From an optimization exercise on the open Yosys and OpenROAD flow, aimed at a short achievable clock period and few clock cycles; shortcuts taken in it are not production practice.
Where RTL was checked, it was by simulation tests only, not by an equivalence proof against the original.
Some runs may be left out. An edit can pass the tests and still lose a function that they never use.
Function not checked in run 5: the RTL went through the layout flow alone.
No activity file was given, so power comes from the tool's default toggle rates.

==> run_1/final_placement.png <==
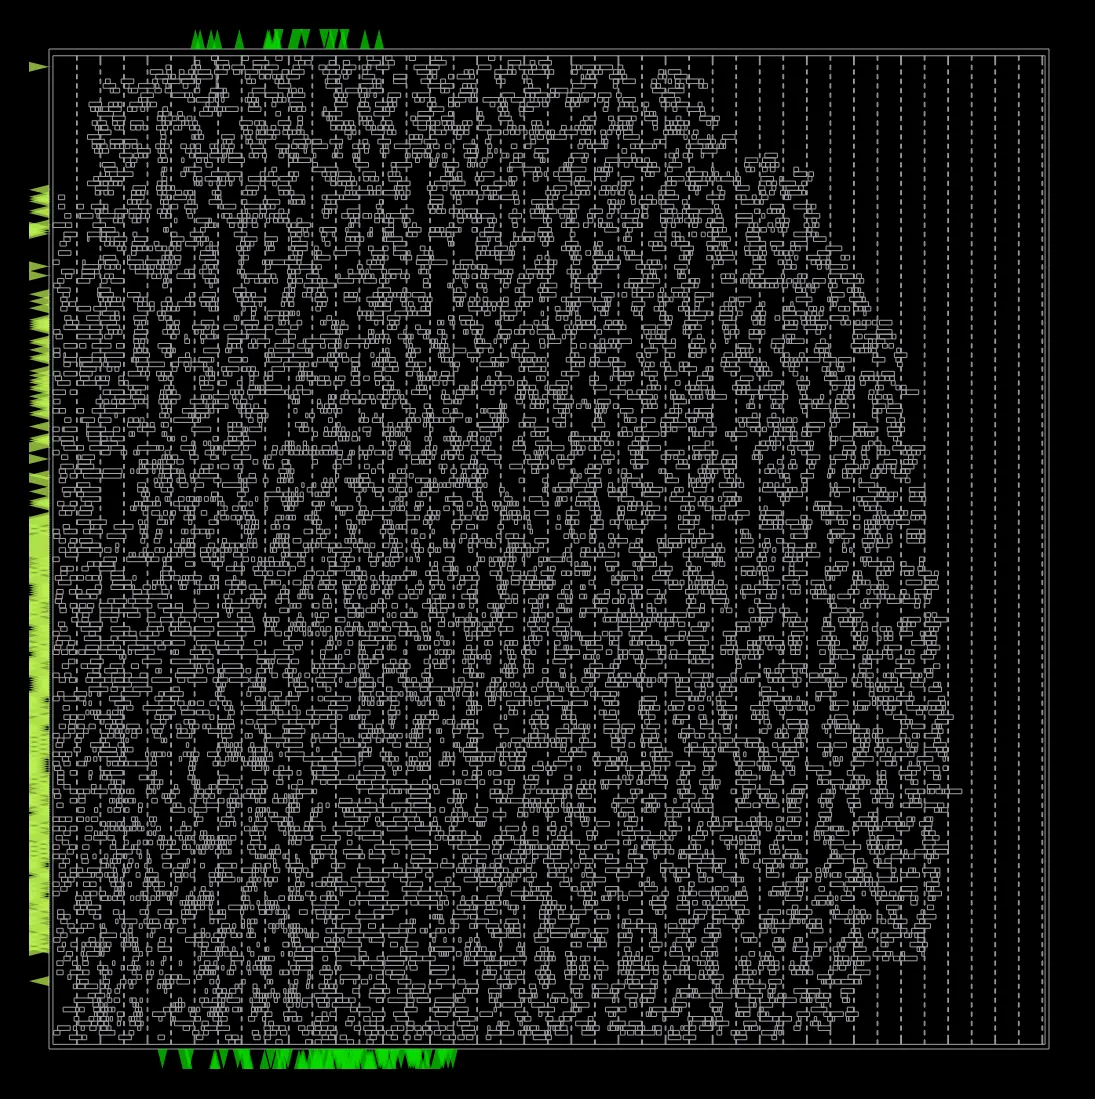
==> run_1/clock_map.png <==
Drawn at 1 px/um.
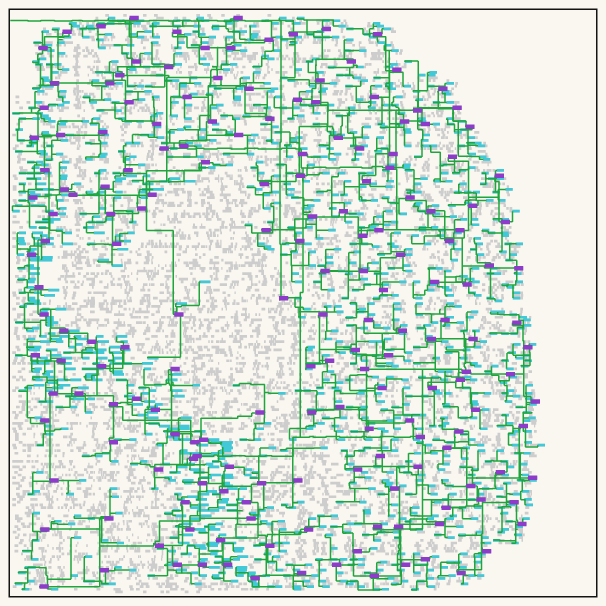
==> run_1/final_worst_path.png <==
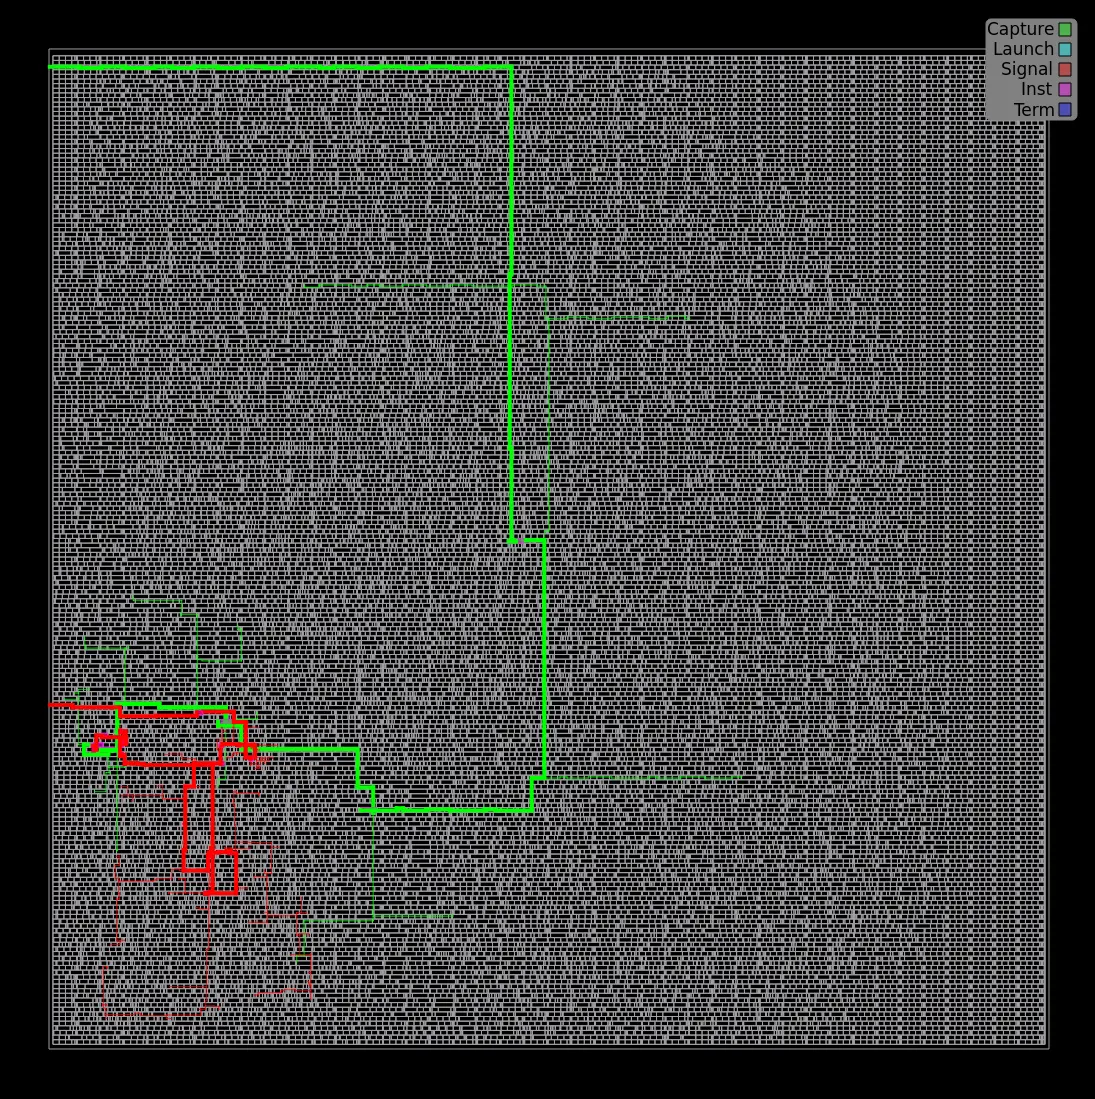
==> run_1/density.png <==
Drawn at 0.5 px/um. 29 x 29 tiles, from dark purple (low) to yellow (high), 0 to 100% covered.
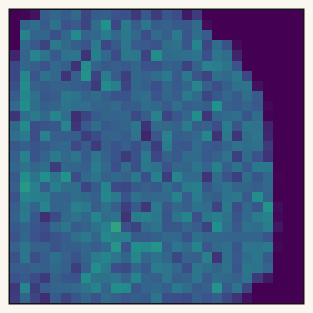
<file path="design/flow/run.sh">
#!/bin/bash
# synth_recipe.tcl (not shown) runs the flow's synth.tcl, then flattens the netlist and writes it again
# the make line also repeats each setting of config.mk as NAME=value (left out here)
make -C /OpenROAD-flow-scripts/flow DESIGN_CONFIG=/design/flow/config.mk WORK_HOME=/design/flow/orfs CLKGATE_MAP_FILE= SYNTH_SCRIPT=/design/flow/synth_recipe.tcl finish
</file>
<file path="design/flow/config.mk">
export PLATFORM = sky130hd
export DESIGN_NAME = y86_pipe
export DESIGN_NICKNAME = y86_pipe
export VERILOG_FILES = /design/flow/design.v
export SDC_FILE = /design/flow/constraint.sdc
export NUM_CORES = 4
export LEC_CHECK = 0
export CAP_MARGIN = 20
export CORE_MARGIN = 2
export CORE_UTILIZATION = 25
export GPL_ROUTABILITY_DRIVEN = 1
export PLACE_DENSITY = 0.35
export SLEW_MARGIN = 20
</file>
<file path="design/flow/constraint.sdc">
create_clock -name core_clock -period 33.0 [get_ports {clk}]
set_input_delay 6.6000 -clock core_clock [delete_from_list [all_inputs] [get_ports {clk}]]
set_output_delay 6.6000 -clock core_clock [all_outputs]
set_load 0.01 [all_outputs]
</file>
<file path="design/flow/design.v">
module y86_pipe(
    input         clk,
    input         rst,             
    output [63:0] imem_addr,       
    input  [79:0] imem_data,       
    output [63:0] dmem_addr,
    output        dmem_we,
    output [63:0] dmem_wdata,
    input  [63:0] dmem_rdata,      
    output [1:0]  stat             
);
localparam [3:0] RNONE = 4'hF, RSP = 4'd4;
reg  [63:0] pc;
reg         f_stop;                
reg         x_valid;
reg  [3:0]  x_icode, x_ifun;
reg  [3:0]  x_srcA, x_srcB, x_dstE, x_dstM;
reg  [63:0] x_valC, x_valP;
reg  [1:0]  x_stat;                
reg         m_we;
reg  [63:0] m_addr, m_wdata;
reg  [3:0]  m_dstM;
reg         m_isret;
reg  [63:0] w_valM;
reg  [3:0]  w_dstM;
reg  [1:0]  stat_r;
reg         zf, sf, of;
reg         rst_q;
reg  [63:0] rf [0:14];
assign imem_addr  = pc;
assign dmem_addr  = m_addr;
assign dmem_we    = m_we;
assign dmem_wdata = m_wdata;
assign stat       = stat_r;
wire x_rr  = x_icode == 4'h2;
wire x_ir  = x_icode == 4'h3;
wire x_rm  = x_icode == 4'h4;
wire x_mr  = x_icode == 4'h5;
wire x_op  = x_icode == 4'h6;
wire x_cl  = x_icode == 4'h8;
wire x_rt  = x_icode == 4'h9;
wire x_ps  = x_icode == 4'hA;
wire x_pp  = x_icode == 4'hB;
wire x_stall = x_valid && m_dstM != RNONE && (x_srcA == m_dstM || x_srcB == m_dstM);
wire x_go    = x_valid && !x_stall;
function [63:0] rdreg(input [3:0] s);
    rdreg = (s == RNONE) ? 64'd0 : rf[s];
endfunction
wire [63:0] valA = (x_srcA != RNONE && x_srcA == w_dstM) ? w_valM : rdreg(x_srcA);
wire [63:0] valB = (x_srcB != RNONE && x_srcB == w_dstM) ? w_valM : rdreg(x_srcB);
function cond_of(input [3:0] fn, input z, input s, input o);
    case (fn)
        4'd0: cond_of = 1'b1;
        4'd1: cond_of = (s ^ o) | z;
        4'd2: cond_of = s ^ o;
        4'd3: cond_of = z;
        4'd4: cond_of = ~z;
        4'd5: cond_of = ~(s ^ o);
        4'd6: cond_of = ~(s ^ o) & ~z;
        default: cond_of = 1'b0;
    endcase
endfunction
wire        x_sub = x_op && x_ifun[1:0] == 2'd1;
reg  [63:0] addA;
always @(*) begin
    if (x_op)              addA = x_sub ? ~valA : valA;
    else if (x_rm || x_mr) addA = x_valC;
    else if (x_cl || x_ps) addA = -64'd8;
    else                   addA = 64'd8;            
end
wire [64:0] sum65 = {1'b0, valB} + {1'b0, addA} + {64'd0, x_sub};
wire [63:0] sum   = sum65[63:0];
wire [63:0] andv  = valB & valA;
wire [63:0] xorv  = valB ^ valA;
reg  [63:0] opres;
reg         op_zf, op_of;
always @(*) begin
    case (x_ifun[1:0])
        2'd0: begin opres = sum;  op_zf = (valA ^ valB) == ((valA | valB) << 1);
                    op_of = (valA[63] == valB[63]) && (sum[63] != valB[63]); end
        2'd1: begin opres = sum;  op_zf = valA == valB;
                    op_of = (valA[63] != valB[63]) && (sum[63] != valB[63]); end
        2'd2: begin opres = andv; op_zf = andv == 64'd0; op_of = 1'b0; end
        default: begin opres = xorv; op_zf = valA == valB; op_of = 1'b0; end
    endcase
end
wire op_sf = opres[63];
wire x_cnd = cond_of(x_ifun, zf, sf, of);
reg  [63:0] valE;
always @(*) begin
    if (x_op)      valE = opres;
    else if (x_ir) valE = x_valC;
    else if (x_rr) valE = valA;
    else           valE = sum;
end
wire x_wrE = x_go && x_dstE != RNONE && !(x_rr && !x_cnd);
wire cc_upd = x_go && x_op;
wire zf_n = cc_upd ? op_zf : zf;
wire sf_n = cc_upd ? op_sf : sf;
wire of_n = cc_upd ? op_of : of;
wire [3:0] f_icode = imem_data[7:4];
wire [3:0] f_ifun  = imem_data[3:0];
wire [3:0] f_rA    = imem_data[15:12];
wire [3:0] f_rB    = imem_data[11:8];
wire f_bad  = (f_icode > 4'hB) ||
              ((f_icode == 4'h2 || f_icode == 4'h7) && f_ifun > 4'd6) ||
              (f_icode == 4'h6 && f_ifun > 4'd3);
wire f_halt = f_icode == 4'h0;
wire f_final = f_bad || f_halt;
wire f_take = (f_icode == 4'h8) || (f_icode == 4'h7 && cond_of(f_ifun, zf_n, sf_n, of_n));
wire [63:0] pc1 = pc + 64'd1;
wire [63:0] pc2 = pc + 64'd2;
wire [63:0] pc9 = pc + 64'd9;
wire [63:0] pc10 = pc + 64'd10;
reg [63:0] f_seq;
always @(*) begin
    case (f_icode)
        4'h2, 4'h6, 4'hA, 4'hB: f_seq = pc2;
        4'h3, 4'h4, 4'h5:       f_seq = pc10;
        4'h7, 4'h8:             f_seq = pc9;
        default:                f_seq = pc1;
    endcase
end
reg [3:0] f_srcA, f_srcB, f_dstE, f_dstM;
always @(*) begin
    f_srcA = RNONE; f_srcB = RNONE; f_dstE = RNONE; f_dstM = RNONE;
    if (!f_bad)
        case (f_icode)
            4'h2: begin f_srcA = f_rA; f_dstE = f_rB; end
            4'h3: begin f_dstE = f_rB; end
            4'h4: begin f_srcA = f_rA; f_srcB = f_rB; end
            4'h5: begin f_srcB = f_rB; f_dstM = f_rA; end
            4'h6: begin f_srcA = f_rA; f_srcB = f_rB; f_dstE = f_rB; end
            4'h8: begin f_srcB = RSP; f_dstE = RSP; end
            4'h9: begin f_srcA = RSP; f_srcB = RSP; f_dstE = RSP; end
            4'hA: begin f_srcA = f_rA; f_srcB = RSP; f_dstE = RSP; end
            4'hB: begin f_srcA = RSP; f_srcB = RSP; f_dstE = RSP; f_dstM = f_rA; end
            default: ;
        endcase
end
wire f_block = (x_valid && x_rt) || m_isret;       
wire f_go    = !f_stop && !f_block && !x_stall;
always @(posedge clk) begin
    if (rst)
        pc <= 64'd0;
    else if (m_isret)
        pc <= dmem_rdata;
    else if (f_go)
        pc <= f_take ? imem_data[71:8] : f_seq;
    if (rst)
        f_stop <= 1'b0;
    else if (f_go && f_final)
        f_stop <= 1'b1;
    if (rst)
        x_valid <= 1'b0;
    else if (!x_stall)
        x_valid <= f_go;
    if (f_go) begin
        x_icode <= f_bad ? 4'h1 : f_icode;
        x_ifun  <= f_ifun;
        x_srcA  <= f_srcA;
        x_srcB  <= f_srcB;
        x_dstE  <= f_dstE;
        x_dstM  <= f_dstM;
        x_valC  <= imem_data[79:16];
        x_valP  <= pc9;
        x_stat  <= f_bad ? 2'd2 : (f_halt ? 2'd1 : 2'd0);
    end
end
always @(posedge clk) begin
    if (rst) begin
        m_we    <= 1'b0;
        m_dstM  <= RNONE;
        m_isret <= 1'b0;
    end
    else begin
        m_we    <= x_go && (x_rm || x_ps || x_cl);
        m_dstM  <= x_go ? x_dstM : RNONE;
        m_isret <= x_go && x_rt;
    end
    m_addr  <= (x_rt || x_pp) ? valA : sum;
    m_wdata <= x_cl ? x_valP : valA;
    if (rst)
        w_dstM <= RNONE;
    else
        w_dstM <= (x_wrE && x_dstE == m_dstM) ? RNONE : m_dstM;
    w_valM <= dmem_rdata;
    if (rst) begin
        zf <= 1'b1; sf <= 1'b0; of <= 1'b0;
    end
    else if (cc_upd) begin
        zf <= op_zf; sf <= op_sf; of <= op_of;
    end
    if (rst)
        stat_r <= 2'd0;
    else if (x_valid && stat_r == 2'd0)
        stat_r <= x_stat;
    rst_q <= rst;
end
genvar i;
generate
    for (i = 0; i < 15; i = i + 1) begin : regs
        always @(posedge clk) begin
            if (rst_q)
                rf[i] <= 64'd0;
            else if (x_wrE && x_dstE == i)
                rf[i] <= valE;
            else if (w_dstM == i)
                rf[i] <= w_valM;
        end
    end
endgenerate
endmodule
</file>
==> run notes, run 1 <==
largest family of logic cells by synthesized area=compound AO/OA/AOI/OAI gates; Register Area=between 20000 and 30000 um2; H-tree depth=4; Seq. pwr=approximately 2000 uW; crit path launch type=input pin; final hold vios=0; multi-input combinational area share=51.58%; PD cells=around 66 nW/um2; pre-CTS setup slack=between 20000 and 25000 ps; Non-CTS buffers=roughly 620; arrival time at the worst endpoint=between 10000 and 15000 ps; Area Overhead vs Synth=16.35%; Yosys warning total=2; RSZ-0062 raised after global routing=no; Final setup viols=0; post-synthesis register bit count=approximately 1.4k; R2R cell count=29; Final clock-cell share=slightly above 6%; worst-path cell chain=clkdlybuf4s50_1 > nand2b_1 > nor3_1 > a21o_2 > buf_4 > nor2_1 > a221o_1 > nor2_1 > nand2_1 > nor2_1 > xor2_1 > mux2i_1 > a21oi_1; Vias/cell=about 6.3; CTS Buffer Depth=4; Pins Over Slew Limit=0; reg2reg setup slack=approximately 23000 ps; ys flop type=dfxtp_1; Top Layer Used=met5; root buf cell=clkbuf_16; commonest non-fill, non-tap cell in the layout=a211oi_1; Sequential Power Share=30.8%; met1 Use GR=between 40 and 50%; layout cells sized above 1=under 10%; critical path's largest stage delay=between 800 and 900 ps; fraction of area in registers=approximately 30%; worst-margin pin slew=roughly 1300 ps; multi-input gates=approximately 7.5k; Slew Limit Headroom=14.26%; Power Internal=approximately 3700 uW; most frequent cells in the layout=a211oi_1 (1257), dfxtp_1 (1230), nand2_1 (1007), a22oi_1 (748), nor2_1 (572); hold buffer count at CTS=0; busiest grt layer=met2; Die Ht=between 500 and 600 um; met3 WL=56060 um; post-synthesis mux area share=approximately 6%; status=finished clean; met3 GRT Util=roughly 7.6%; Placed Instance Area=~92000 um2; Hold WC Path Type=reg -> reg; Biggest consumer=combinational cells; asr flop ratio synth=0%; dpl cells=around 14k; XOR/XNOR Fraction of Synth Area=under 10%; Seq/Total Area, Yosys=approximately a third; routed wire length=600400 um; share of the synthesized area in the top cell type=just under 30%; Net Switching=2805 uW; via count=91.96k; n_taps=about 4.5k; Clk pwr share=32.3%; Worst Setup Path Type=in -> reg; Final Cycle Share=about 31%; Antenna Nets Post-Route=0; overall power=around 6500 uW; Post-synth EDFFs=154; vias in the first global route=~86k; First-pass DRT Iterations=10; most frequent cell after synthesis=a211oi_1; post-cts resize count=0; crit-path most repeated cell=nor2_1; combinational power=approximately 2400 uW; Post-Synth Adder-Cell Area=under 10%; Sw Ratio=roughly 43%; Avg Cell Area, Syn=8.235 um2; Worst path slowest cell=clkdlybuf4s50_1; Residual DRC=0; initial antenna violation count=just over 60; cell taking the most area after synthesis=dfxtp_1; met2 wire len=approximately 260000 um; Levels on crit path=13; Num CTS Buffers=~180; top cells by count, synth=a211oi_1 (1257), dfxtp_1 (1234), nand2_1 (1019); hold path start=x_dstM[3]; Multi-input gate area=just over 50000 um2; Post-CTS Setup Bufs=0; Die ar.=roughly 340000 um2; clock latency at the later pin of the worst-skew pair=around 920 ps; Top class by area=multi-input combinational cells; hold path depth=1; Synth Instances=10.29k; CTS tree=yes; Required @ worst endpoint=roughly 34000 ps; buffer share of cell area=between 5 and 6%; met2 Use GR=a little over 50%; wl on met1=248300 um; hold_ws=between 400 and 500 ps; Largest Register=rf; Detailed Route Iter0 Violations=~14k; HPWL Detailed=roughly 380000 um; clock sinks=between 1k and 1.5k; reg2reg start=x_srcA[3]; Worst-path clk slew=around 70 ps; I/O Pins=about 340; seq_cells=1388; CP endpoint kind=register; largest cells by area after synthesis=dfxtp_1 (29%), a211oi_1 (11%), a22oi_1 (6.6%); Worst Hold Path EP=m_dstM[3]; Crit path max-delay family=simple AND/OR/NAND/NOR gates; GR Overflow Total=0; Post-Layout Inst Area=98540 um2; Wirelength per Cell=about 41 um; R2R Path End=pc[2]; I/O Buffers=340; Max Cap Viol=0; non-clock inverter total of the final layout=around 200; Synth Area in Compound Gates=30.93%; Max IR drop VDD=0.04021 mV; GRT Total Usage=33.51%; worst path bufs/invs=2; Final Wtd Congestion=0.9895; Pleak=approximately 0.033 uW; combinational power share=between 30% and 40%; synthesized cell area=84690 um2; Yosys cell types=between 100 and 150; row count=213; crit path launch=imem_data[7]; worst setup path end=pc[47]; clock buffers=around 280
Testbench counts for the RTL of run 1, summed over its fixed seeds: cycles 47,294.
Back to the opening pictures, final_placement.png:
Fillers: 35.71k
core box area: 336900 um2

Back to the opening pictures, clock_map.png:
Key: green = clock wires [length 25.7 mm]; cyan = flip-flops [count 1388]; purple = cells driving clock nets [count 184]
Position of the flops: widely spread.
clock skew: 52.26 ps
Power Clock: 2100 uW

Back to the opening pictures, final_worst_path.png:
Util after Layout: 29.25%
Tmin final: 10280 ps
total negative slack: 0 ps
final std cells w/o fill: 14.62k
Final Worst Setup Slack: 22720 ps

Back to the opening pictures, density.png:
15% of the tiles are nearly empty. The fullest tile reaches 57%. The emptiest ninth of the die: upper right. The mean over all tiles is 27%.
Starting Density: 25.14%

## Run 2: files that changed since run 1, shown whole
removed: design/flow/run.sh
==> design/flow/design.v <==
module y86_pipe(
    input         clk,
    input         rst,             
    output [63:0] imem_addr,       
    input  [79:0] imem_data,       
    output [63:0] dmem_addr,
    output        dmem_we,
    output [63:0] dmem_wdata,
    input  [63:0] dmem_rdata,      
    output [1:0]  stat             
);
localparam [3:0] RNONE = 4'hF, RSP = 4'd4;
reg  [63:0] pc;
reg         f_stop;                
reg         x_valid;
reg  [3:0]  x_icode, x_ifun;
reg  [3:0]  x_srcA, x_srcB, x_dstE, x_dstM;
reg  [63:0] x_valC, x_valP;
reg  [1:0]  x_stat;                
reg  [1:0]  x_ridx;
reg         x_pred;
reg         y_valid;
reg  [3:0]  y_icode, y_ifun;
reg  [3:0]  y_srcA, y_srcB, y_dstE, y_dstM;
reg         m_we;
reg  [63:0] m_addr, m_wdata;
reg  [3:0]  m_dstM;
reg         m_isret;               
reg         m_iscall;
reg  [1:0]  m_ridx;
reg  [63:0] w_valM;
reg  [3:0]  w_dstM;
reg  [1:0]  stat_r;
reg         zf, sf, of;
reg         rst_q;
reg  [63:0] rf [0:14];
reg  [63:0] ras_tgt [0:3];
reg  [11:0] ras_S   [0:3];
reg  [3:0]  ras_v;
reg  [1:0]  ras_ptr;
assign imem_addr  = pc;
assign dmem_addr  = m_addr;
assign dmem_we    = m_we;
assign dmem_wdata = m_wdata;
assign stat       = stat_r;
function [63:0] rdreg(input [3:0] s);
    rdreg = (s == RNONE) ? 64'd0 : rf[s];
endfunction
function cond_of(input [3:0] fn, input z, input s, input o);
    case (fn)
        4'd0: cond_of = 1'b1;
        4'd1: cond_of = (s ^ o) | z;
        4'd2: cond_of = s ^ o;
        4'd3: cond_of = z;
        4'd4: cond_of = ~z;
        4'd5: cond_of = ~(s ^ o);
        4'd6: cond_of = ~(s ^ o) & ~z;
        default: cond_of = 1'b0;
    endcase
endfunction
function overlap(input [11:0] a, input [11:0] sl);
    reg [11:0] d;
    begin
        d = a - sl;
        overlap = (d[11:3] == 9'd0) || (d[11:3] == 9'h1ff && d[2:0] != 3'd0);
    end
endfunction
function [66:0] opq(input [1:0] fn, input [63:0] a, input [63:0] b);
    reg [63:0] r;
    reg z, o;
    begin
        case (fn)
            2'd0: begin r = b + a; z = (a ^ b) == ((a | b) << 1);
                        o = (a[63] == b[63]) && (r[63] != b[63]); end
            2'd1: begin r = b - a; z = a == b;
                        o = (a[63] != b[63]) && (r[63] != b[63]); end
            2'd2: begin r = b & a; z = r == 64'd0; o = 1'b0; end
            default: begin r = b ^ a; z = a == b; o = 1'b0; end
        endcase
        opq = {z, r[63], o, r};
    end
endfunction
wire x_rr  = x_icode == 4'h2;
wire x_ir  = x_icode == 4'h3;
wire x_rm  = x_icode == 4'h4;
wire x_mr  = x_icode == 4'h5;
wire x_op  = x_icode == 4'h6;
wire x_cl  = x_icode == 4'h8;
wire x_rt  = x_icode == 4'h9;
wire x_ps  = x_icode == 4'hA;
wire x_pp  = x_icode == 4'hB;
wire y_rr  = y_icode == 4'h2;
wire y_op  = y_icode == 4'h6;
wire y_ps  = y_icode == 4'hA;
wire y_pp  = y_icode == 4'hB;
wire m_ld = m_dstM != RNONE;
wire x_stall = x_valid && m_ld &&
               (x_srcA == m_dstM || x_srcB == m_dstM ||
                (y_valid && (y_srcA == m_dstM || y_srcB == m_dstM)));
wire x_go    = x_valid && !x_stall;
function hits(input [3:0] s, input [3:0] d);
    hits = s != RNONE && s == d;
endfunction
wire y_dep = hits(y_srcA, x_dstE) || hits(y_srcB, x_dstE) ||
             hits(y_srcA, x_dstM) || hits(y_srcB, x_dstM);
wire y_go  = x_go && y_valid && !y_dep;
wire x_split = x_go && y_valid && y_dep;
wire [63:0] valA = (x_srcA != RNONE && x_srcA == w_dstM) ? w_valM : rdreg(x_srcA);
wire [63:0] valB = (x_srcB != RNONE && x_srcB == w_dstM) ? w_valM : rdreg(x_srcB);
wire [63:0] valA2 = (y_srcA != RNONE && y_srcA == w_dstM) ? w_valM : rdreg(y_srcA);
wire [63:0] valB2 = (y_srcB != RNONE && y_srcB == w_dstM) ? w_valM : rdreg(y_srcB);
wire [66:0] op1 = opq(x_ifun[1:0], valA, valB);
reg  [63:0] addA;
always @(*) begin
    if (x_rm || x_mr)      addA = x_valC;
    else if (x_cl || x_ps) addA = -64'd8;
    else                   addA = 64'd8;            
end
wire [63:0] sum = valB + addA;
wire x_cnd = cond_of(x_ifun, zf, sf, of);
reg  [63:0] valE;
always @(*) begin
    if (x_op)      valE = op1[63:0];
    else if (x_ir) valE = x_valC;
    else if (x_rr) valE = valA;
    else           valE = sum;
end
wire x_wrE = x_go && x_dstE != RNONE && !(x_rr && !x_cnd);
wire zf_1 = (x_go && x_op) ? op1[66] : zf;
wire sf_1 = (x_go && x_op) ? op1[65] : sf;
wire of_1 = (x_go && x_op) ? op1[64] : of;
wire [66:0] op2 = opq(y_ifun[1:0], valA2, valB2);
wire [63:0] sum2 = valB2 + (y_ps ? -64'd8 : 64'd8);
wire y_cnd = cond_of(y_ifun, zf_1, sf_1, of_1);
wire [63:0] valE2 = y_op ? op2[63:0] : (y_rr ? valA2 : sum2);
wire y_wrE = y_go && y_dstE != RNONE && !(y_rr && !y_cnd);
wire zf_n = (y_go && y_op) ? op2[66] : zf_1;
wire sf_n = (y_go && y_op) ? op2[65] : sf_1;
wire of_n = (y_go && y_op) ? op2[64] : of_1;
wire x_rt_ok = x_pred && valA[11:0] == ras_S[x_ridx];
wire [3:0] f_icode = imem_data[7:4];
wire [3:0] f_ifun  = imem_data[3:0];
wire [3:0] f_rA    = imem_data[15:12];
wire [3:0] f_rB    = imem_data[11:8];
wire [3:0] g_icode = imem_data[23:20];
wire [3:0] g_ifun  = imem_data[19:16];
wire [3:0] g_rA    = imem_data[31:28];
wire [3:0] g_rB    = imem_data[27:24];
wire f_bad  = (f_icode > 4'hB) ||
              ((f_icode == 4'h2 || f_icode == 4'h7) && f_ifun > 4'd6) ||
              (f_icode == 4'h6 && f_ifun > 4'd3);
wire f_halt = f_icode == 4'h0;
wire f_final = f_bad || f_halt;
wire [63:0] pc1, pc2, pc4, pc9, pc10;
pc_inc pcinc(.pc(pc), .pc1(pc1), .pc2(pc2), .pc4(pc4), .pc9(pc9), .pc10(pc10));
reg [3:0] f_srcA, f_srcB, f_dstE, f_dstM;
always @(*) begin
    f_srcA = RNONE; f_srcB = RNONE; f_dstE = RNONE; f_dstM = RNONE;
    if (!f_bad)
        case (f_icode)
            4'h2: begin f_srcA = f_rA; f_dstE = f_rB; end
            4'h3: begin f_dstE = f_rB; end
            4'h4: begin f_srcA = f_rA; f_srcB = f_rB; end
            4'h5: begin f_srcB = f_rB; f_dstM = f_rA; end
            4'h6: begin f_srcA = f_rA; f_srcB = f_rB; f_dstE = f_rB; end
            4'h8: begin f_srcB = RSP; f_dstE = RSP; end
            4'h9: begin f_srcA = RSP; f_srcB = RSP; f_dstE = RSP; end
            4'hA: begin f_srcA = f_rA; f_srcB = RSP; f_dstE = RSP; end
            4'hB: begin f_srcA = RSP; f_srcB = RSP; f_dstE = RSP; f_dstM = f_rA; end
            default: ;
        endcase
end
reg [3:0] g_srcA, g_srcB, g_dstE, g_dstM;
always @(*) begin
    g_srcA = RNONE; g_srcB = RNONE; g_dstE = RNONE; g_dstM = RNONE;
    case (g_icode)
        4'h2: begin g_srcA = g_rA; g_dstE = g_rB; end
        4'h6: begin g_srcA = g_rA; g_srcB = g_rB; g_dstE = g_rB; end
        4'hA: begin g_srcA = g_rA; g_srcB = RSP; g_dstE = RSP; end
        4'hB: begin g_srcA = RSP; g_srcB = RSP; g_dstE = RSP; g_dstM = g_rA; end
        default: ;
    endcase
end
wire f_ret = f_icode == 4'h9;
wire f_call = f_icode == 4'h8;
wire m_hits_top = m_we && overlap(m_addr[11:0], ras_S[ras_ptr]) && !(m_iscall && m_ridx == ras_ptr);
wire f_pred = ras_v[ras_ptr] && !(x_valid && (x_rm || x_ps || x_cl || (y_valid && y_ps))) && !m_hits_top;
wire f_block = (x_valid && x_rt && !x_rt_ok) || m_isret;    
wire f_go    = !f_stop && !f_block && !x_stall && !x_split;
wire [63:0] pc_next;
wire        f_pair;
pc_sel pcsel(.rst(rst), .redirect(m_isret), .go(f_go), .ins(imem_data), .zf(zf_n), .sf(sf_n), .of(of_n),
             .pc(pc), .pc1(pc1), .pc2(pc2), .pc4(pc4), .pc9(pc9), .pc10(pc10),
             .ras(ras_tgt[ras_ptr]), .rdata(dmem_rdata), .pair(f_pair), .pc_next(pc_next));
always @(posedge clk) begin
    pc <= pc_next;
    if (rst)
        f_stop <= 1'b0;
    else if (f_go && f_final)
        f_stop <= 1'b1;
    if (rst) begin
        ras_ptr <= 2'd0;
        x_pred  <= 1'b0;
    end
    else if (f_go) begin
        if (f_call) ras_ptr <= ras_ptr + 2'd1;
        if (f_ret)  ras_ptr <= ras_ptr - 2'd1;
        x_pred <= f_ret && f_pred;
    end
    if (f_go && f_call)
        ras_tgt[ras_ptr + 2'd1] <= pc9;
    if (f_go)
        x_ridx <= f_call ? ras_ptr + 2'd1 : ras_ptr;
    if (x_go && x_cl)
        ras_S[x_ridx] <= sum[11:0];
    if (rst) begin
        x_valid <= 1'b0;
        y_valid <= 1'b0;
    end
    else if (x_split) begin
        x_valid <= 1'b1;
        y_valid <= 1'b0;
    end
    else if (!x_stall) begin
        x_valid <= f_go;
        y_valid <= f_go && f_pair;
    end
    if (x_split) begin
        x_icode <= y_icode;
        x_ifun  <= y_ifun;
        x_srcA  <= y_srcA;
        x_srcB  <= y_srcB;
        x_dstE  <= y_dstE;
        x_dstM  <= y_dstM;
        x_stat  <= 2'd0;
    end
    else if (f_go) begin
        x_icode <= f_bad ? 4'h1 : f_icode;
        x_ifun  <= f_ifun;
        x_srcA  <= f_srcA;
        x_srcB  <= f_srcB;
        x_dstE  <= f_dstE;
        x_dstM  <= f_dstM;
        x_valC  <= imem_data[79:16];
        x_valP  <= pc9;
        x_stat  <= f_bad ? 2'd2 : (f_halt ? 2'd1 : 2'd0);
        y_icode <= g_icode;
        y_ifun  <= g_ifun;
        y_srcA  <= g_srcA;
        y_srcB  <= g_srcB;
        y_dstE  <= g_dstE;
        y_dstM  <= g_dstM;
    end
end
wire y_mem = y_go && (y_ps || y_pp);
always @(posedge clk) begin
    if (rst) begin
        m_we    <= 1'b0;
        m_dstM  <= RNONE;
        m_isret <= 1'b0;
    end
    else begin
        m_we    <= (x_go && (x_rm || x_ps || x_cl)) || (y_go && y_ps);
        m_dstM  <= y_go ? ((y_dstM != RNONE) ? y_dstM :
                           (y_wrE && y_dstE == x_dstM) ? RNONE : x_dstM) :
                   x_go ? x_dstM : RNONE;
        m_isret <= x_go && x_rt && !x_rt_ok;
    end
    m_iscall <= x_cl;
    m_ridx   <= x_ridx;
    if (y_mem) begin
        m_addr  <= y_pp ? valA2 : sum2;
        m_wdata <= valA2;
    end
    else begin
        m_addr  <= (x_rt || x_pp) ? valA : sum;
        m_wdata <= x_cl ? x_valP : valA;
    end
    if (rst)
        w_dstM <= RNONE;
    else
        w_dstM <= ((x_wrE && x_dstE == m_dstM) || (y_wrE && y_dstE == m_dstM)) ? RNONE : m_dstM;
    w_valM <= dmem_rdata;
    if (rst) begin
        zf <= 1'b1; sf <= 1'b0; of <= 1'b0;
    end
    else begin
        zf <= zf_n; sf <= sf_n; of <= of_n;
    end
    if (rst)
        stat_r <= 2'd0;
    else if (x_valid && stat_r == 2'd0)
        stat_r <= x_stat;
    rst_q <= rst;
end
genvar i;
generate
    for (i = 0; i < 4; i = i + 1) begin : rasv
        always @(posedge clk) begin
            if (rst)
                ras_v[i] <= 1'b0;
            else if (x_go && x_cl && x_ridx == i)
                ras_v[i] <= 1'b1;
            else if ((f_go && f_call && ras_ptr + 2'd1 == i) ||
                     (m_we && overlap(m_addr[11:0], ras_S[i]) && !(m_iscall && m_ridx == i)))
                ras_v[i] <= 1'b0;
        end
    end
    for (i = 0; i < 15; i = i + 1) begin : regs
        always @(posedge clk) begin
            if (rst_q)
                rf[i] <= 64'd0;
            else if (y_wrE && y_dstE == i)
                rf[i] <= valE2;
            else if (x_wrE && x_dstE == i)
                rf[i] <= valE;
            else if (w_dstM == i)
                rf[i] <= w_valM;
        end
    end
endgenerate
endmodule
module pc_inc(
    input  [63:0] pc,
    output [63:0] pc1, pc2, pc4, pc9, pc10
);
assign pc1  = pc + 64'd1;
assign pc2  = pc + 64'd2;
assign pc4  = pc + 64'd4;
assign pc9  = pc + 64'd9;
assign pc10 = pc + 64'd10;
endmodule
module pc_sel(
    input         rst,
    input         redirect,        
    input         go,              
    input  [79:0] ins,
    input         zf, sf, of,      
    input  [63:0] pc, pc1, pc2, pc4, pc9, pc10,
    input  [63:0] ras,
    input  [63:0] rdata,
    output        pair,
    output reg [63:0] pc_next
);
wire [3:0] ic = ins[7:4];
wire [3:0] fn = ins[3:0];
wire [3:0] ic2 = ins[23:20];
wire [3:0] fn2 = ins[19:16];
function pairable(input [3:0] c, input [3:0] f);
    pairable = (c == 4'h2 && f <= 4'd6) || (c == 4'h6 && f <= 4'd3) ||
               c == 4'hA || c == 4'hB;
endfunction
wire mem1 = ic == 4'hA || ic == 4'hB;
wire mem2 = ic2 == 4'hA || ic2 == 4'hB;
assign pair = pairable(ic, fn) && pairable(ic2, fn2) && !(mem1 && mem2);
reg cnd;
always @(*) begin
    case (fn)
        4'd0: cnd = 1'b1;
        4'd1: cnd = (sf ^ of) | zf;
        4'd2: cnd = sf ^ of;
        4'd3: cnd = zf;
        4'd4: cnd = ~zf;
        4'd5: cnd = ~(sf ^ of);
        4'd6: cnd = ~(sf ^ of) & ~zf;
        default: cnd = 1'b0;
    endcase
end
wire take = ic == 4'h8 || (ic == 4'h7 && cnd);
always @(*) begin
    if (rst)
        pc_next = 64'd0;
    else if (redirect)
        pc_next = rdata;
    else if (!go)
        pc_next = pc;
    else if (take)
        pc_next = ins[71:8];
    else
        case (ic)
            4'h2, 4'h6, 4'hA, 4'hB: pc_next = pair ? pc4 : pc2;
            4'h3, 4'h4, 4'h5:       pc_next = pc10;
            4'h7, 4'h8:             pc_next = pc9;
            4'h9:                   pc_next = ras;
            default:                pc_next = pc1;
        endcase
end
endmodule
==> design/flow/flow/run.sh <==
#!/bin/bash
set -euo pipefail
bash standard.sh SETUP_SLACK_MARGIN=26 finish > standard_flow.log 2>&1
==> design/flow/standard.sh <==
#!/bin/bash
# synth_recipe.tcl (not shown) runs the flow's synth.tcl, then flattens the netlist and writes it again
# the make line also repeats each setting of config.mk as NAME=value (left out here)
make -C /OpenROAD-flow-scripts/flow DESIGN_CONFIG=/design/flow/config.mk WORK_HOME=/design/flow/orfs CLKGATE_MAP_FILE= SYNTH_SCRIPT=/design/flow/synth_recipe.tcl "${@:-finish}"
==> design/flow/config.mk <==
export PLATFORM = sky130hd
export DESIGN_NAME = y86_pipe
export DESIGN_NICKNAME = y86_pipe
export VERILOG_FILES = /design/flow/design.v
export SDC_FILE = /design/flow/constraint.sdc
export NUM_CORES = 4
export LEC_CHECK = 0
export ABC_CLOCK_PERIOD_IN_PS = 5000
export CAP_MARGIN = 20
export CORE_MARGIN = 2
export CORE_UTILIZATION = 40
export GPL_ROUTABILITY_DRIVEN = 1
export GPL_TIMING_DRIVEN = 1
export PLACE_DENSITY = 0.5
export SLEW_MARGIN = 20
export SYNTH_HIERARCHICAL = 1
==> run 2 against run 1 <==
Against the previous run: the run now fails in global routing (5_1_grt); synthesized cell count is 100% higher; area after synthesis rose by 80%.
==> run notes, run 2 <==
status=stopped before the end; Fail Step=global routing (5_1_grt); Error=[ERROR GRT-0116] Global routing finished with congestion. Check the congestion regions in the DRC Viewer.; CTS Buffer Depth=4 (unchanged); share of the synthesized area in the top cell type=16.41% (-13 points); post-cts resize count=3672 (+3672); XOR/XNOR Fraction of Synth Area=4.349% (+1.7 points); Die Ht=621.7 um (+6.1%); Post-Synth Adder-Cell Area=4.883% (+2.0 points); I/O Pins=341 (unchanged); met1 Use GR=78.74%; first-pass GRT wire length=approximately 2000000 um; met3 GRT Util=about 62%; most frequent cell after synthesis=nand2_1; asr flop ratio synth=0% (unchanged); Yosys warning total=10 (+8); post-synthesis mux area share=3.441% (-2.4 points); Avg Cell Area, Syn=7.252 um2 (-12%); Post-Synth Simple-Gate Area=22.80%; largest family of logic cells by synthesized area=compound AO/OA/AOI/OAI gates; synthesized cell area=152600 um2 (+80%); Placed Instance Area=162700 um2 (+76%); busiest grt layer=met2; GR Overflow Total=43; I/O Buffers=340 (unchanged); DIE WIDTH=621.7 um; met2 Use GR=between 80 and 90%; Synth Area in Compound Gates=31.68% (+0.75 points); dpl cells=25.07k (+76%); maximum number of pins on one net before global-route repair=~150; top cells by count, synth=nand2_1 (3555), a21oi_1 (1698), clkbuf_1 (1670); H-tree depth=4 (unchanged); root buf cell=clkbuf_16; Seq/Total Area, Yosys=25.74% (-8.9 points); Starting Density=40.22% (+15 points); hold buffer count at CTS=0 (unchanged); HPWL Detailed=853200 um (+130%); post-synth net total=21.78k; Post-CTS Setup Bufs=856 (+856); pre-CTS setup slack=21340 ps (-608.0 ps); cell taking the most area after synthesis=dfxtp_1; Yosys cell types=116 (+13%); ys flop type=dfxtp_1; Post-synth EDFFs=474 (+210%); post-synthesis register bit count=1725 (+24%); clock sinks=1725 (+24%); largest cells by area after synthesis=dfxtp_1 (16%), edfxtp_1 (9.3%), nand2_1 (8.7%); row count=226 (+6.1%); Final Wtd Congestion=1.123 (+13%); GRT Total Usage=around 76%; vias in the first global route=between 200k and 250k; Synth Instances=21.05k (+100%); Num CTS Buffers=216 (+17%)
Testbench counts for the RTL of run 2, summed over its fixed seeds: cycles 40,676.
--- run 3 (diff from run 2) ---
--- a/design/flow/design.v
+++ b/design/flow/design.v
@@ -11,5 +11,6 @@
 );
 localparam [3:0] RNONE = 4'hF, RSP = 4'd4;
-reg  [63:0] pc;
+reg  [63:0] pc;                    
+reg  [63:0] pc_out;                
 reg         f_stop;                
 reg         x_valid;
@@ -20,5 +21,5 @@
 reg  [1:0]  x_ridx;
 reg         x_pred;
-reg         y_valid;
+wire        y_valid = 1'b0;
 reg  [3:0]  y_icode, y_ifun;
 reg  [3:0]  y_srcA, y_srcB, y_dstE, y_dstM;
@@ -27,8 +28,6 @@
 reg  [3:0]  m_dstM;
 reg         m_isret;               
-reg         m_iscall;
-reg  [1:0]  m_ridx;
-reg  [63:0] w_valM;
-reg  [3:0]  w_dstM;
+reg  [3:0]  m_kill;                
+reg  [14:0] x_selA, x_selB, y_selA, y_selB;
 reg  [1:0]  stat_r;
 reg         zf, sf, of;
@@ -39,11 +38,19 @@
 reg  [3:0]  ras_v;
 reg  [1:0]  ras_ptr;
-assign imem_addr  = pc;
+assign imem_addr  = pc_out;
 assign dmem_addr  = m_addr;
 assign dmem_we    = m_we;
 assign dmem_wdata = m_wdata;
 assign stat       = stat_r;
-function [63:0] rdreg(input [3:0] s);
-    rdreg = (s == RNONE) ? 64'd0 : rf[s];
+function [63:0] rdreg(input [14:0] sel);
+    integer k;
+    begin
+        rdreg = 64'd0;
+        for (k = 0; k < 15; k = k + 1)
+            rdreg = rdreg | ({64{sel[k]}} & rf[k]);
+    end
+endfunction
+function [14:0] onehot(input [3:0] r);
+    onehot = (r == RNONE) ? 15'd0 : (15'd1 << r);
 endfunction
 function cond_of(input [3:0] fn, input z, input s, input o);
@@ -106,8 +113,8 @@
 wire y_go  = x_go && y_valid && !y_dep;
 wire x_split = x_go && y_valid && y_dep;
-wire [63:0] valA = (x_srcA != RNONE && x_srcA == w_dstM) ? w_valM : rdreg(x_srcA);
-wire [63:0] valB = (x_srcB != RNONE && x_srcB == w_dstM) ? w_valM : rdreg(x_srcB);
-wire [63:0] valA2 = (y_srcA != RNONE && y_srcA == w_dstM) ? w_valM : rdreg(y_srcA);
-wire [63:0] valB2 = (y_srcB != RNONE && y_srcB == w_dstM) ? w_valM : rdreg(y_srcB);
+wire [63:0] valA  = rdreg(x_selA);
+wire [63:0] valB  = rdreg(x_selB);
+wire [63:0] valA2 = rdreg(y_selA);
+wire [63:0] valB2 = rdreg(y_selB);
 wire [66:0] op1 = opq(x_ifun[1:0], valA, valB);
 reg  [63:0] addA;
@@ -182,17 +189,32 @@
     endcase
 end
+function pairable(input [3:0] c, input [3:0] f);
+    pairable = (c == 4'h2 && f <= 4'd6) || (c == 4'h6 && f <= 4'd3) ||
+               c == 4'hA || c == 4'hB;
+endfunction
 wire f_ret = f_icode == 4'h9;
 wire f_call = f_icode == 4'h8;
-wire m_hits_top = m_we && overlap(m_addr[11:0], ras_S[ras_ptr]) && !(m_iscall && m_ridx == ras_ptr);
+wire m_hits_top = m_kill[ras_ptr];
 wire f_pred = ras_v[ras_ptr] && !(x_valid && (x_rm || x_ps || x_cl || (y_valid && y_ps))) && !m_hits_top;
 wire f_block = (x_valid && x_rt && !x_rt_ok) || m_isret;    
 wire f_go    = !f_stop && !f_block && !x_stall && !x_split;
-wire [63:0] pc_next;
-wire        f_pair;
-pc_sel pcsel(.rst(rst), .redirect(m_isret), .go(f_go), .ins(imem_data), .zf(zf_n), .sf(sf_n), .of(of_n),
-             .pc(pc), .pc1(pc1), .pc2(pc2), .pc4(pc4), .pc9(pc9), .pc10(pc10),
-             .ras(ras_tgt[ras_ptr]), .rdata(dmem_rdata), .pair(f_pair), .pc_next(pc_next));
+wire [63:0] pc_next, pco_next;
+wire [63:0] ras_top = ras_tgt[ras_ptr];
+genvar j;
+generate
+    for (j = 0; j < 4; j = j + 1) begin : nxt
+        pc_sel sl(.rst(rst), .redirect(m_isret), .go(f_go), .ins(imem_data), .zf(zf_n), .sf(sf_n), .of(of_n),
+                  .pc(pc[16*j +: 16]), .pc1(pc1[16*j +: 16]), .pc2(pc2[16*j +: 16]), .pc4(pc4[16*j +: 16]),
+                  .pc9(pc9[16*j +: 16]), .pc10(pc10[16*j +: 16]), .ras(ras_top[16*j +: 16]),
+                  .rdata(dmem_rdata[16*j +: 16]), .valC(imem_data[16*j+8 +: 16]), .pc_next(pc_next[16*j +: 16]));
+        pc_sel so(.rst(rst), .redirect(m_isret), .go(f_go), .ins(imem_data), .zf(zf_n), .sf(sf_n), .of(of_n),
+                  .pc(pc[16*j +: 16]), .pc1(pc1[16*j +: 16]), .pc2(pc2[16*j +: 16]), .pc4(pc4[16*j +: 16]),
+                  .pc9(pc9[16*j +: 16]), .pc10(pc10[16*j +: 16]), .ras(ras_top[16*j +: 16]),
+                  .rdata(dmem_rdata[16*j +: 16]), .valC(imem_data[16*j+8 +: 16]), .pc_next(pco_next[16*j +: 16]));
+    end
+endgenerate
 always @(posedge clk) begin
-    pc <= pc_next;
+    pc     <= pc_next;
+    pc_out <= pco_next;
     if (rst)
         f_stop <= 1'b0;
@@ -216,13 +238,10 @@
     if (rst) begin
         x_valid <= 1'b0;
-        y_valid <= 1'b0;
     end
     else if (x_split) begin
         x_valid <= 1'b1;
-        y_valid <= 1'b0;
     end
     else if (!x_stall) begin
         x_valid <= f_go;
-        y_valid <= f_go && f_pair;
     end
     if (x_split) begin
@@ -233,4 +252,6 @@
         x_dstE  <= y_dstE;
         x_dstM  <= y_dstM;
+        x_selA  <= y_selA;
+        x_selB  <= y_selB;
         x_stat  <= 2'd0;
     end
@@ -242,4 +263,8 @@
         x_dstE  <= f_dstE;
         x_dstM  <= f_dstM;
+        x_selA  <= onehot(f_srcA);
+        x_selB  <= onehot(f_srcB);
+        y_selA  <= onehot(g_srcA);
+        y_selB  <= onehot(g_srcB);
         x_valC  <= imem_data[79:16];
         x_valP  <= pc9;
@@ -254,4 +279,7 @@
 end
 wire y_mem = y_go && (y_ps || y_pp);
+wire st_go = (x_go && (x_rm || x_ps || x_cl)) || (y_go && y_ps);
+wire [63:0] st_addr = (y_go && y_ps) ? sum2 : sum;
+integer k;
 always @(posedge clk) begin
     if (rst) begin
@@ -267,6 +295,6 @@
         m_isret <= x_go && x_rt && !x_rt_ok;
     end
-    m_iscall <= x_cl;
-    m_ridx   <= x_ridx;
+    for (k = 0; k < 4; k = k + 1)
+        m_kill[k] <= !rst && st_go && overlap(st_addr[11:0], ras_S[k]) && !(x_cl && x_ridx == k);
     if (y_mem) begin
         m_addr  <= y_pp ? valA2 : sum2;
@@ -277,9 +305,4 @@
         m_wdata <= x_cl ? x_valP : valA;
     end
-    if (rst)
-        w_dstM <= RNONE;
-    else
-        w_dstM <= ((x_wrE && x_dstE == m_dstM) || (y_wrE && y_dstE == m_dstM)) ? RNONE : m_dstM;
-    w_valM <= dmem_rdata;
     if (rst) begin
         zf <= 1'b1; sf <= 1'b0; of <= 1'b0;
@@ -303,5 +326,5 @@
                 ras_v[i] <= 1'b1;
             else if ((f_go && f_call && ras_ptr + 2'd1 == i) ||
-                     (m_we && overlap(m_addr[11:0], ras_S[i]) && !(m_iscall && m_ridx == i)))
+                     m_kill[i])
                 ras_v[i] <= 1'b0;
         end
@@ -315,6 +338,6 @@
             else if (x_wrE && x_dstE == i)
                 rf[i] <= valE;
-            else if (w_dstM == i)
-                rf[i] <= w_valM;
+            else if (m_dstM == i)
+                rf[i] <= dmem_rdata;        
         end
     end
@@ -337,9 +360,9 @@
     input  [79:0] ins,
     input         zf, sf, of,      
-    input  [63:0] pc, pc1, pc2, pc4, pc9, pc10,
-    input  [63:0] ras,
-    input  [63:0] rdata,
-    output        pair,
-    output reg [63:0] pc_next
+    input  [15:0] pc, pc1, pc2, pc4, pc9, pc10,
+    input  [15:0] ras,
+    input  [15:0] rdata,
+    input  [15:0] valC,            
+    output reg [15:0] pc_next
 );
 wire [3:0] ic = ins[7:4];
@@ -353,5 +376,5 @@
 wire mem1 = ic == 4'hA || ic == 4'hB;
 wire mem2 = ic2 == 4'hA || ic2 == 4'hB;
-assign pair = pairable(ic, fn) && pairable(ic2, fn2) && !(mem1 && mem2);
+wire pair = 1'b0;    
 reg cnd;
 always @(*) begin
@@ -370,5 +393,5 @@
 always @(*) begin
     if (rst)
-        pc_next = 64'd0;
+        pc_next = 16'd0;
     else if (redirect)
         pc_next = rdata;
@@ -376,5 +399,5 @@
         pc_next = pc;
     else if (take)
-        pc_next = ins[71:8];
+        pc_next = valC;
     else
         case (ic)
--- a/design/flow/config.mk
+++ b/design/flow/config.mk
@@ -9,8 +9,8 @@
 export CAP_MARGIN = 20
 export CORE_MARGIN = 2
-export CORE_UTILIZATION = 40
+export CORE_UTILIZATION = 25
 export GPL_ROUTABILITY_DRIVEN = 1
 export GPL_TIMING_DRIVEN = 1
-export PLACE_DENSITY = 0.5
+export PLACE_DENSITY = 0.35
 export SLEW_MARGIN = 20
 export SYNTH_HIERARCHICAL = 1
==> run_3/final_placement.png <==
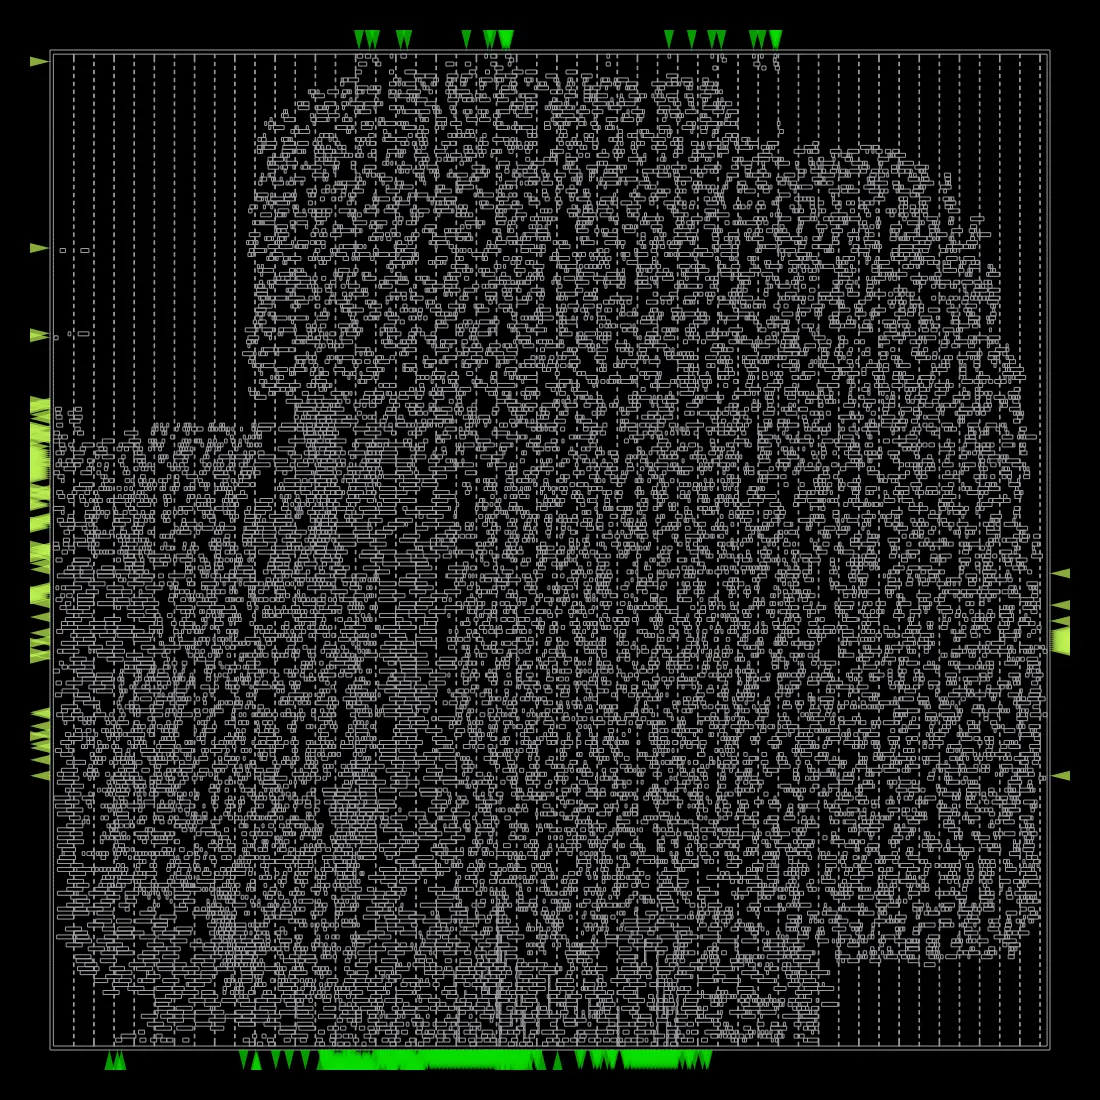
Util after Layout: 31.55%
final std cells w/o fill: 21.52k
Fillers: 48.97k

==> run 3 against run 2 <==
Against the previous run: now clean on timing, DRC and antenna; area after synthesis fell by 24%; synthesized cell count fell by 29%.
==> run notes, run 3 <==
Starting Density=25.07% (-15 points); met1 Use GR=between 40% and 50%; Wirelength per Cell=41.48 um; via count=133.2k; post-cts resize count=1824 (-50%); fraction of area in registers=27.33%; synthesized cell area=116100 um2 (-24%); Top class by area=multi-input combinational cells; I/O Pins=341 (unchanged); Pins Over Slew Limit=0; Levels on crit path=1; Avg Cell Area, Syn=7.781 um2 (+7.3%); R2R Path End=pc[53]; Power Internal=4798 uW; Hold WC Path Type=reg -> reg; overall power=about 8700 uW; DIE WIDTH=685.6 um (+10%); Detailed Route Iter0 Violations=20.58k; H-tree depth=4 (unchanged); busiest grt layer=met2; vias in the first global route=121.5k; root buf cell=clkbuf_16; dpl cells=20.54k (-18%); Final Wtd Congestion=1.004 (-11%); arrival time at the worst endpoint=1580 ps; GR Overflow Total=0; Placed Instance Area=129400 um2 (-20%); row count=250 (+11%); met2 Use GR=53.33%; PD cells=between 50 and 60 nW/um2; worst path bufs/invs=1; critical path's largest stage delay=about 450 ps; worst setup path end=imem_addr[47]; multi-input combinational area share=between 50% and 60%; I/O Buffers=340 (unchanged); clock sinks=1735 (+0.58%); Die Ht=685.6 um (+10%); met3 GRT Util=7.861%; reg2reg start=x_selB[1]; pre-CTS setup slack=22950 ps (+1615 ps); layout cells sized above 1=20.80%; final hold vios=0; status=finished clean; CTS tree=yes; crit path launch type=register; Yosys warning total=9 (-1); Largest Register=rf; post-synth net total=15.39k (-29%); CTS Buffer Depth=4 (unchanged); maximum number of pins on one net before global-route repair=96; buffer share of cell area=9.367%; Worst-path clk slew=roughly 60 ps; Synth Instances=14.93k (-29%); hold buffer count at CTS=0 (unchanged); Final clock-cell share=a little over 5%; Crit path max-delay family=flip-flops; Worst path slowest cell=dfxtp_4; first-pass GRT wire length=~1200000 um; Top Layer Used=met5; Num CTS Buffers=225 (+4.2%); GRT Total Usage=between 30% and 40%; HPWL Detailed=578300 um (-32%); worst-margin pin slew=1469 ps; Clk pwr share=between 20% and 30%; biggest regs=rf: 960 flops, ras_tgt: 256 flops; Post-Layout Inst Area=about 150000 um2; Post-CTS Setup Bufs=219 (-74%)
Testbench counts for the RTL of run 3, summed over its fixed seeds: cycles 45,702.
==> run_3/final_worst_path.png <==
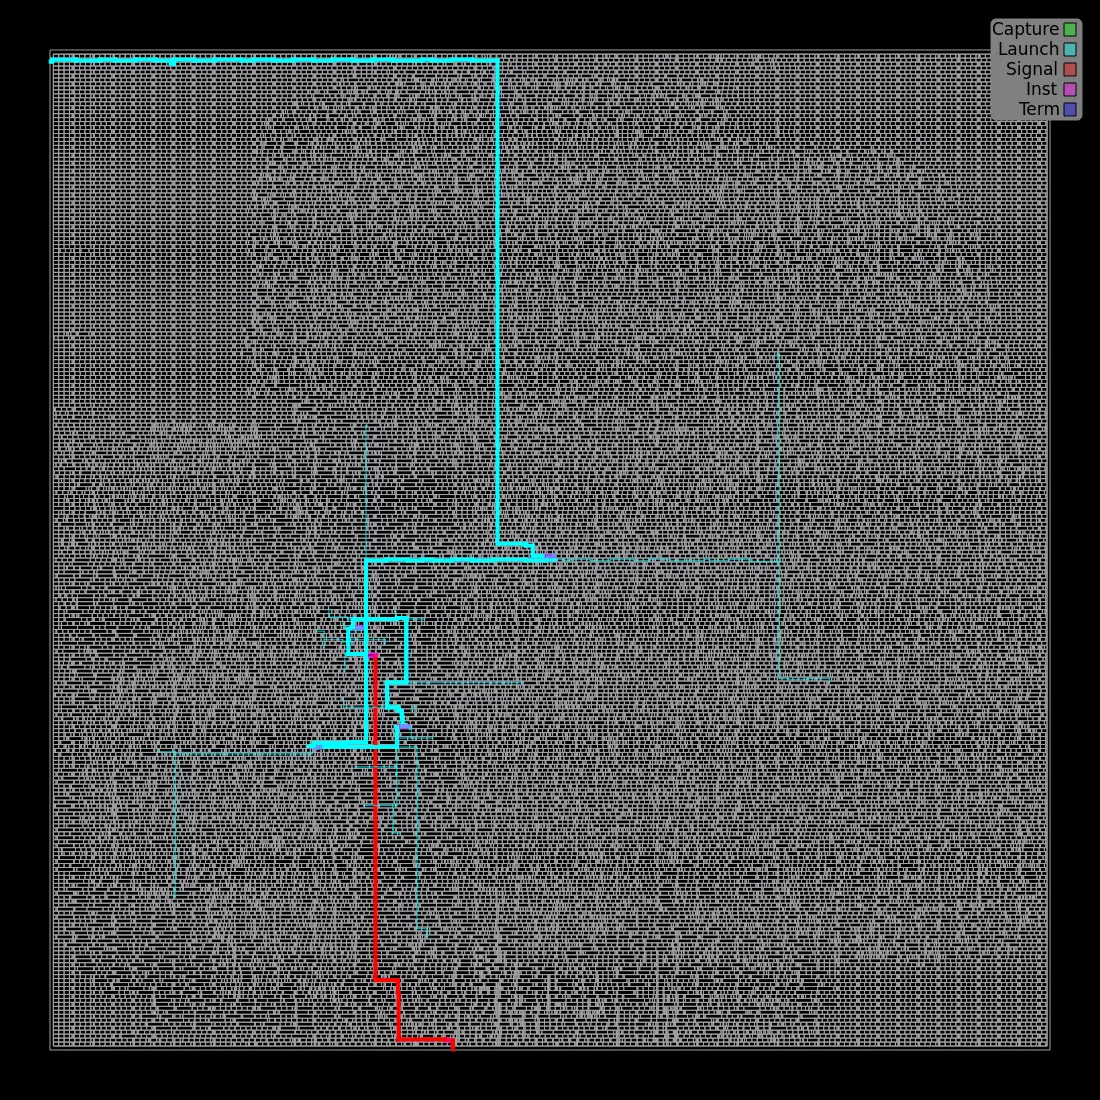
Tmin final: 8180 ps
Final Worst Setup Slack: 24820 ps

--- run 4 (diff from run 3) ---
--- a/design/flow/design.v
+++ b/design/flow/design.v
@@ -21,5 +21,5 @@
 reg  [1:0]  x_ridx;
 reg         x_pred;
-wire        y_valid = 1'b0;
+reg         y_valid;
 reg  [3:0]  y_icode, y_ifun;
 reg  [3:0]  y_srcA, y_srcB, y_dstE, y_dstM;
@@ -214,4 +214,6 @@
     end
 endgenerate
+wire f_pair = pairable(f_icode, f_ifun) && pairable(g_icode, g_ifun) &&
+              !((f_icode == 4'hA || f_icode == 4'hB) && (g_icode == 4'hA || g_icode == 4'hB));
 always @(posedge clk) begin
     pc     <= pc_next;
@@ -238,10 +240,13 @@
     if (rst) begin
         x_valid <= 1'b0;
+        y_valid <= 1'b0;
     end
     else if (x_split) begin
         x_valid <= 1'b1;
+        y_valid <= 1'b0;
     end
     else if (!x_stall) begin
         x_valid <= f_go;
+        y_valid <= f_go && f_pair;
     end
     if (x_split) begin
@@ -376,5 +381,5 @@
 wire mem1 = ic == 4'hA || ic == 4'hB;
 wire mem2 = ic2 == 4'hA || ic2 == 4'hB;
-wire pair = 1'b0;    
+wire pair = pairable(ic, fn) && pairable(ic2, fn2) && !(mem1 && mem2);
 reg cnd;
 always @(*) begin
--- a/design/flow/config.mk
+++ b/design/flow/config.mk
@@ -6,5 +6,4 @@
 export NUM_CORES = 4
 export LEC_CHECK = 0
-export ABC_CLOCK_PERIOD_IN_PS = 5000
 export CAP_MARGIN = 20
 export CORE_MARGIN = 2
@@ -12,4 +11,5 @@
 export GPL_ROUTABILITY_DRIVEN = 1
 export GPL_TIMING_DRIVEN = 1
+export MIN_ROUTING_LAYER = met2
 export PLACE_DENSITY = 0.35
 export SLEW_MARGIN = 20
==> run 4 against run 3 <==
Against the previous run: the flow now stops in global routing (5_1_grt); area after synthesis increased by 34%; synthesized cell count increased by 39%.
==> run notes, run 4 <==
synthesized cell area=155900 um2 (+34%); root buf cell=clkbuf_16; first-pass GRT wire length=around 2700000 um; HPWL Detailed=1172000 um (+100%); XOR/XNOR Fraction of Synth Area=3.973%; GR Overflow Total=about 7.0k; dpl cells=28.45k (+39%); Num CTS Buffers=244 (+8.4%); busiest grt layer=met3; post-synthesis mux area share=just under 3%; top cells by count, synth=nand2_1 (2996), clkbuf_1 (1533), a21oi_1 (1484); GRT Total Usage=between 90 and 100%; Post-synth EDFFs=between 500 and 600; cell taking the most area after synthesis=dfxtp_1; Yosys warning total=9 (unchanged); met1 Use GR=0%; post-synth net total=21.54k (+40%); most frequent cell after synthesis=nand2_1; post-cts resize count=2993 (+64%); CTS Buffer Depth=4 (unchanged); asr flop ratio synth=0%; H-tree depth=4 (unchanged); Final Wtd Congestion=1.228 (+22%); DIE WIDTH=793.6 um (+16%); largest family of logic cells by synthesized area=compound AO/OA/AOI/OAI gates; Synth Instances=20.82k (+39%); Post-CTS Setup Bufs=551 (+150%); Post-Synth Simple-Gate Area=21.24%; hold buffer count at CTS=0 (unchanged); clock sinks=1782 (+2.7%); status=stopped before the end; post-synthesis register bit count=1782; largest cells by area after synthesis=dfxtp_1 (16%), edfxtp_1 (10%), nand2_1 (7.2%); I/O Pins=341 (unchanged); Post-Synth Adder-Cell Area=under 10%; Avg Cell Area, Syn=7.488 um2 (-3.8%); Fail Step=global routing (5_1_grt); Synth Area in Compound Gates=between 30% and 40%; Error=[ERROR GRT-0116] Global routing finished with congestion. Check the congestion regions in the DRC Viewer.; row count=290 (+16%); ys flop type=dfxtp_1; Placed Instance Area=178800 um2 (+38%); Die Ht=793.6 um (+16%); met2 Use GR=about nine tenths; vias in the first global route=~330k; Starting Density=25.05% (about the same); met3 GRT Util=98.27%; share of the synthesized area in the top cell type=16.03%; pre-CTS setup slack=22160 ps (-798.8 ps); maximum number of pins on one net before global-route repair=~110; I/O Buffers=340 (unchanged); Yosys cell types=120; Seq/Total Area, Yosys=between 20% and 30%
Testbench counts for the RTL of run 4, summed over its fixed seeds: cycles 40,676.
==> run 5: a larger rewrite; changed files in full <==
removed: design/flow/flow/run.sh
removed: design/flow/standard.sh
==> design/flow/design.v <==
module mux (
    input S0, 
    input S1, 
    output D0, D1, D2, D3
);
    wire S0comp, S1comp;
    not n1(S0comp, S0);
    not n2(S1comp, S1);
    and a1(D0, S0comp, S1comp);
    and a2(D1, S0, S1comp);
    and a3(D2, S0comp, S1);
    and a4(D3, S0, S1);
endmodule
module adder (
    input [63:0] A, 
    input [63:0] B, 
    input M, 
    output [63:0] sum
);
    genvar i;
    wire [64:0] C;
    wire [63:0] AXORB, BXORM;
    wire [63:0] AND1, AND2;
    assign C[0] = M;
    generate
        for (i = 0; i <= 63; i = i + 1) 
        begin 
            xor x1(BXORM[i], C[0], B[i]);
            xor x2(AXORB[i], A[i], BXORM[i]);
            xor x3(sum[i], AXORB[i], C[i]);
            and a1(AND1[i], A[i], BXORM[i]);
            and a2(AND2[i], AXORB[i], C[i]);
            or o1(C[i+1], AND1[i], AND2[i]);
        end
    endgenerate
endmodule
module subtractor (
    input [63:0] A, 
    input [63:0] B, 
    input M, 
    output [63:0] diff
);
    genvar i;
    wire [64:0] C;
    wire [63:0] AXORB, BXORM;
    wire [63:0] AND1, AND2;
    assign C[0] = M;
    generate    
        for (i = 0; i <= 63; i = i + 1) 
        begin 
            xor x1(BXORM[i], C[0], B[i]);
            xor x2(AXORB[i], A[i], BXORM[i]);
            xor x3(diff[i], AXORB[i], C[i]);
            and a1(AND1[i], A[i], BXORM[i]);
            and a2(AND2[i], AXORB[i], C[i]);
            or o1(C[i+1], AND1[i], AND2[i]);
        end
    endgenerate
endmodule
module andder (
    input [63:0] A, 
    input [63:0] B, 
    output [63:0] and_out
);
    genvar i;
    generate
        for (i = 0; i <= 63; i = i + 1) 
        begin 
            and a1(and_out[i], A[i], B[i]);
        end
    endgenerate
endmodule
module xor_calc (
    input [63:0] A, 
    input [63:0] B, 
    output [63:0] xor_out
);
    genvar i;
    generate
        for (i = 0; i <= 63; i = i + 1) 
        begin 
            xor x1(xor_out[i], A[i], B[i]);
        end
    endgenerate
endmodule
module alu_final (
    input S0, 
    input S1, 
    input [63:0] A, 
    input [63:0] B, 
    output [63:0] sum, 
    output [63:0] diff, 
    output [63:0] and_out, 
    output [63:0] xor_out, 
    output reg overflow
);
    wire D0, D1, D2, D3;
    mux d1(S0, S1, D0, D1, D2, D3);
    wire [63:0] Aadd, Badd, Asub, Bsub, Aand, Band, Axor, Bxor;
    genvar i;
    generate
        for (i = 0; i <= 63; i = i + 1) 
        begin 
            and a1(Aadd[i], A[i], D0);
            and a2(Badd[i], B[i], D0);
            and a3(Asub[i], A[i], D1);
            and a4(Bsub[i], B[i], D1);
            and a5(Aand[i], A[i], D2);
            and a6(Band[i], B[i], D2);
            and a7(Axor[i], A[i], D3);
            and a8(Bxor[i], B[i], D3);
        end
    endgenerate
    adder add1(.A(Aadd), .B(Badd), .M(D1), .sum(sum));
    subtractor sub1(.A(Asub), .B(Bsub), .M(D1), .diff(diff));
    andder and1(.A(Aand), .B(Band), .and_out(and_out));  
    xor_calc xor1(.A(Axor), .B(Bxor), .xor_out(xor_out));
    always @* begin 
        if ((S0 == 0) && (S1 == 0))
            overflow = (A[63] == B[63]) && (sum[63] != A[63]);
        else if ((S0 == 1) && (S1 == 0))
            overflow = (A[63] != B[63]) && (diff[63] != A[63]);
        else
            overflow = 1'b0;
    end
endmodule
module select_PC(
    input [63:0] F_predPC,
    input [63:0] W_valM,
    input [63:0] M_valA,
    input [3:0] M_icode,
    input [3:0] W_icode,
    input M_cnd,
    output reg [63:0] PC_new
);
always @(*)
    begin
        if(M_icode == 4'd7 && M_cnd == 1'b0)
            PC_new = M_valA;
        else if(W_icode == 4'd9)
            PC_new = W_valM;
        else
            PC_new = F_predPC;
    end
endmodule
module f_reg(
    input clk,
    input rst,
    input F_stall,
    input [63:0] predPC,
    output reg [63:0] F_predPC
);
always @(posedge clk)
begin
    if(rst)
        F_predPC <= 64'd0;
    else if(F_stall == 1'b0)
        F_predPC <= predPC;
end
endmodule
module fetch(
    input clk,
    input rst,
    input [63:0] F_pc,
    input [79:0] instr_bytes,      
    input D_stall,
    input D_bubble,
    output reg [63:0] predPC,
    output reg [3:0] D_icode, D_ifun,
    output reg [1:0] D_stat,
    output reg [3:0] D_rA, D_rB,
    output reg [63:0] D_valC, D_valP
);
reg [63:0] f_valC, f_valP;
reg [3:0]  f_rA, f_rB, f_icode, f_ifun;
reg [1:0]  f_stat;
reg        instr_valid, need_regids, need_valC;
always @(*)
begin
    f_icode = instr_bytes[7:4];
    f_ifun  = instr_bytes[3:0];
    instr_valid = (f_icode <= 4'hB);
    if((f_icode == 4'd2 || f_icode == 4'd7) && (f_ifun > 4'd6))
        instr_valid = 1'b0;
    if((f_icode == 4'd6) && (f_ifun > 4'd3))
        instr_valid = 1'b0;
    if(!instr_valid)
        f_stat = 2'd2;             
    else if(f_icode == 4'd0)
        f_stat = 2'd1;             
    else
        f_stat = 2'd0;             
    need_regids = (f_icode == 4'd2) || (f_icode == 4'd3) || (f_icode == 4'd4) ||
                  (f_icode == 4'd5) || (f_icode == 4'd6) || (f_icode == 4'hA) ||
                  (f_icode == 4'hB);
    need_valC   = (f_icode == 4'd3) || (f_icode == 4'd4) || (f_icode == 4'd5) ||
                  (f_icode == 4'd7) || (f_icode == 4'd8);
    if(need_regids)
    begin
        f_rA = instr_bytes[15:12];
        f_rB = instr_bytes[11:8];
        f_valC = instr_bytes[79:16];
    end
    else
    begin
        f_rA = 4'hF;
        f_rB = 4'hF;
        f_valC = instr_bytes[71:8];
    end
    f_valP = F_pc + 64'd1 + {63'd0, need_regids} + {60'd0, need_valC, 3'd0};
    if(f_icode == 4'd7 || f_icode == 4'd8)
        predPC = f_valC;
    else
        predPC = f_valP;
end
always @(posedge clk)
begin
   if(rst || (D_stall == 1'b0 && D_bubble == 1'b1))
   begin
      D_icode <= 4'd1;
      D_ifun  <= 4'd0;
      D_stat  <= 2'd0;
      D_rA    <= 4'hF;
      D_rB    <= 4'hF;
   end
   else if(D_stall == 1'b0)
   begin
      D_rA    <= f_rA;
      D_rB    <= f_rB;
      D_icode <= f_icode;
      D_ifun  <= f_ifun;
      D_valC  <= f_valC;
      D_valP  <= f_valP;
      D_stat  <= f_stat;
   end
end
endmodule
module decoder(
    input [3:0] D_rA,
    input [3:0] D_rB,
    input [3:0] D_icode,
    input [63:0] D_valP,
    input [63:0] W_valM,
    input [63:0] m_valM,
    input [63:0] e_valE,
    input [63:0] M_valE,
    input [63:0] W_valE,
    input [3:0] W_destE, W_destM, M_destM, e_destE, M_destE,
    input [63:0] rdataA, rdataB,
    output reg [63:0] d_valA, d_valB,
    output reg [3:0] d_destE, d_destM, d_srcA, d_srcB
);
    always @(*)
    begin
        d_srcA = 4'hF;
        d_srcB = 4'hF;
        d_destE = 4'hF;
        d_destM = 4'hF;
        case (D_icode)
        4'd2: begin d_srcA = D_rA; d_destE = D_rB; end                    
        4'd3: begin d_destE = D_rB; end                                   
        4'd4: begin d_srcA = D_rA; d_srcB = D_rB; end                     
        4'd5: begin d_srcB = D_rB; d_destM = D_rA; end                    
        4'd6: begin d_srcA = D_rA; d_srcB = D_rB; d_destE = D_rB; end     
        4'd8: begin d_srcB = 4'd4; d_destE = 4'd4; end                    
        4'd9: begin d_srcA = 4'd4; d_srcB = 4'd4; d_destE = 4'd4; end     
        4'hA: begin d_srcA = D_rA; d_srcB = 4'd4; d_destE = 4'd4; end     
        4'hB: begin d_srcA = 4'd4; d_srcB = 4'd4; d_destE = 4'd4; d_destM = D_rA; end  
        default: ;
        endcase
    end
    always @(*)
    begin
        if (D_icode == 4'd7 || D_icode == 4'd8)
            d_valA = D_valP;
        else if(d_srcA != 4'hF && d_srcA == e_destE)
            d_valA = e_valE;
        else if(d_srcA != 4'hF && d_srcA == M_destM)
            d_valA = m_valM;
        else if(d_srcA != 4'hF && d_srcA == M_destE)
            d_valA = M_valE;
        else if(d_srcA != 4'hF && d_srcA == W_destM)
            d_valA = W_valM;
        else if(d_srcA != 4'hF && d_srcA == W_destE)
            d_valA = W_valE;
        else
            d_valA = rdataA;
    end
    always @(*)
    begin
        if(d_srcB != 4'hF && d_srcB == e_destE)
            d_valB = e_valE;
        else if(d_srcB != 4'hF && d_srcB == M_destM)
            d_valB = m_valM;
        else if(d_srcB != 4'hF && d_srcB == M_destE)
            d_valB = M_valE;
        else if(d_srcB != 4'hF && d_srcB == W_destM)
            d_valB = W_valM;
        else if(d_srcB != 4'hF && d_srcB == W_destE)
            d_valB = W_valE;
        else
            d_valB = rdataB;
    end
endmodule
module e_reg(
input clk,
input rst,
input E_bubble,
input [63:0] d_valA ,d_valB, d_valC,
input [3:0] d_destE ,d_destM, d_icode ,d_ifun,
input [1:0] d_stat,
output reg [63:0] E_valA, E_valB, E_valC,
output reg [3:0] E_destE, E_destM, E_icode, E_ifun,
output reg [1:0] E_stat
);
always @(posedge clk)
begin
   if(rst || E_bubble)
   begin
      E_icode <= 4'd1;
      E_ifun  <= 4'd0;
      E_destE <= 4'hF;
      E_destM <= 4'hF;
      E_stat  <= 2'd0;
   end
   else
   begin
      E_destE <= d_destE;
      E_destM <= d_destM;
      E_icode <= d_icode;
      E_ifun  <= d_ifun;
      E_stat  <= d_stat;
   end
   E_valA <= d_valA;
   E_valB <= d_valB;
   E_valC <= d_valC;
end
endmodule
module execute (
    input clk,
    input rst,
    input set_cc,
    input [63:0] E_valA, E_valB, E_valC,
    input [3:0] E_icode, E_ifun,
    input [3:0] E_destE,
    output reg [63:0] e_valE,
    output reg [3:0] e_destE,
    output reg e_cnd
);
    reg [63:0] aluA, aluB;
    reg [3:0]  alufun;
    wire [63:0] sum, diff, and_out, xor_out;
    wire overflow;
    reg ZF, SF, OF;
    reg cond;
    always @(*) begin
        case(E_icode)
            4'd2, 4'd6:             aluA = E_valA;       
            4'd3, 4'd4, 4'd5:       aluA = E_valC;       
            4'd8, 4'hA:             aluA = -64'd8;       
            4'd9, 4'hB:             aluA = 64'd8;        
            default:                aluA = 64'd0;
        endcase
        case(E_icode)
            4'd4, 4'd5, 4'd6, 4'd8, 4'd9, 4'hA, 4'hB: aluB = E_valB;
            default:                aluB = 64'd0;
        endcase
        alufun = (E_icode == 4'd6) ? E_ifun : 4'd0;
    end
    alu_final alu(alufun[0], alufun[1], aluB, aluA, sum, diff, and_out, xor_out, overflow);
    always @(*) begin
        case(alufun[1:0])
            2'd0: e_valE = sum;
            2'd1: e_valE = diff;
            2'd2: e_valE = and_out;
            default: e_valE = xor_out;
        endcase
    end
    always @(posedge clk) begin
        if(rst) begin
            ZF <= 1'b1;
            SF <= 1'b0;
            OF <= 1'b0;
        end
        else if(set_cc) begin
            ZF <= (e_valE == 64'd0);
            SF <= e_valE[63];
            OF <= overflow;
        end
    end
    always @(*) begin
        case(E_ifun)
            4'd0: cond = 1'b1;
            4'd1: cond = (SF ^ OF) | ZF;       
            4'd2: cond = SF ^ OF;              
            4'd3: cond = ZF;                   
            4'd4: cond = ~ZF;                  
            4'd5: cond = ~(SF ^ OF);           
            4'd6: cond = ~(SF ^ OF) & ~ZF;     
            default: cond = 1'b0;
        endcase
        e_cnd = (E_icode == 4'd2 || E_icode == 4'd7) ? cond : 1'b0;
        e_destE = (E_icode == 4'd2 && !e_cnd) ? 4'hF : E_destE;
    end
endmodule
module m_reg(
    input clk,
    input rst,
    input M_bubble,
    input e_cnd,
    input [1:0] e_stat,
    input [3:0] e_icode, e_destE, e_destM,
    input [63:0] e_valA, e_valE,
    output reg M_cnd,
    output reg [63:0] M_valA, M_valE,
    output reg [1:0] M_stat,
    output reg [3:0] M_icode, M_destE, M_destM
);
always@(posedge clk)
    begin
        if(rst || M_bubble)
        begin
            M_icode <= 4'd1;
            M_destE <= 4'hF;
            M_destM <= 4'hF;
            M_stat  <= 2'd0;
            M_cnd   <= 1'b1;
        end
        else
        begin
            M_icode <= e_icode;
            M_destE <= e_destE;
            M_destM <= e_destM;
            M_stat  <= e_stat;
            M_cnd   <= e_cnd;
        end
        M_valA <= e_valA;
        M_valE <= e_valE;
    end
endmodule
module memory(
    input [63:0] M_valA, M_valE,
    input [3:0] M_icode,
    output reg [63:0] mem_addr,
    output reg mem_write
);
always @(*)
    begin
        case(M_icode)
            4'd4, 4'd5, 4'd8, 4'hA: mem_addr = M_valE;    
            4'd9, 4'hB:             mem_addr = M_valA;    
            default:                mem_addr = M_valE;
        endcase
        mem_write = (M_icode == 4'd4) || (M_icode == 4'hA) || (M_icode == 4'd8);
    end
endmodule
module w_reg(
input clk, rst, W_stall,
input [1:0] m_stat,
input [3:0] m_icode, m_destE, m_destM,
input [63:0] m_valE, m_valM,
output reg [1:0] W_stat,
output reg [3:0] W_icode, W_destE, W_destM,
output reg [63:0] W_valE, W_valM
);
always @(posedge clk)
    begin
        if(rst)
        begin
            W_stat  <= 2'd0;
            W_icode <= 4'd1;
            W_destE <= 4'hF;
            W_destM <= 4'hF;
        end
        else if(W_stall == 1'b0)
        begin
            W_stat  <= m_stat;
            W_icode <= m_icode;
            W_valE  <= m_valE;
            W_valM  <= m_valM;
            W_destE <= m_destE;
            W_destM <= m_destM;
        end
    end
endmodule
module writeback(
    input clk,
    input rst,
    input [3:0] W_destE, W_destM,
    input [63:0] W_valM, W_valE,
    input [3:0] srcA, srcB,
    output [63:0] rdataA, rdataB
);
    reg  [64*15-1:0] registers;
    wire [64*16-1:0] rf = {64'd0, registers};    
    genvar i;
    generate
        for(i = 0; i <= 14; i = i + 1)
        begin : regs
            always @(posedge clk)
            begin
                if(rst)
                    registers[64*i +: 64] <= 64'd0;
                else if(W_destM == i)
                    registers[64*i +: 64] <= W_valM;
                else if(W_destE == i)
                    registers[64*i +: 64] <= W_valE;
            end
        end
    endgenerate
    assign rdataA = rf[64*srcA +: 64];
    assign rdataB = rf[64*srcB +: 64];
endmodule
module controllogic(
    input e_cnd,
    input [1:0] m_stat, W_stat,
    input [3:0] d_srcA, d_srcB, E_destM,
    input [3:0] D_icode, E_icode, M_icode,
    output reg set_cc,
    output reg D_bubble, E_bubble, M_bubble,
    output reg F_stall, D_stall, W_stall
);
reg load_use, ret_busy, mispred;
always @(*)
begin
    load_use = (E_icode == 4'd5 || E_icode == 4'd11) && (E_destM != 4'hF) &&
               (E_destM == d_srcA || E_destM == d_srcB);
    ret_busy = (D_icode == 4'd9 || E_icode == 4'd9 || M_icode == 4'd9);
    mispred  = (E_icode == 4'd7) && (!e_cnd);
    F_stall  = load_use || ret_busy;
    D_stall  = load_use;
    D_bubble = mispred || (!load_use && ret_busy);
    E_bubble = mispred || load_use;
    M_bubble = (m_stat != 2'd0) || (W_stat != 2'd0);
    W_stall  = (W_stat != 2'd0);
    set_cc   = (E_icode == 4'd6) && (m_stat == 2'd0) && (W_stat == 2'd0);
end
endmodule
module y86_pipe(
    input         clk,
    input         rst,             
    output [63:0] imem_addr,       
    input  [79:0] imem_data,       
    output [63:0] dmem_addr,
    output        dmem_we,
    output [63:0] dmem_wdata,
    input  [63:0] dmem_rdata,      
    output [1:0]  stat             
);
wire [63:0] F_predPC, predPC, PC_new;
wire F_stall, D_stall, D_bubble, E_bubble, M_bubble, W_stall, set_cc;
wire [3:0]  D_icode, D_ifun, D_rA, D_rB;
wire [1:0]  D_stat;
wire [63:0] D_valC, D_valP;
wire [63:0] d_valA, d_valB;
wire [3:0]  d_destE, d_destM, d_srcA, d_srcB;
wire [63:0] rdataA, rdataB;
wire [63:0] E_valA, E_valB, E_valC;
wire [3:0]  E_destE, E_destM, E_icode, E_ifun;
wire [1:0]  E_stat;
wire [63:0] e_valE;
wire [3:0]  e_destE;
wire        e_cnd;
wire        M_cnd;
wire [63:0] M_valA, M_valE;
wire [1:0]  M_stat;
wire [3:0]  M_icode, M_destE, M_destM;
wire [63:0] m_valM = dmem_rdata;
wire [1:0]  W_stat;
wire [3:0]  W_icode, W_destE, W_destM;
wire [63:0] W_valE, W_valM;
select_PC sel(F_predPC, W_valM, M_valA, M_icode, W_icode, M_cnd, PC_new);
assign imem_addr = PC_new;
f_reg freg(clk, rst, F_stall, predPC, F_predPC);
fetch fet(clk, rst, PC_new, imem_data, D_stall, D_bubble, predPC,
          D_icode, D_ifun, D_stat, D_rA, D_rB, D_valC, D_valP);
decoder dec(D_rA, D_rB, D_icode, D_valP, W_valM, m_valM, e_valE, M_valE, W_valE,
            W_destE, W_destM, M_destM, e_destE, M_destE, rdataA, rdataB,
            d_valA, d_valB, d_destE, d_destM, d_srcA, d_srcB);
e_reg ereg(clk, rst, E_bubble, d_valA, d_valB, D_valC, d_destE, d_destM, D_icode, D_ifun, D_stat,
           E_valA, E_valB, E_valC, E_destE, E_destM, E_icode, E_ifun, E_stat);
execute exe(clk, rst, set_cc, E_valA, E_valB, E_valC, E_icode, E_ifun, E_destE,
            e_valE, e_destE, e_cnd);
m_reg mreg(clk, rst, M_bubble, e_cnd, E_stat, E_icode, e_destE, E_destM, E_valA, e_valE,
           M_cnd, M_valA, M_valE, M_stat, M_icode, M_destE, M_destM);
memory mem(M_valA, M_valE, M_icode, dmem_addr, dmem_we);
assign dmem_wdata = M_valA;
w_reg wreg(clk, rst, W_stall, M_stat, M_icode, M_destE, M_destM, M_valE, m_valM,
           W_stat, W_icode, W_destE, W_destM, W_valE, W_valM);
writeback wb(clk, rst, W_destE, W_destM, W_valM, W_valE, d_srcA, d_srcB, rdataA, rdataB);
controllogic ctl(e_cnd, M_stat, W_stat, d_srcA, d_srcB, E_destM, D_icode, E_icode, M_icode,
                 set_cc, D_bubble, E_bubble, M_bubble, F_stall, D_stall, W_stall);
assign stat = W_stat;
endmodule
==> design/flow/run.sh <==
#!/bin/bash
# synth_recipe.tcl (not shown) runs the flow's synth.tcl, then flattens the netlist and writes it again
# the make line also repeats each setting of config.mk as NAME=value (left out here)
make -C /OpenROAD-flow-scripts/flow DESIGN_CONFIG=/design/flow/config.mk WORK_HOME=/design/flow/orfs CLKGATE_MAP_FILE= SYNTH_SCRIPT=/design/flow/synth_recipe.tcl finish
==> design/flow/config.mk <==
export PLATFORM = sky130hd
export DESIGN_NAME = y86_pipe
export DESIGN_NICKNAME = y86_pipe
export VERILOG_FILES = /design/flow/design.v
export SDC_FILE = /design/flow/constraint.sdc
export NUM_CORES = 4
export LEC_CHECK = 0
export CAP_MARGIN = 20
export CORE_MARGIN = 2
export CORE_UTILIZATION = 25
export GPL_ROUTABILITY_DRIVEN = 1
export PLACE_DENSITY = 0.35
export SLEW_MARGIN = 20
==> run_5/final_worst_path.png <==
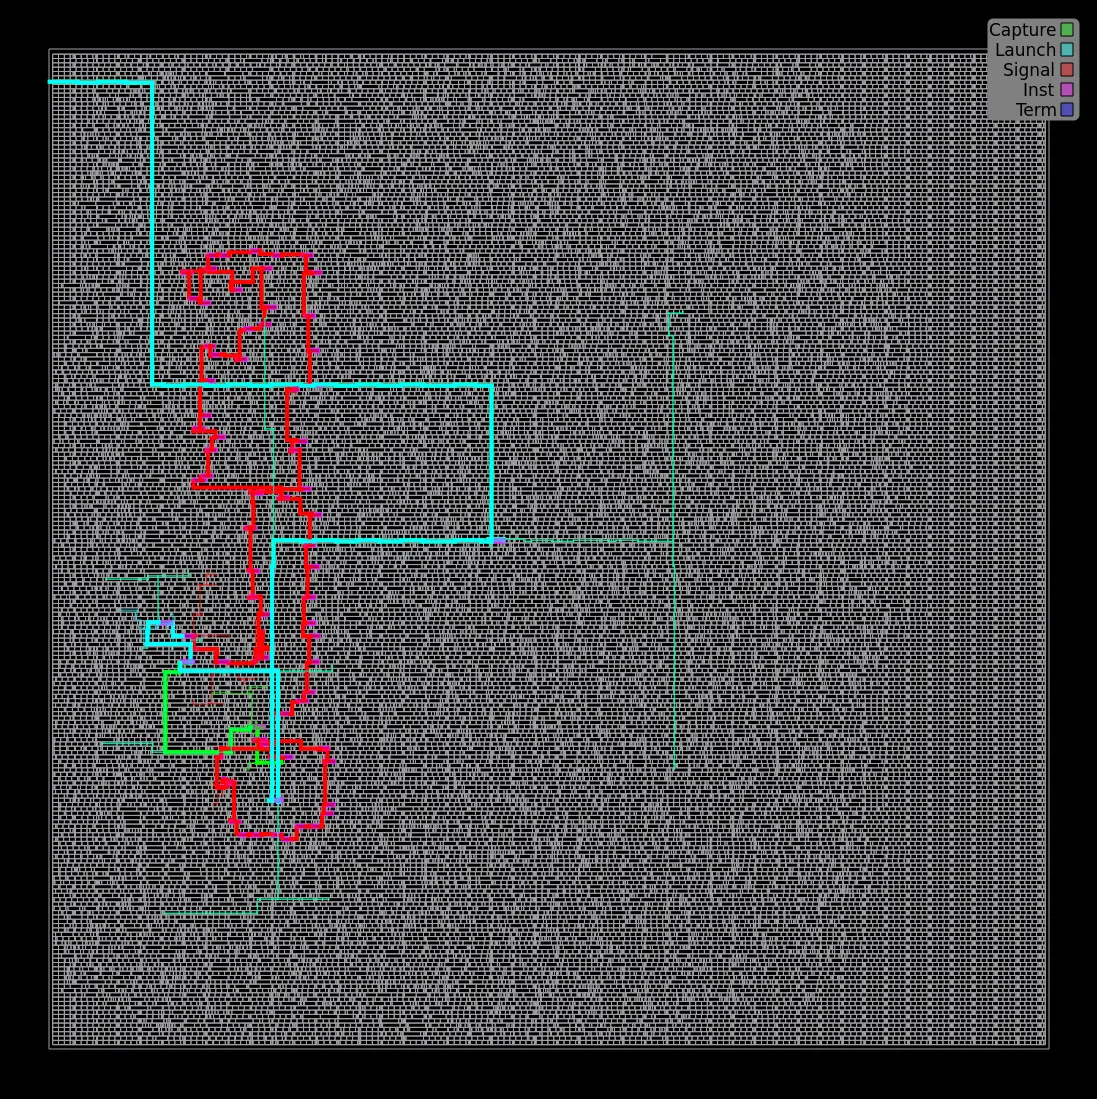
Util after Layout: 29.17%
Tmin final: 32150 ps
final std cells w/o fill: 16.68k
Final Worst Setup Slack: 845.7 ps

==> run 5 against run 4 <==
Against the previous run: now clean on timing, DRC and antenna; synthesized cell count is 44% lower; area after synthesis down 37%.
==> run notes, run 5 <==
most frequent cell after synthesis=nand2_1; R2R cell count=73; Yosys cell types=96 (-20%); Top class by area=multi-input combinational cells; Post-synth EDFFs=256 (-52%); Avg Cell Area, Syn=8.312 um2 (+11%); root buf cell=clkbuf_16; GRT Total Usage=29.38%; dpl cells=16.26k (-43%); combinational power=around 1200 uW; largest family of logic cells by synthesized area=compound AO/OA/AOI/OAI gates; I/O Pins=341 (unchanged); status=finished clean; Starting Density=25.10% (+0.059 points); Synth Instances=11.74k (-44%); initial antenna violation count=58; I/O Buffers=340 (unchanged); post-synthesis mux area share=14.11% (+11 points); Post-Synth Simple-Gate Area=16.98% (-4.3 points); combinational power share=between 15 and 20%; hold_ws=roughly 320 ps; H-tree depth=4 (unchanged); cell taking the most area after synthesis=dfxtp_1; Yosys warning total=12 (+3); CTS Buffer Depth=4 (unchanged); XOR/XNOR Fraction of Synth Area=0.8165% (-3.2 points); share of the synthesized area in the top cell type=28.96% (+13 points); Wirelength per Cell=around 36 um; Biggest consumer=sequential cells; Die Ht=628.9 um (-21%); Post-CTS Setup Bufs=0 (-100%); met2 Use GR=approximately 45%; Crit path max-delay family=adder cells; Post-Synth Adder-Cell Area=2.582% (-2.1 points); ys flop type=dfxtp_1; met3 WL=a little under 50000 um; met3 GRT Util=5.655%; Clk pwr share=39.9%; synthesized cell area=97610 um2 (-37%); maximum number of pins on one net before global-route repair=between 100 and 150; Largest Register=wb.registers; post-synth net total=12.02k (-44%); vias in the first global route=around 92k; Synth Area in Compound Gates=22.78% (-11 points); busiest grt layer=met2; Num CTS Buffers=213 (-13%); asr flop ratio synth=0% (unchanged); largest cells by area after synthesis=dfxtp_1 (29%), mux2i_1 (12%), a211oi_1 (8.8%); Placed Instance Area=106100 um2 (-41%); n_taps=just over 5k; layout cells sized above 1=a little under a tenth; DIE WIDTH=628.9 um (-21%); pre-CTS setup slack=193.6 ps (-21960 ps); Required @ worst endpoint=about 34000 ps; Final Cycle Share=between 90 and 100%; post-cts resize count=0 (-100%); clock skew=~50 ps; top cells by count, synth=nand2_1 (1616), dfxtp_1 (1412), nor2_1 (1402); post-synthesis register bit count=1668 (-6.4%); HPWL Detailed=390200 um (-67%); Seq/Total Area, Yosys=36.83% (+11 points); hold buffer count at CTS=0 (unchanged); Final Wtd Congestion=0.9350 (-24%); clock sinks=1668 (-6.4%); crit-path most repeated cell=fa_1; clock latency at the later pin of the worst-skew pair=about 950 ps; GR Overflow Total=0; met1 Use GR=approximately two fifths; Worst-path clk slew=approximately 70 ps; first-pass GRT wire length=~820000 um; hold path depth=0; row count=229 (-21%)
==> run_5/density.png <==
Drawn at 0.5 px/um. 31 x 31 tiles, from dark purple (low) to yellow (high), 0 to 100% covered.
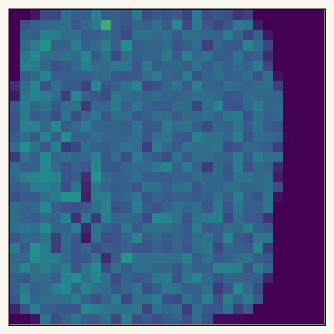
The mean over all tiles is 27%. The fullest tile reaches 62%. 17% of the tiles are nearly empty. The emptiest ninth of the die: lower right.


==> gallery <==
Ports around the boundary.
Drawn at 0.5 px/um. Pins as bars across the die edge, other pins in grey.
panel A
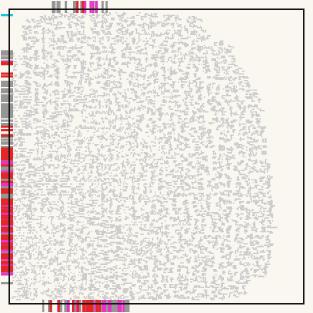
panel B
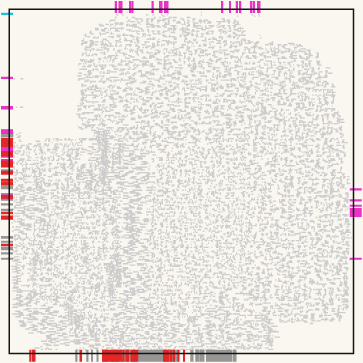
run 1 -> panel A
run 3 -> panel B

-- static timing again, ports no longer ideal --
The results above use ideal ports. As a check the final layouts listed here were re-extracted and re-timed, cells and wires unchanged. Step 1 (the two cells are an assumption about what drives the block):
set clk [get_ports {clk}]
set_driving_cell -lib_cell sky130_fd_sc_hd__clkbuf_16 $clk
set_driving_cell -lib_cell sky130_fd_sc_hd__buf_2 [delete_from_list [all_inputs] $clk]
Step 2 adds t to the input delays and takes it off the output delays; t is the mean of the earliest and latest rising clock arrival at the registers after step 1. Input paths then give back, and output paths get back, about the clock's delay inside the block. Three values: ideal, step 1, step 2; two values: the first two.
run	t, ns	slack for setup (ns)	worst setup path after step 2
run 1	1.004	22.722 / 22.723 / 21.719	input to register
run 3	1.101	24.820 / 24.689 / 24.087	input to register
run 5	1.043	0.846 / 0.846 / 0.846	register to register
After both steps every run listed still meets setup and hold. For run 1, which loses most, drivers alone change the setup slack by +0.001 ns; drivers and shift together by -1.003 ns.
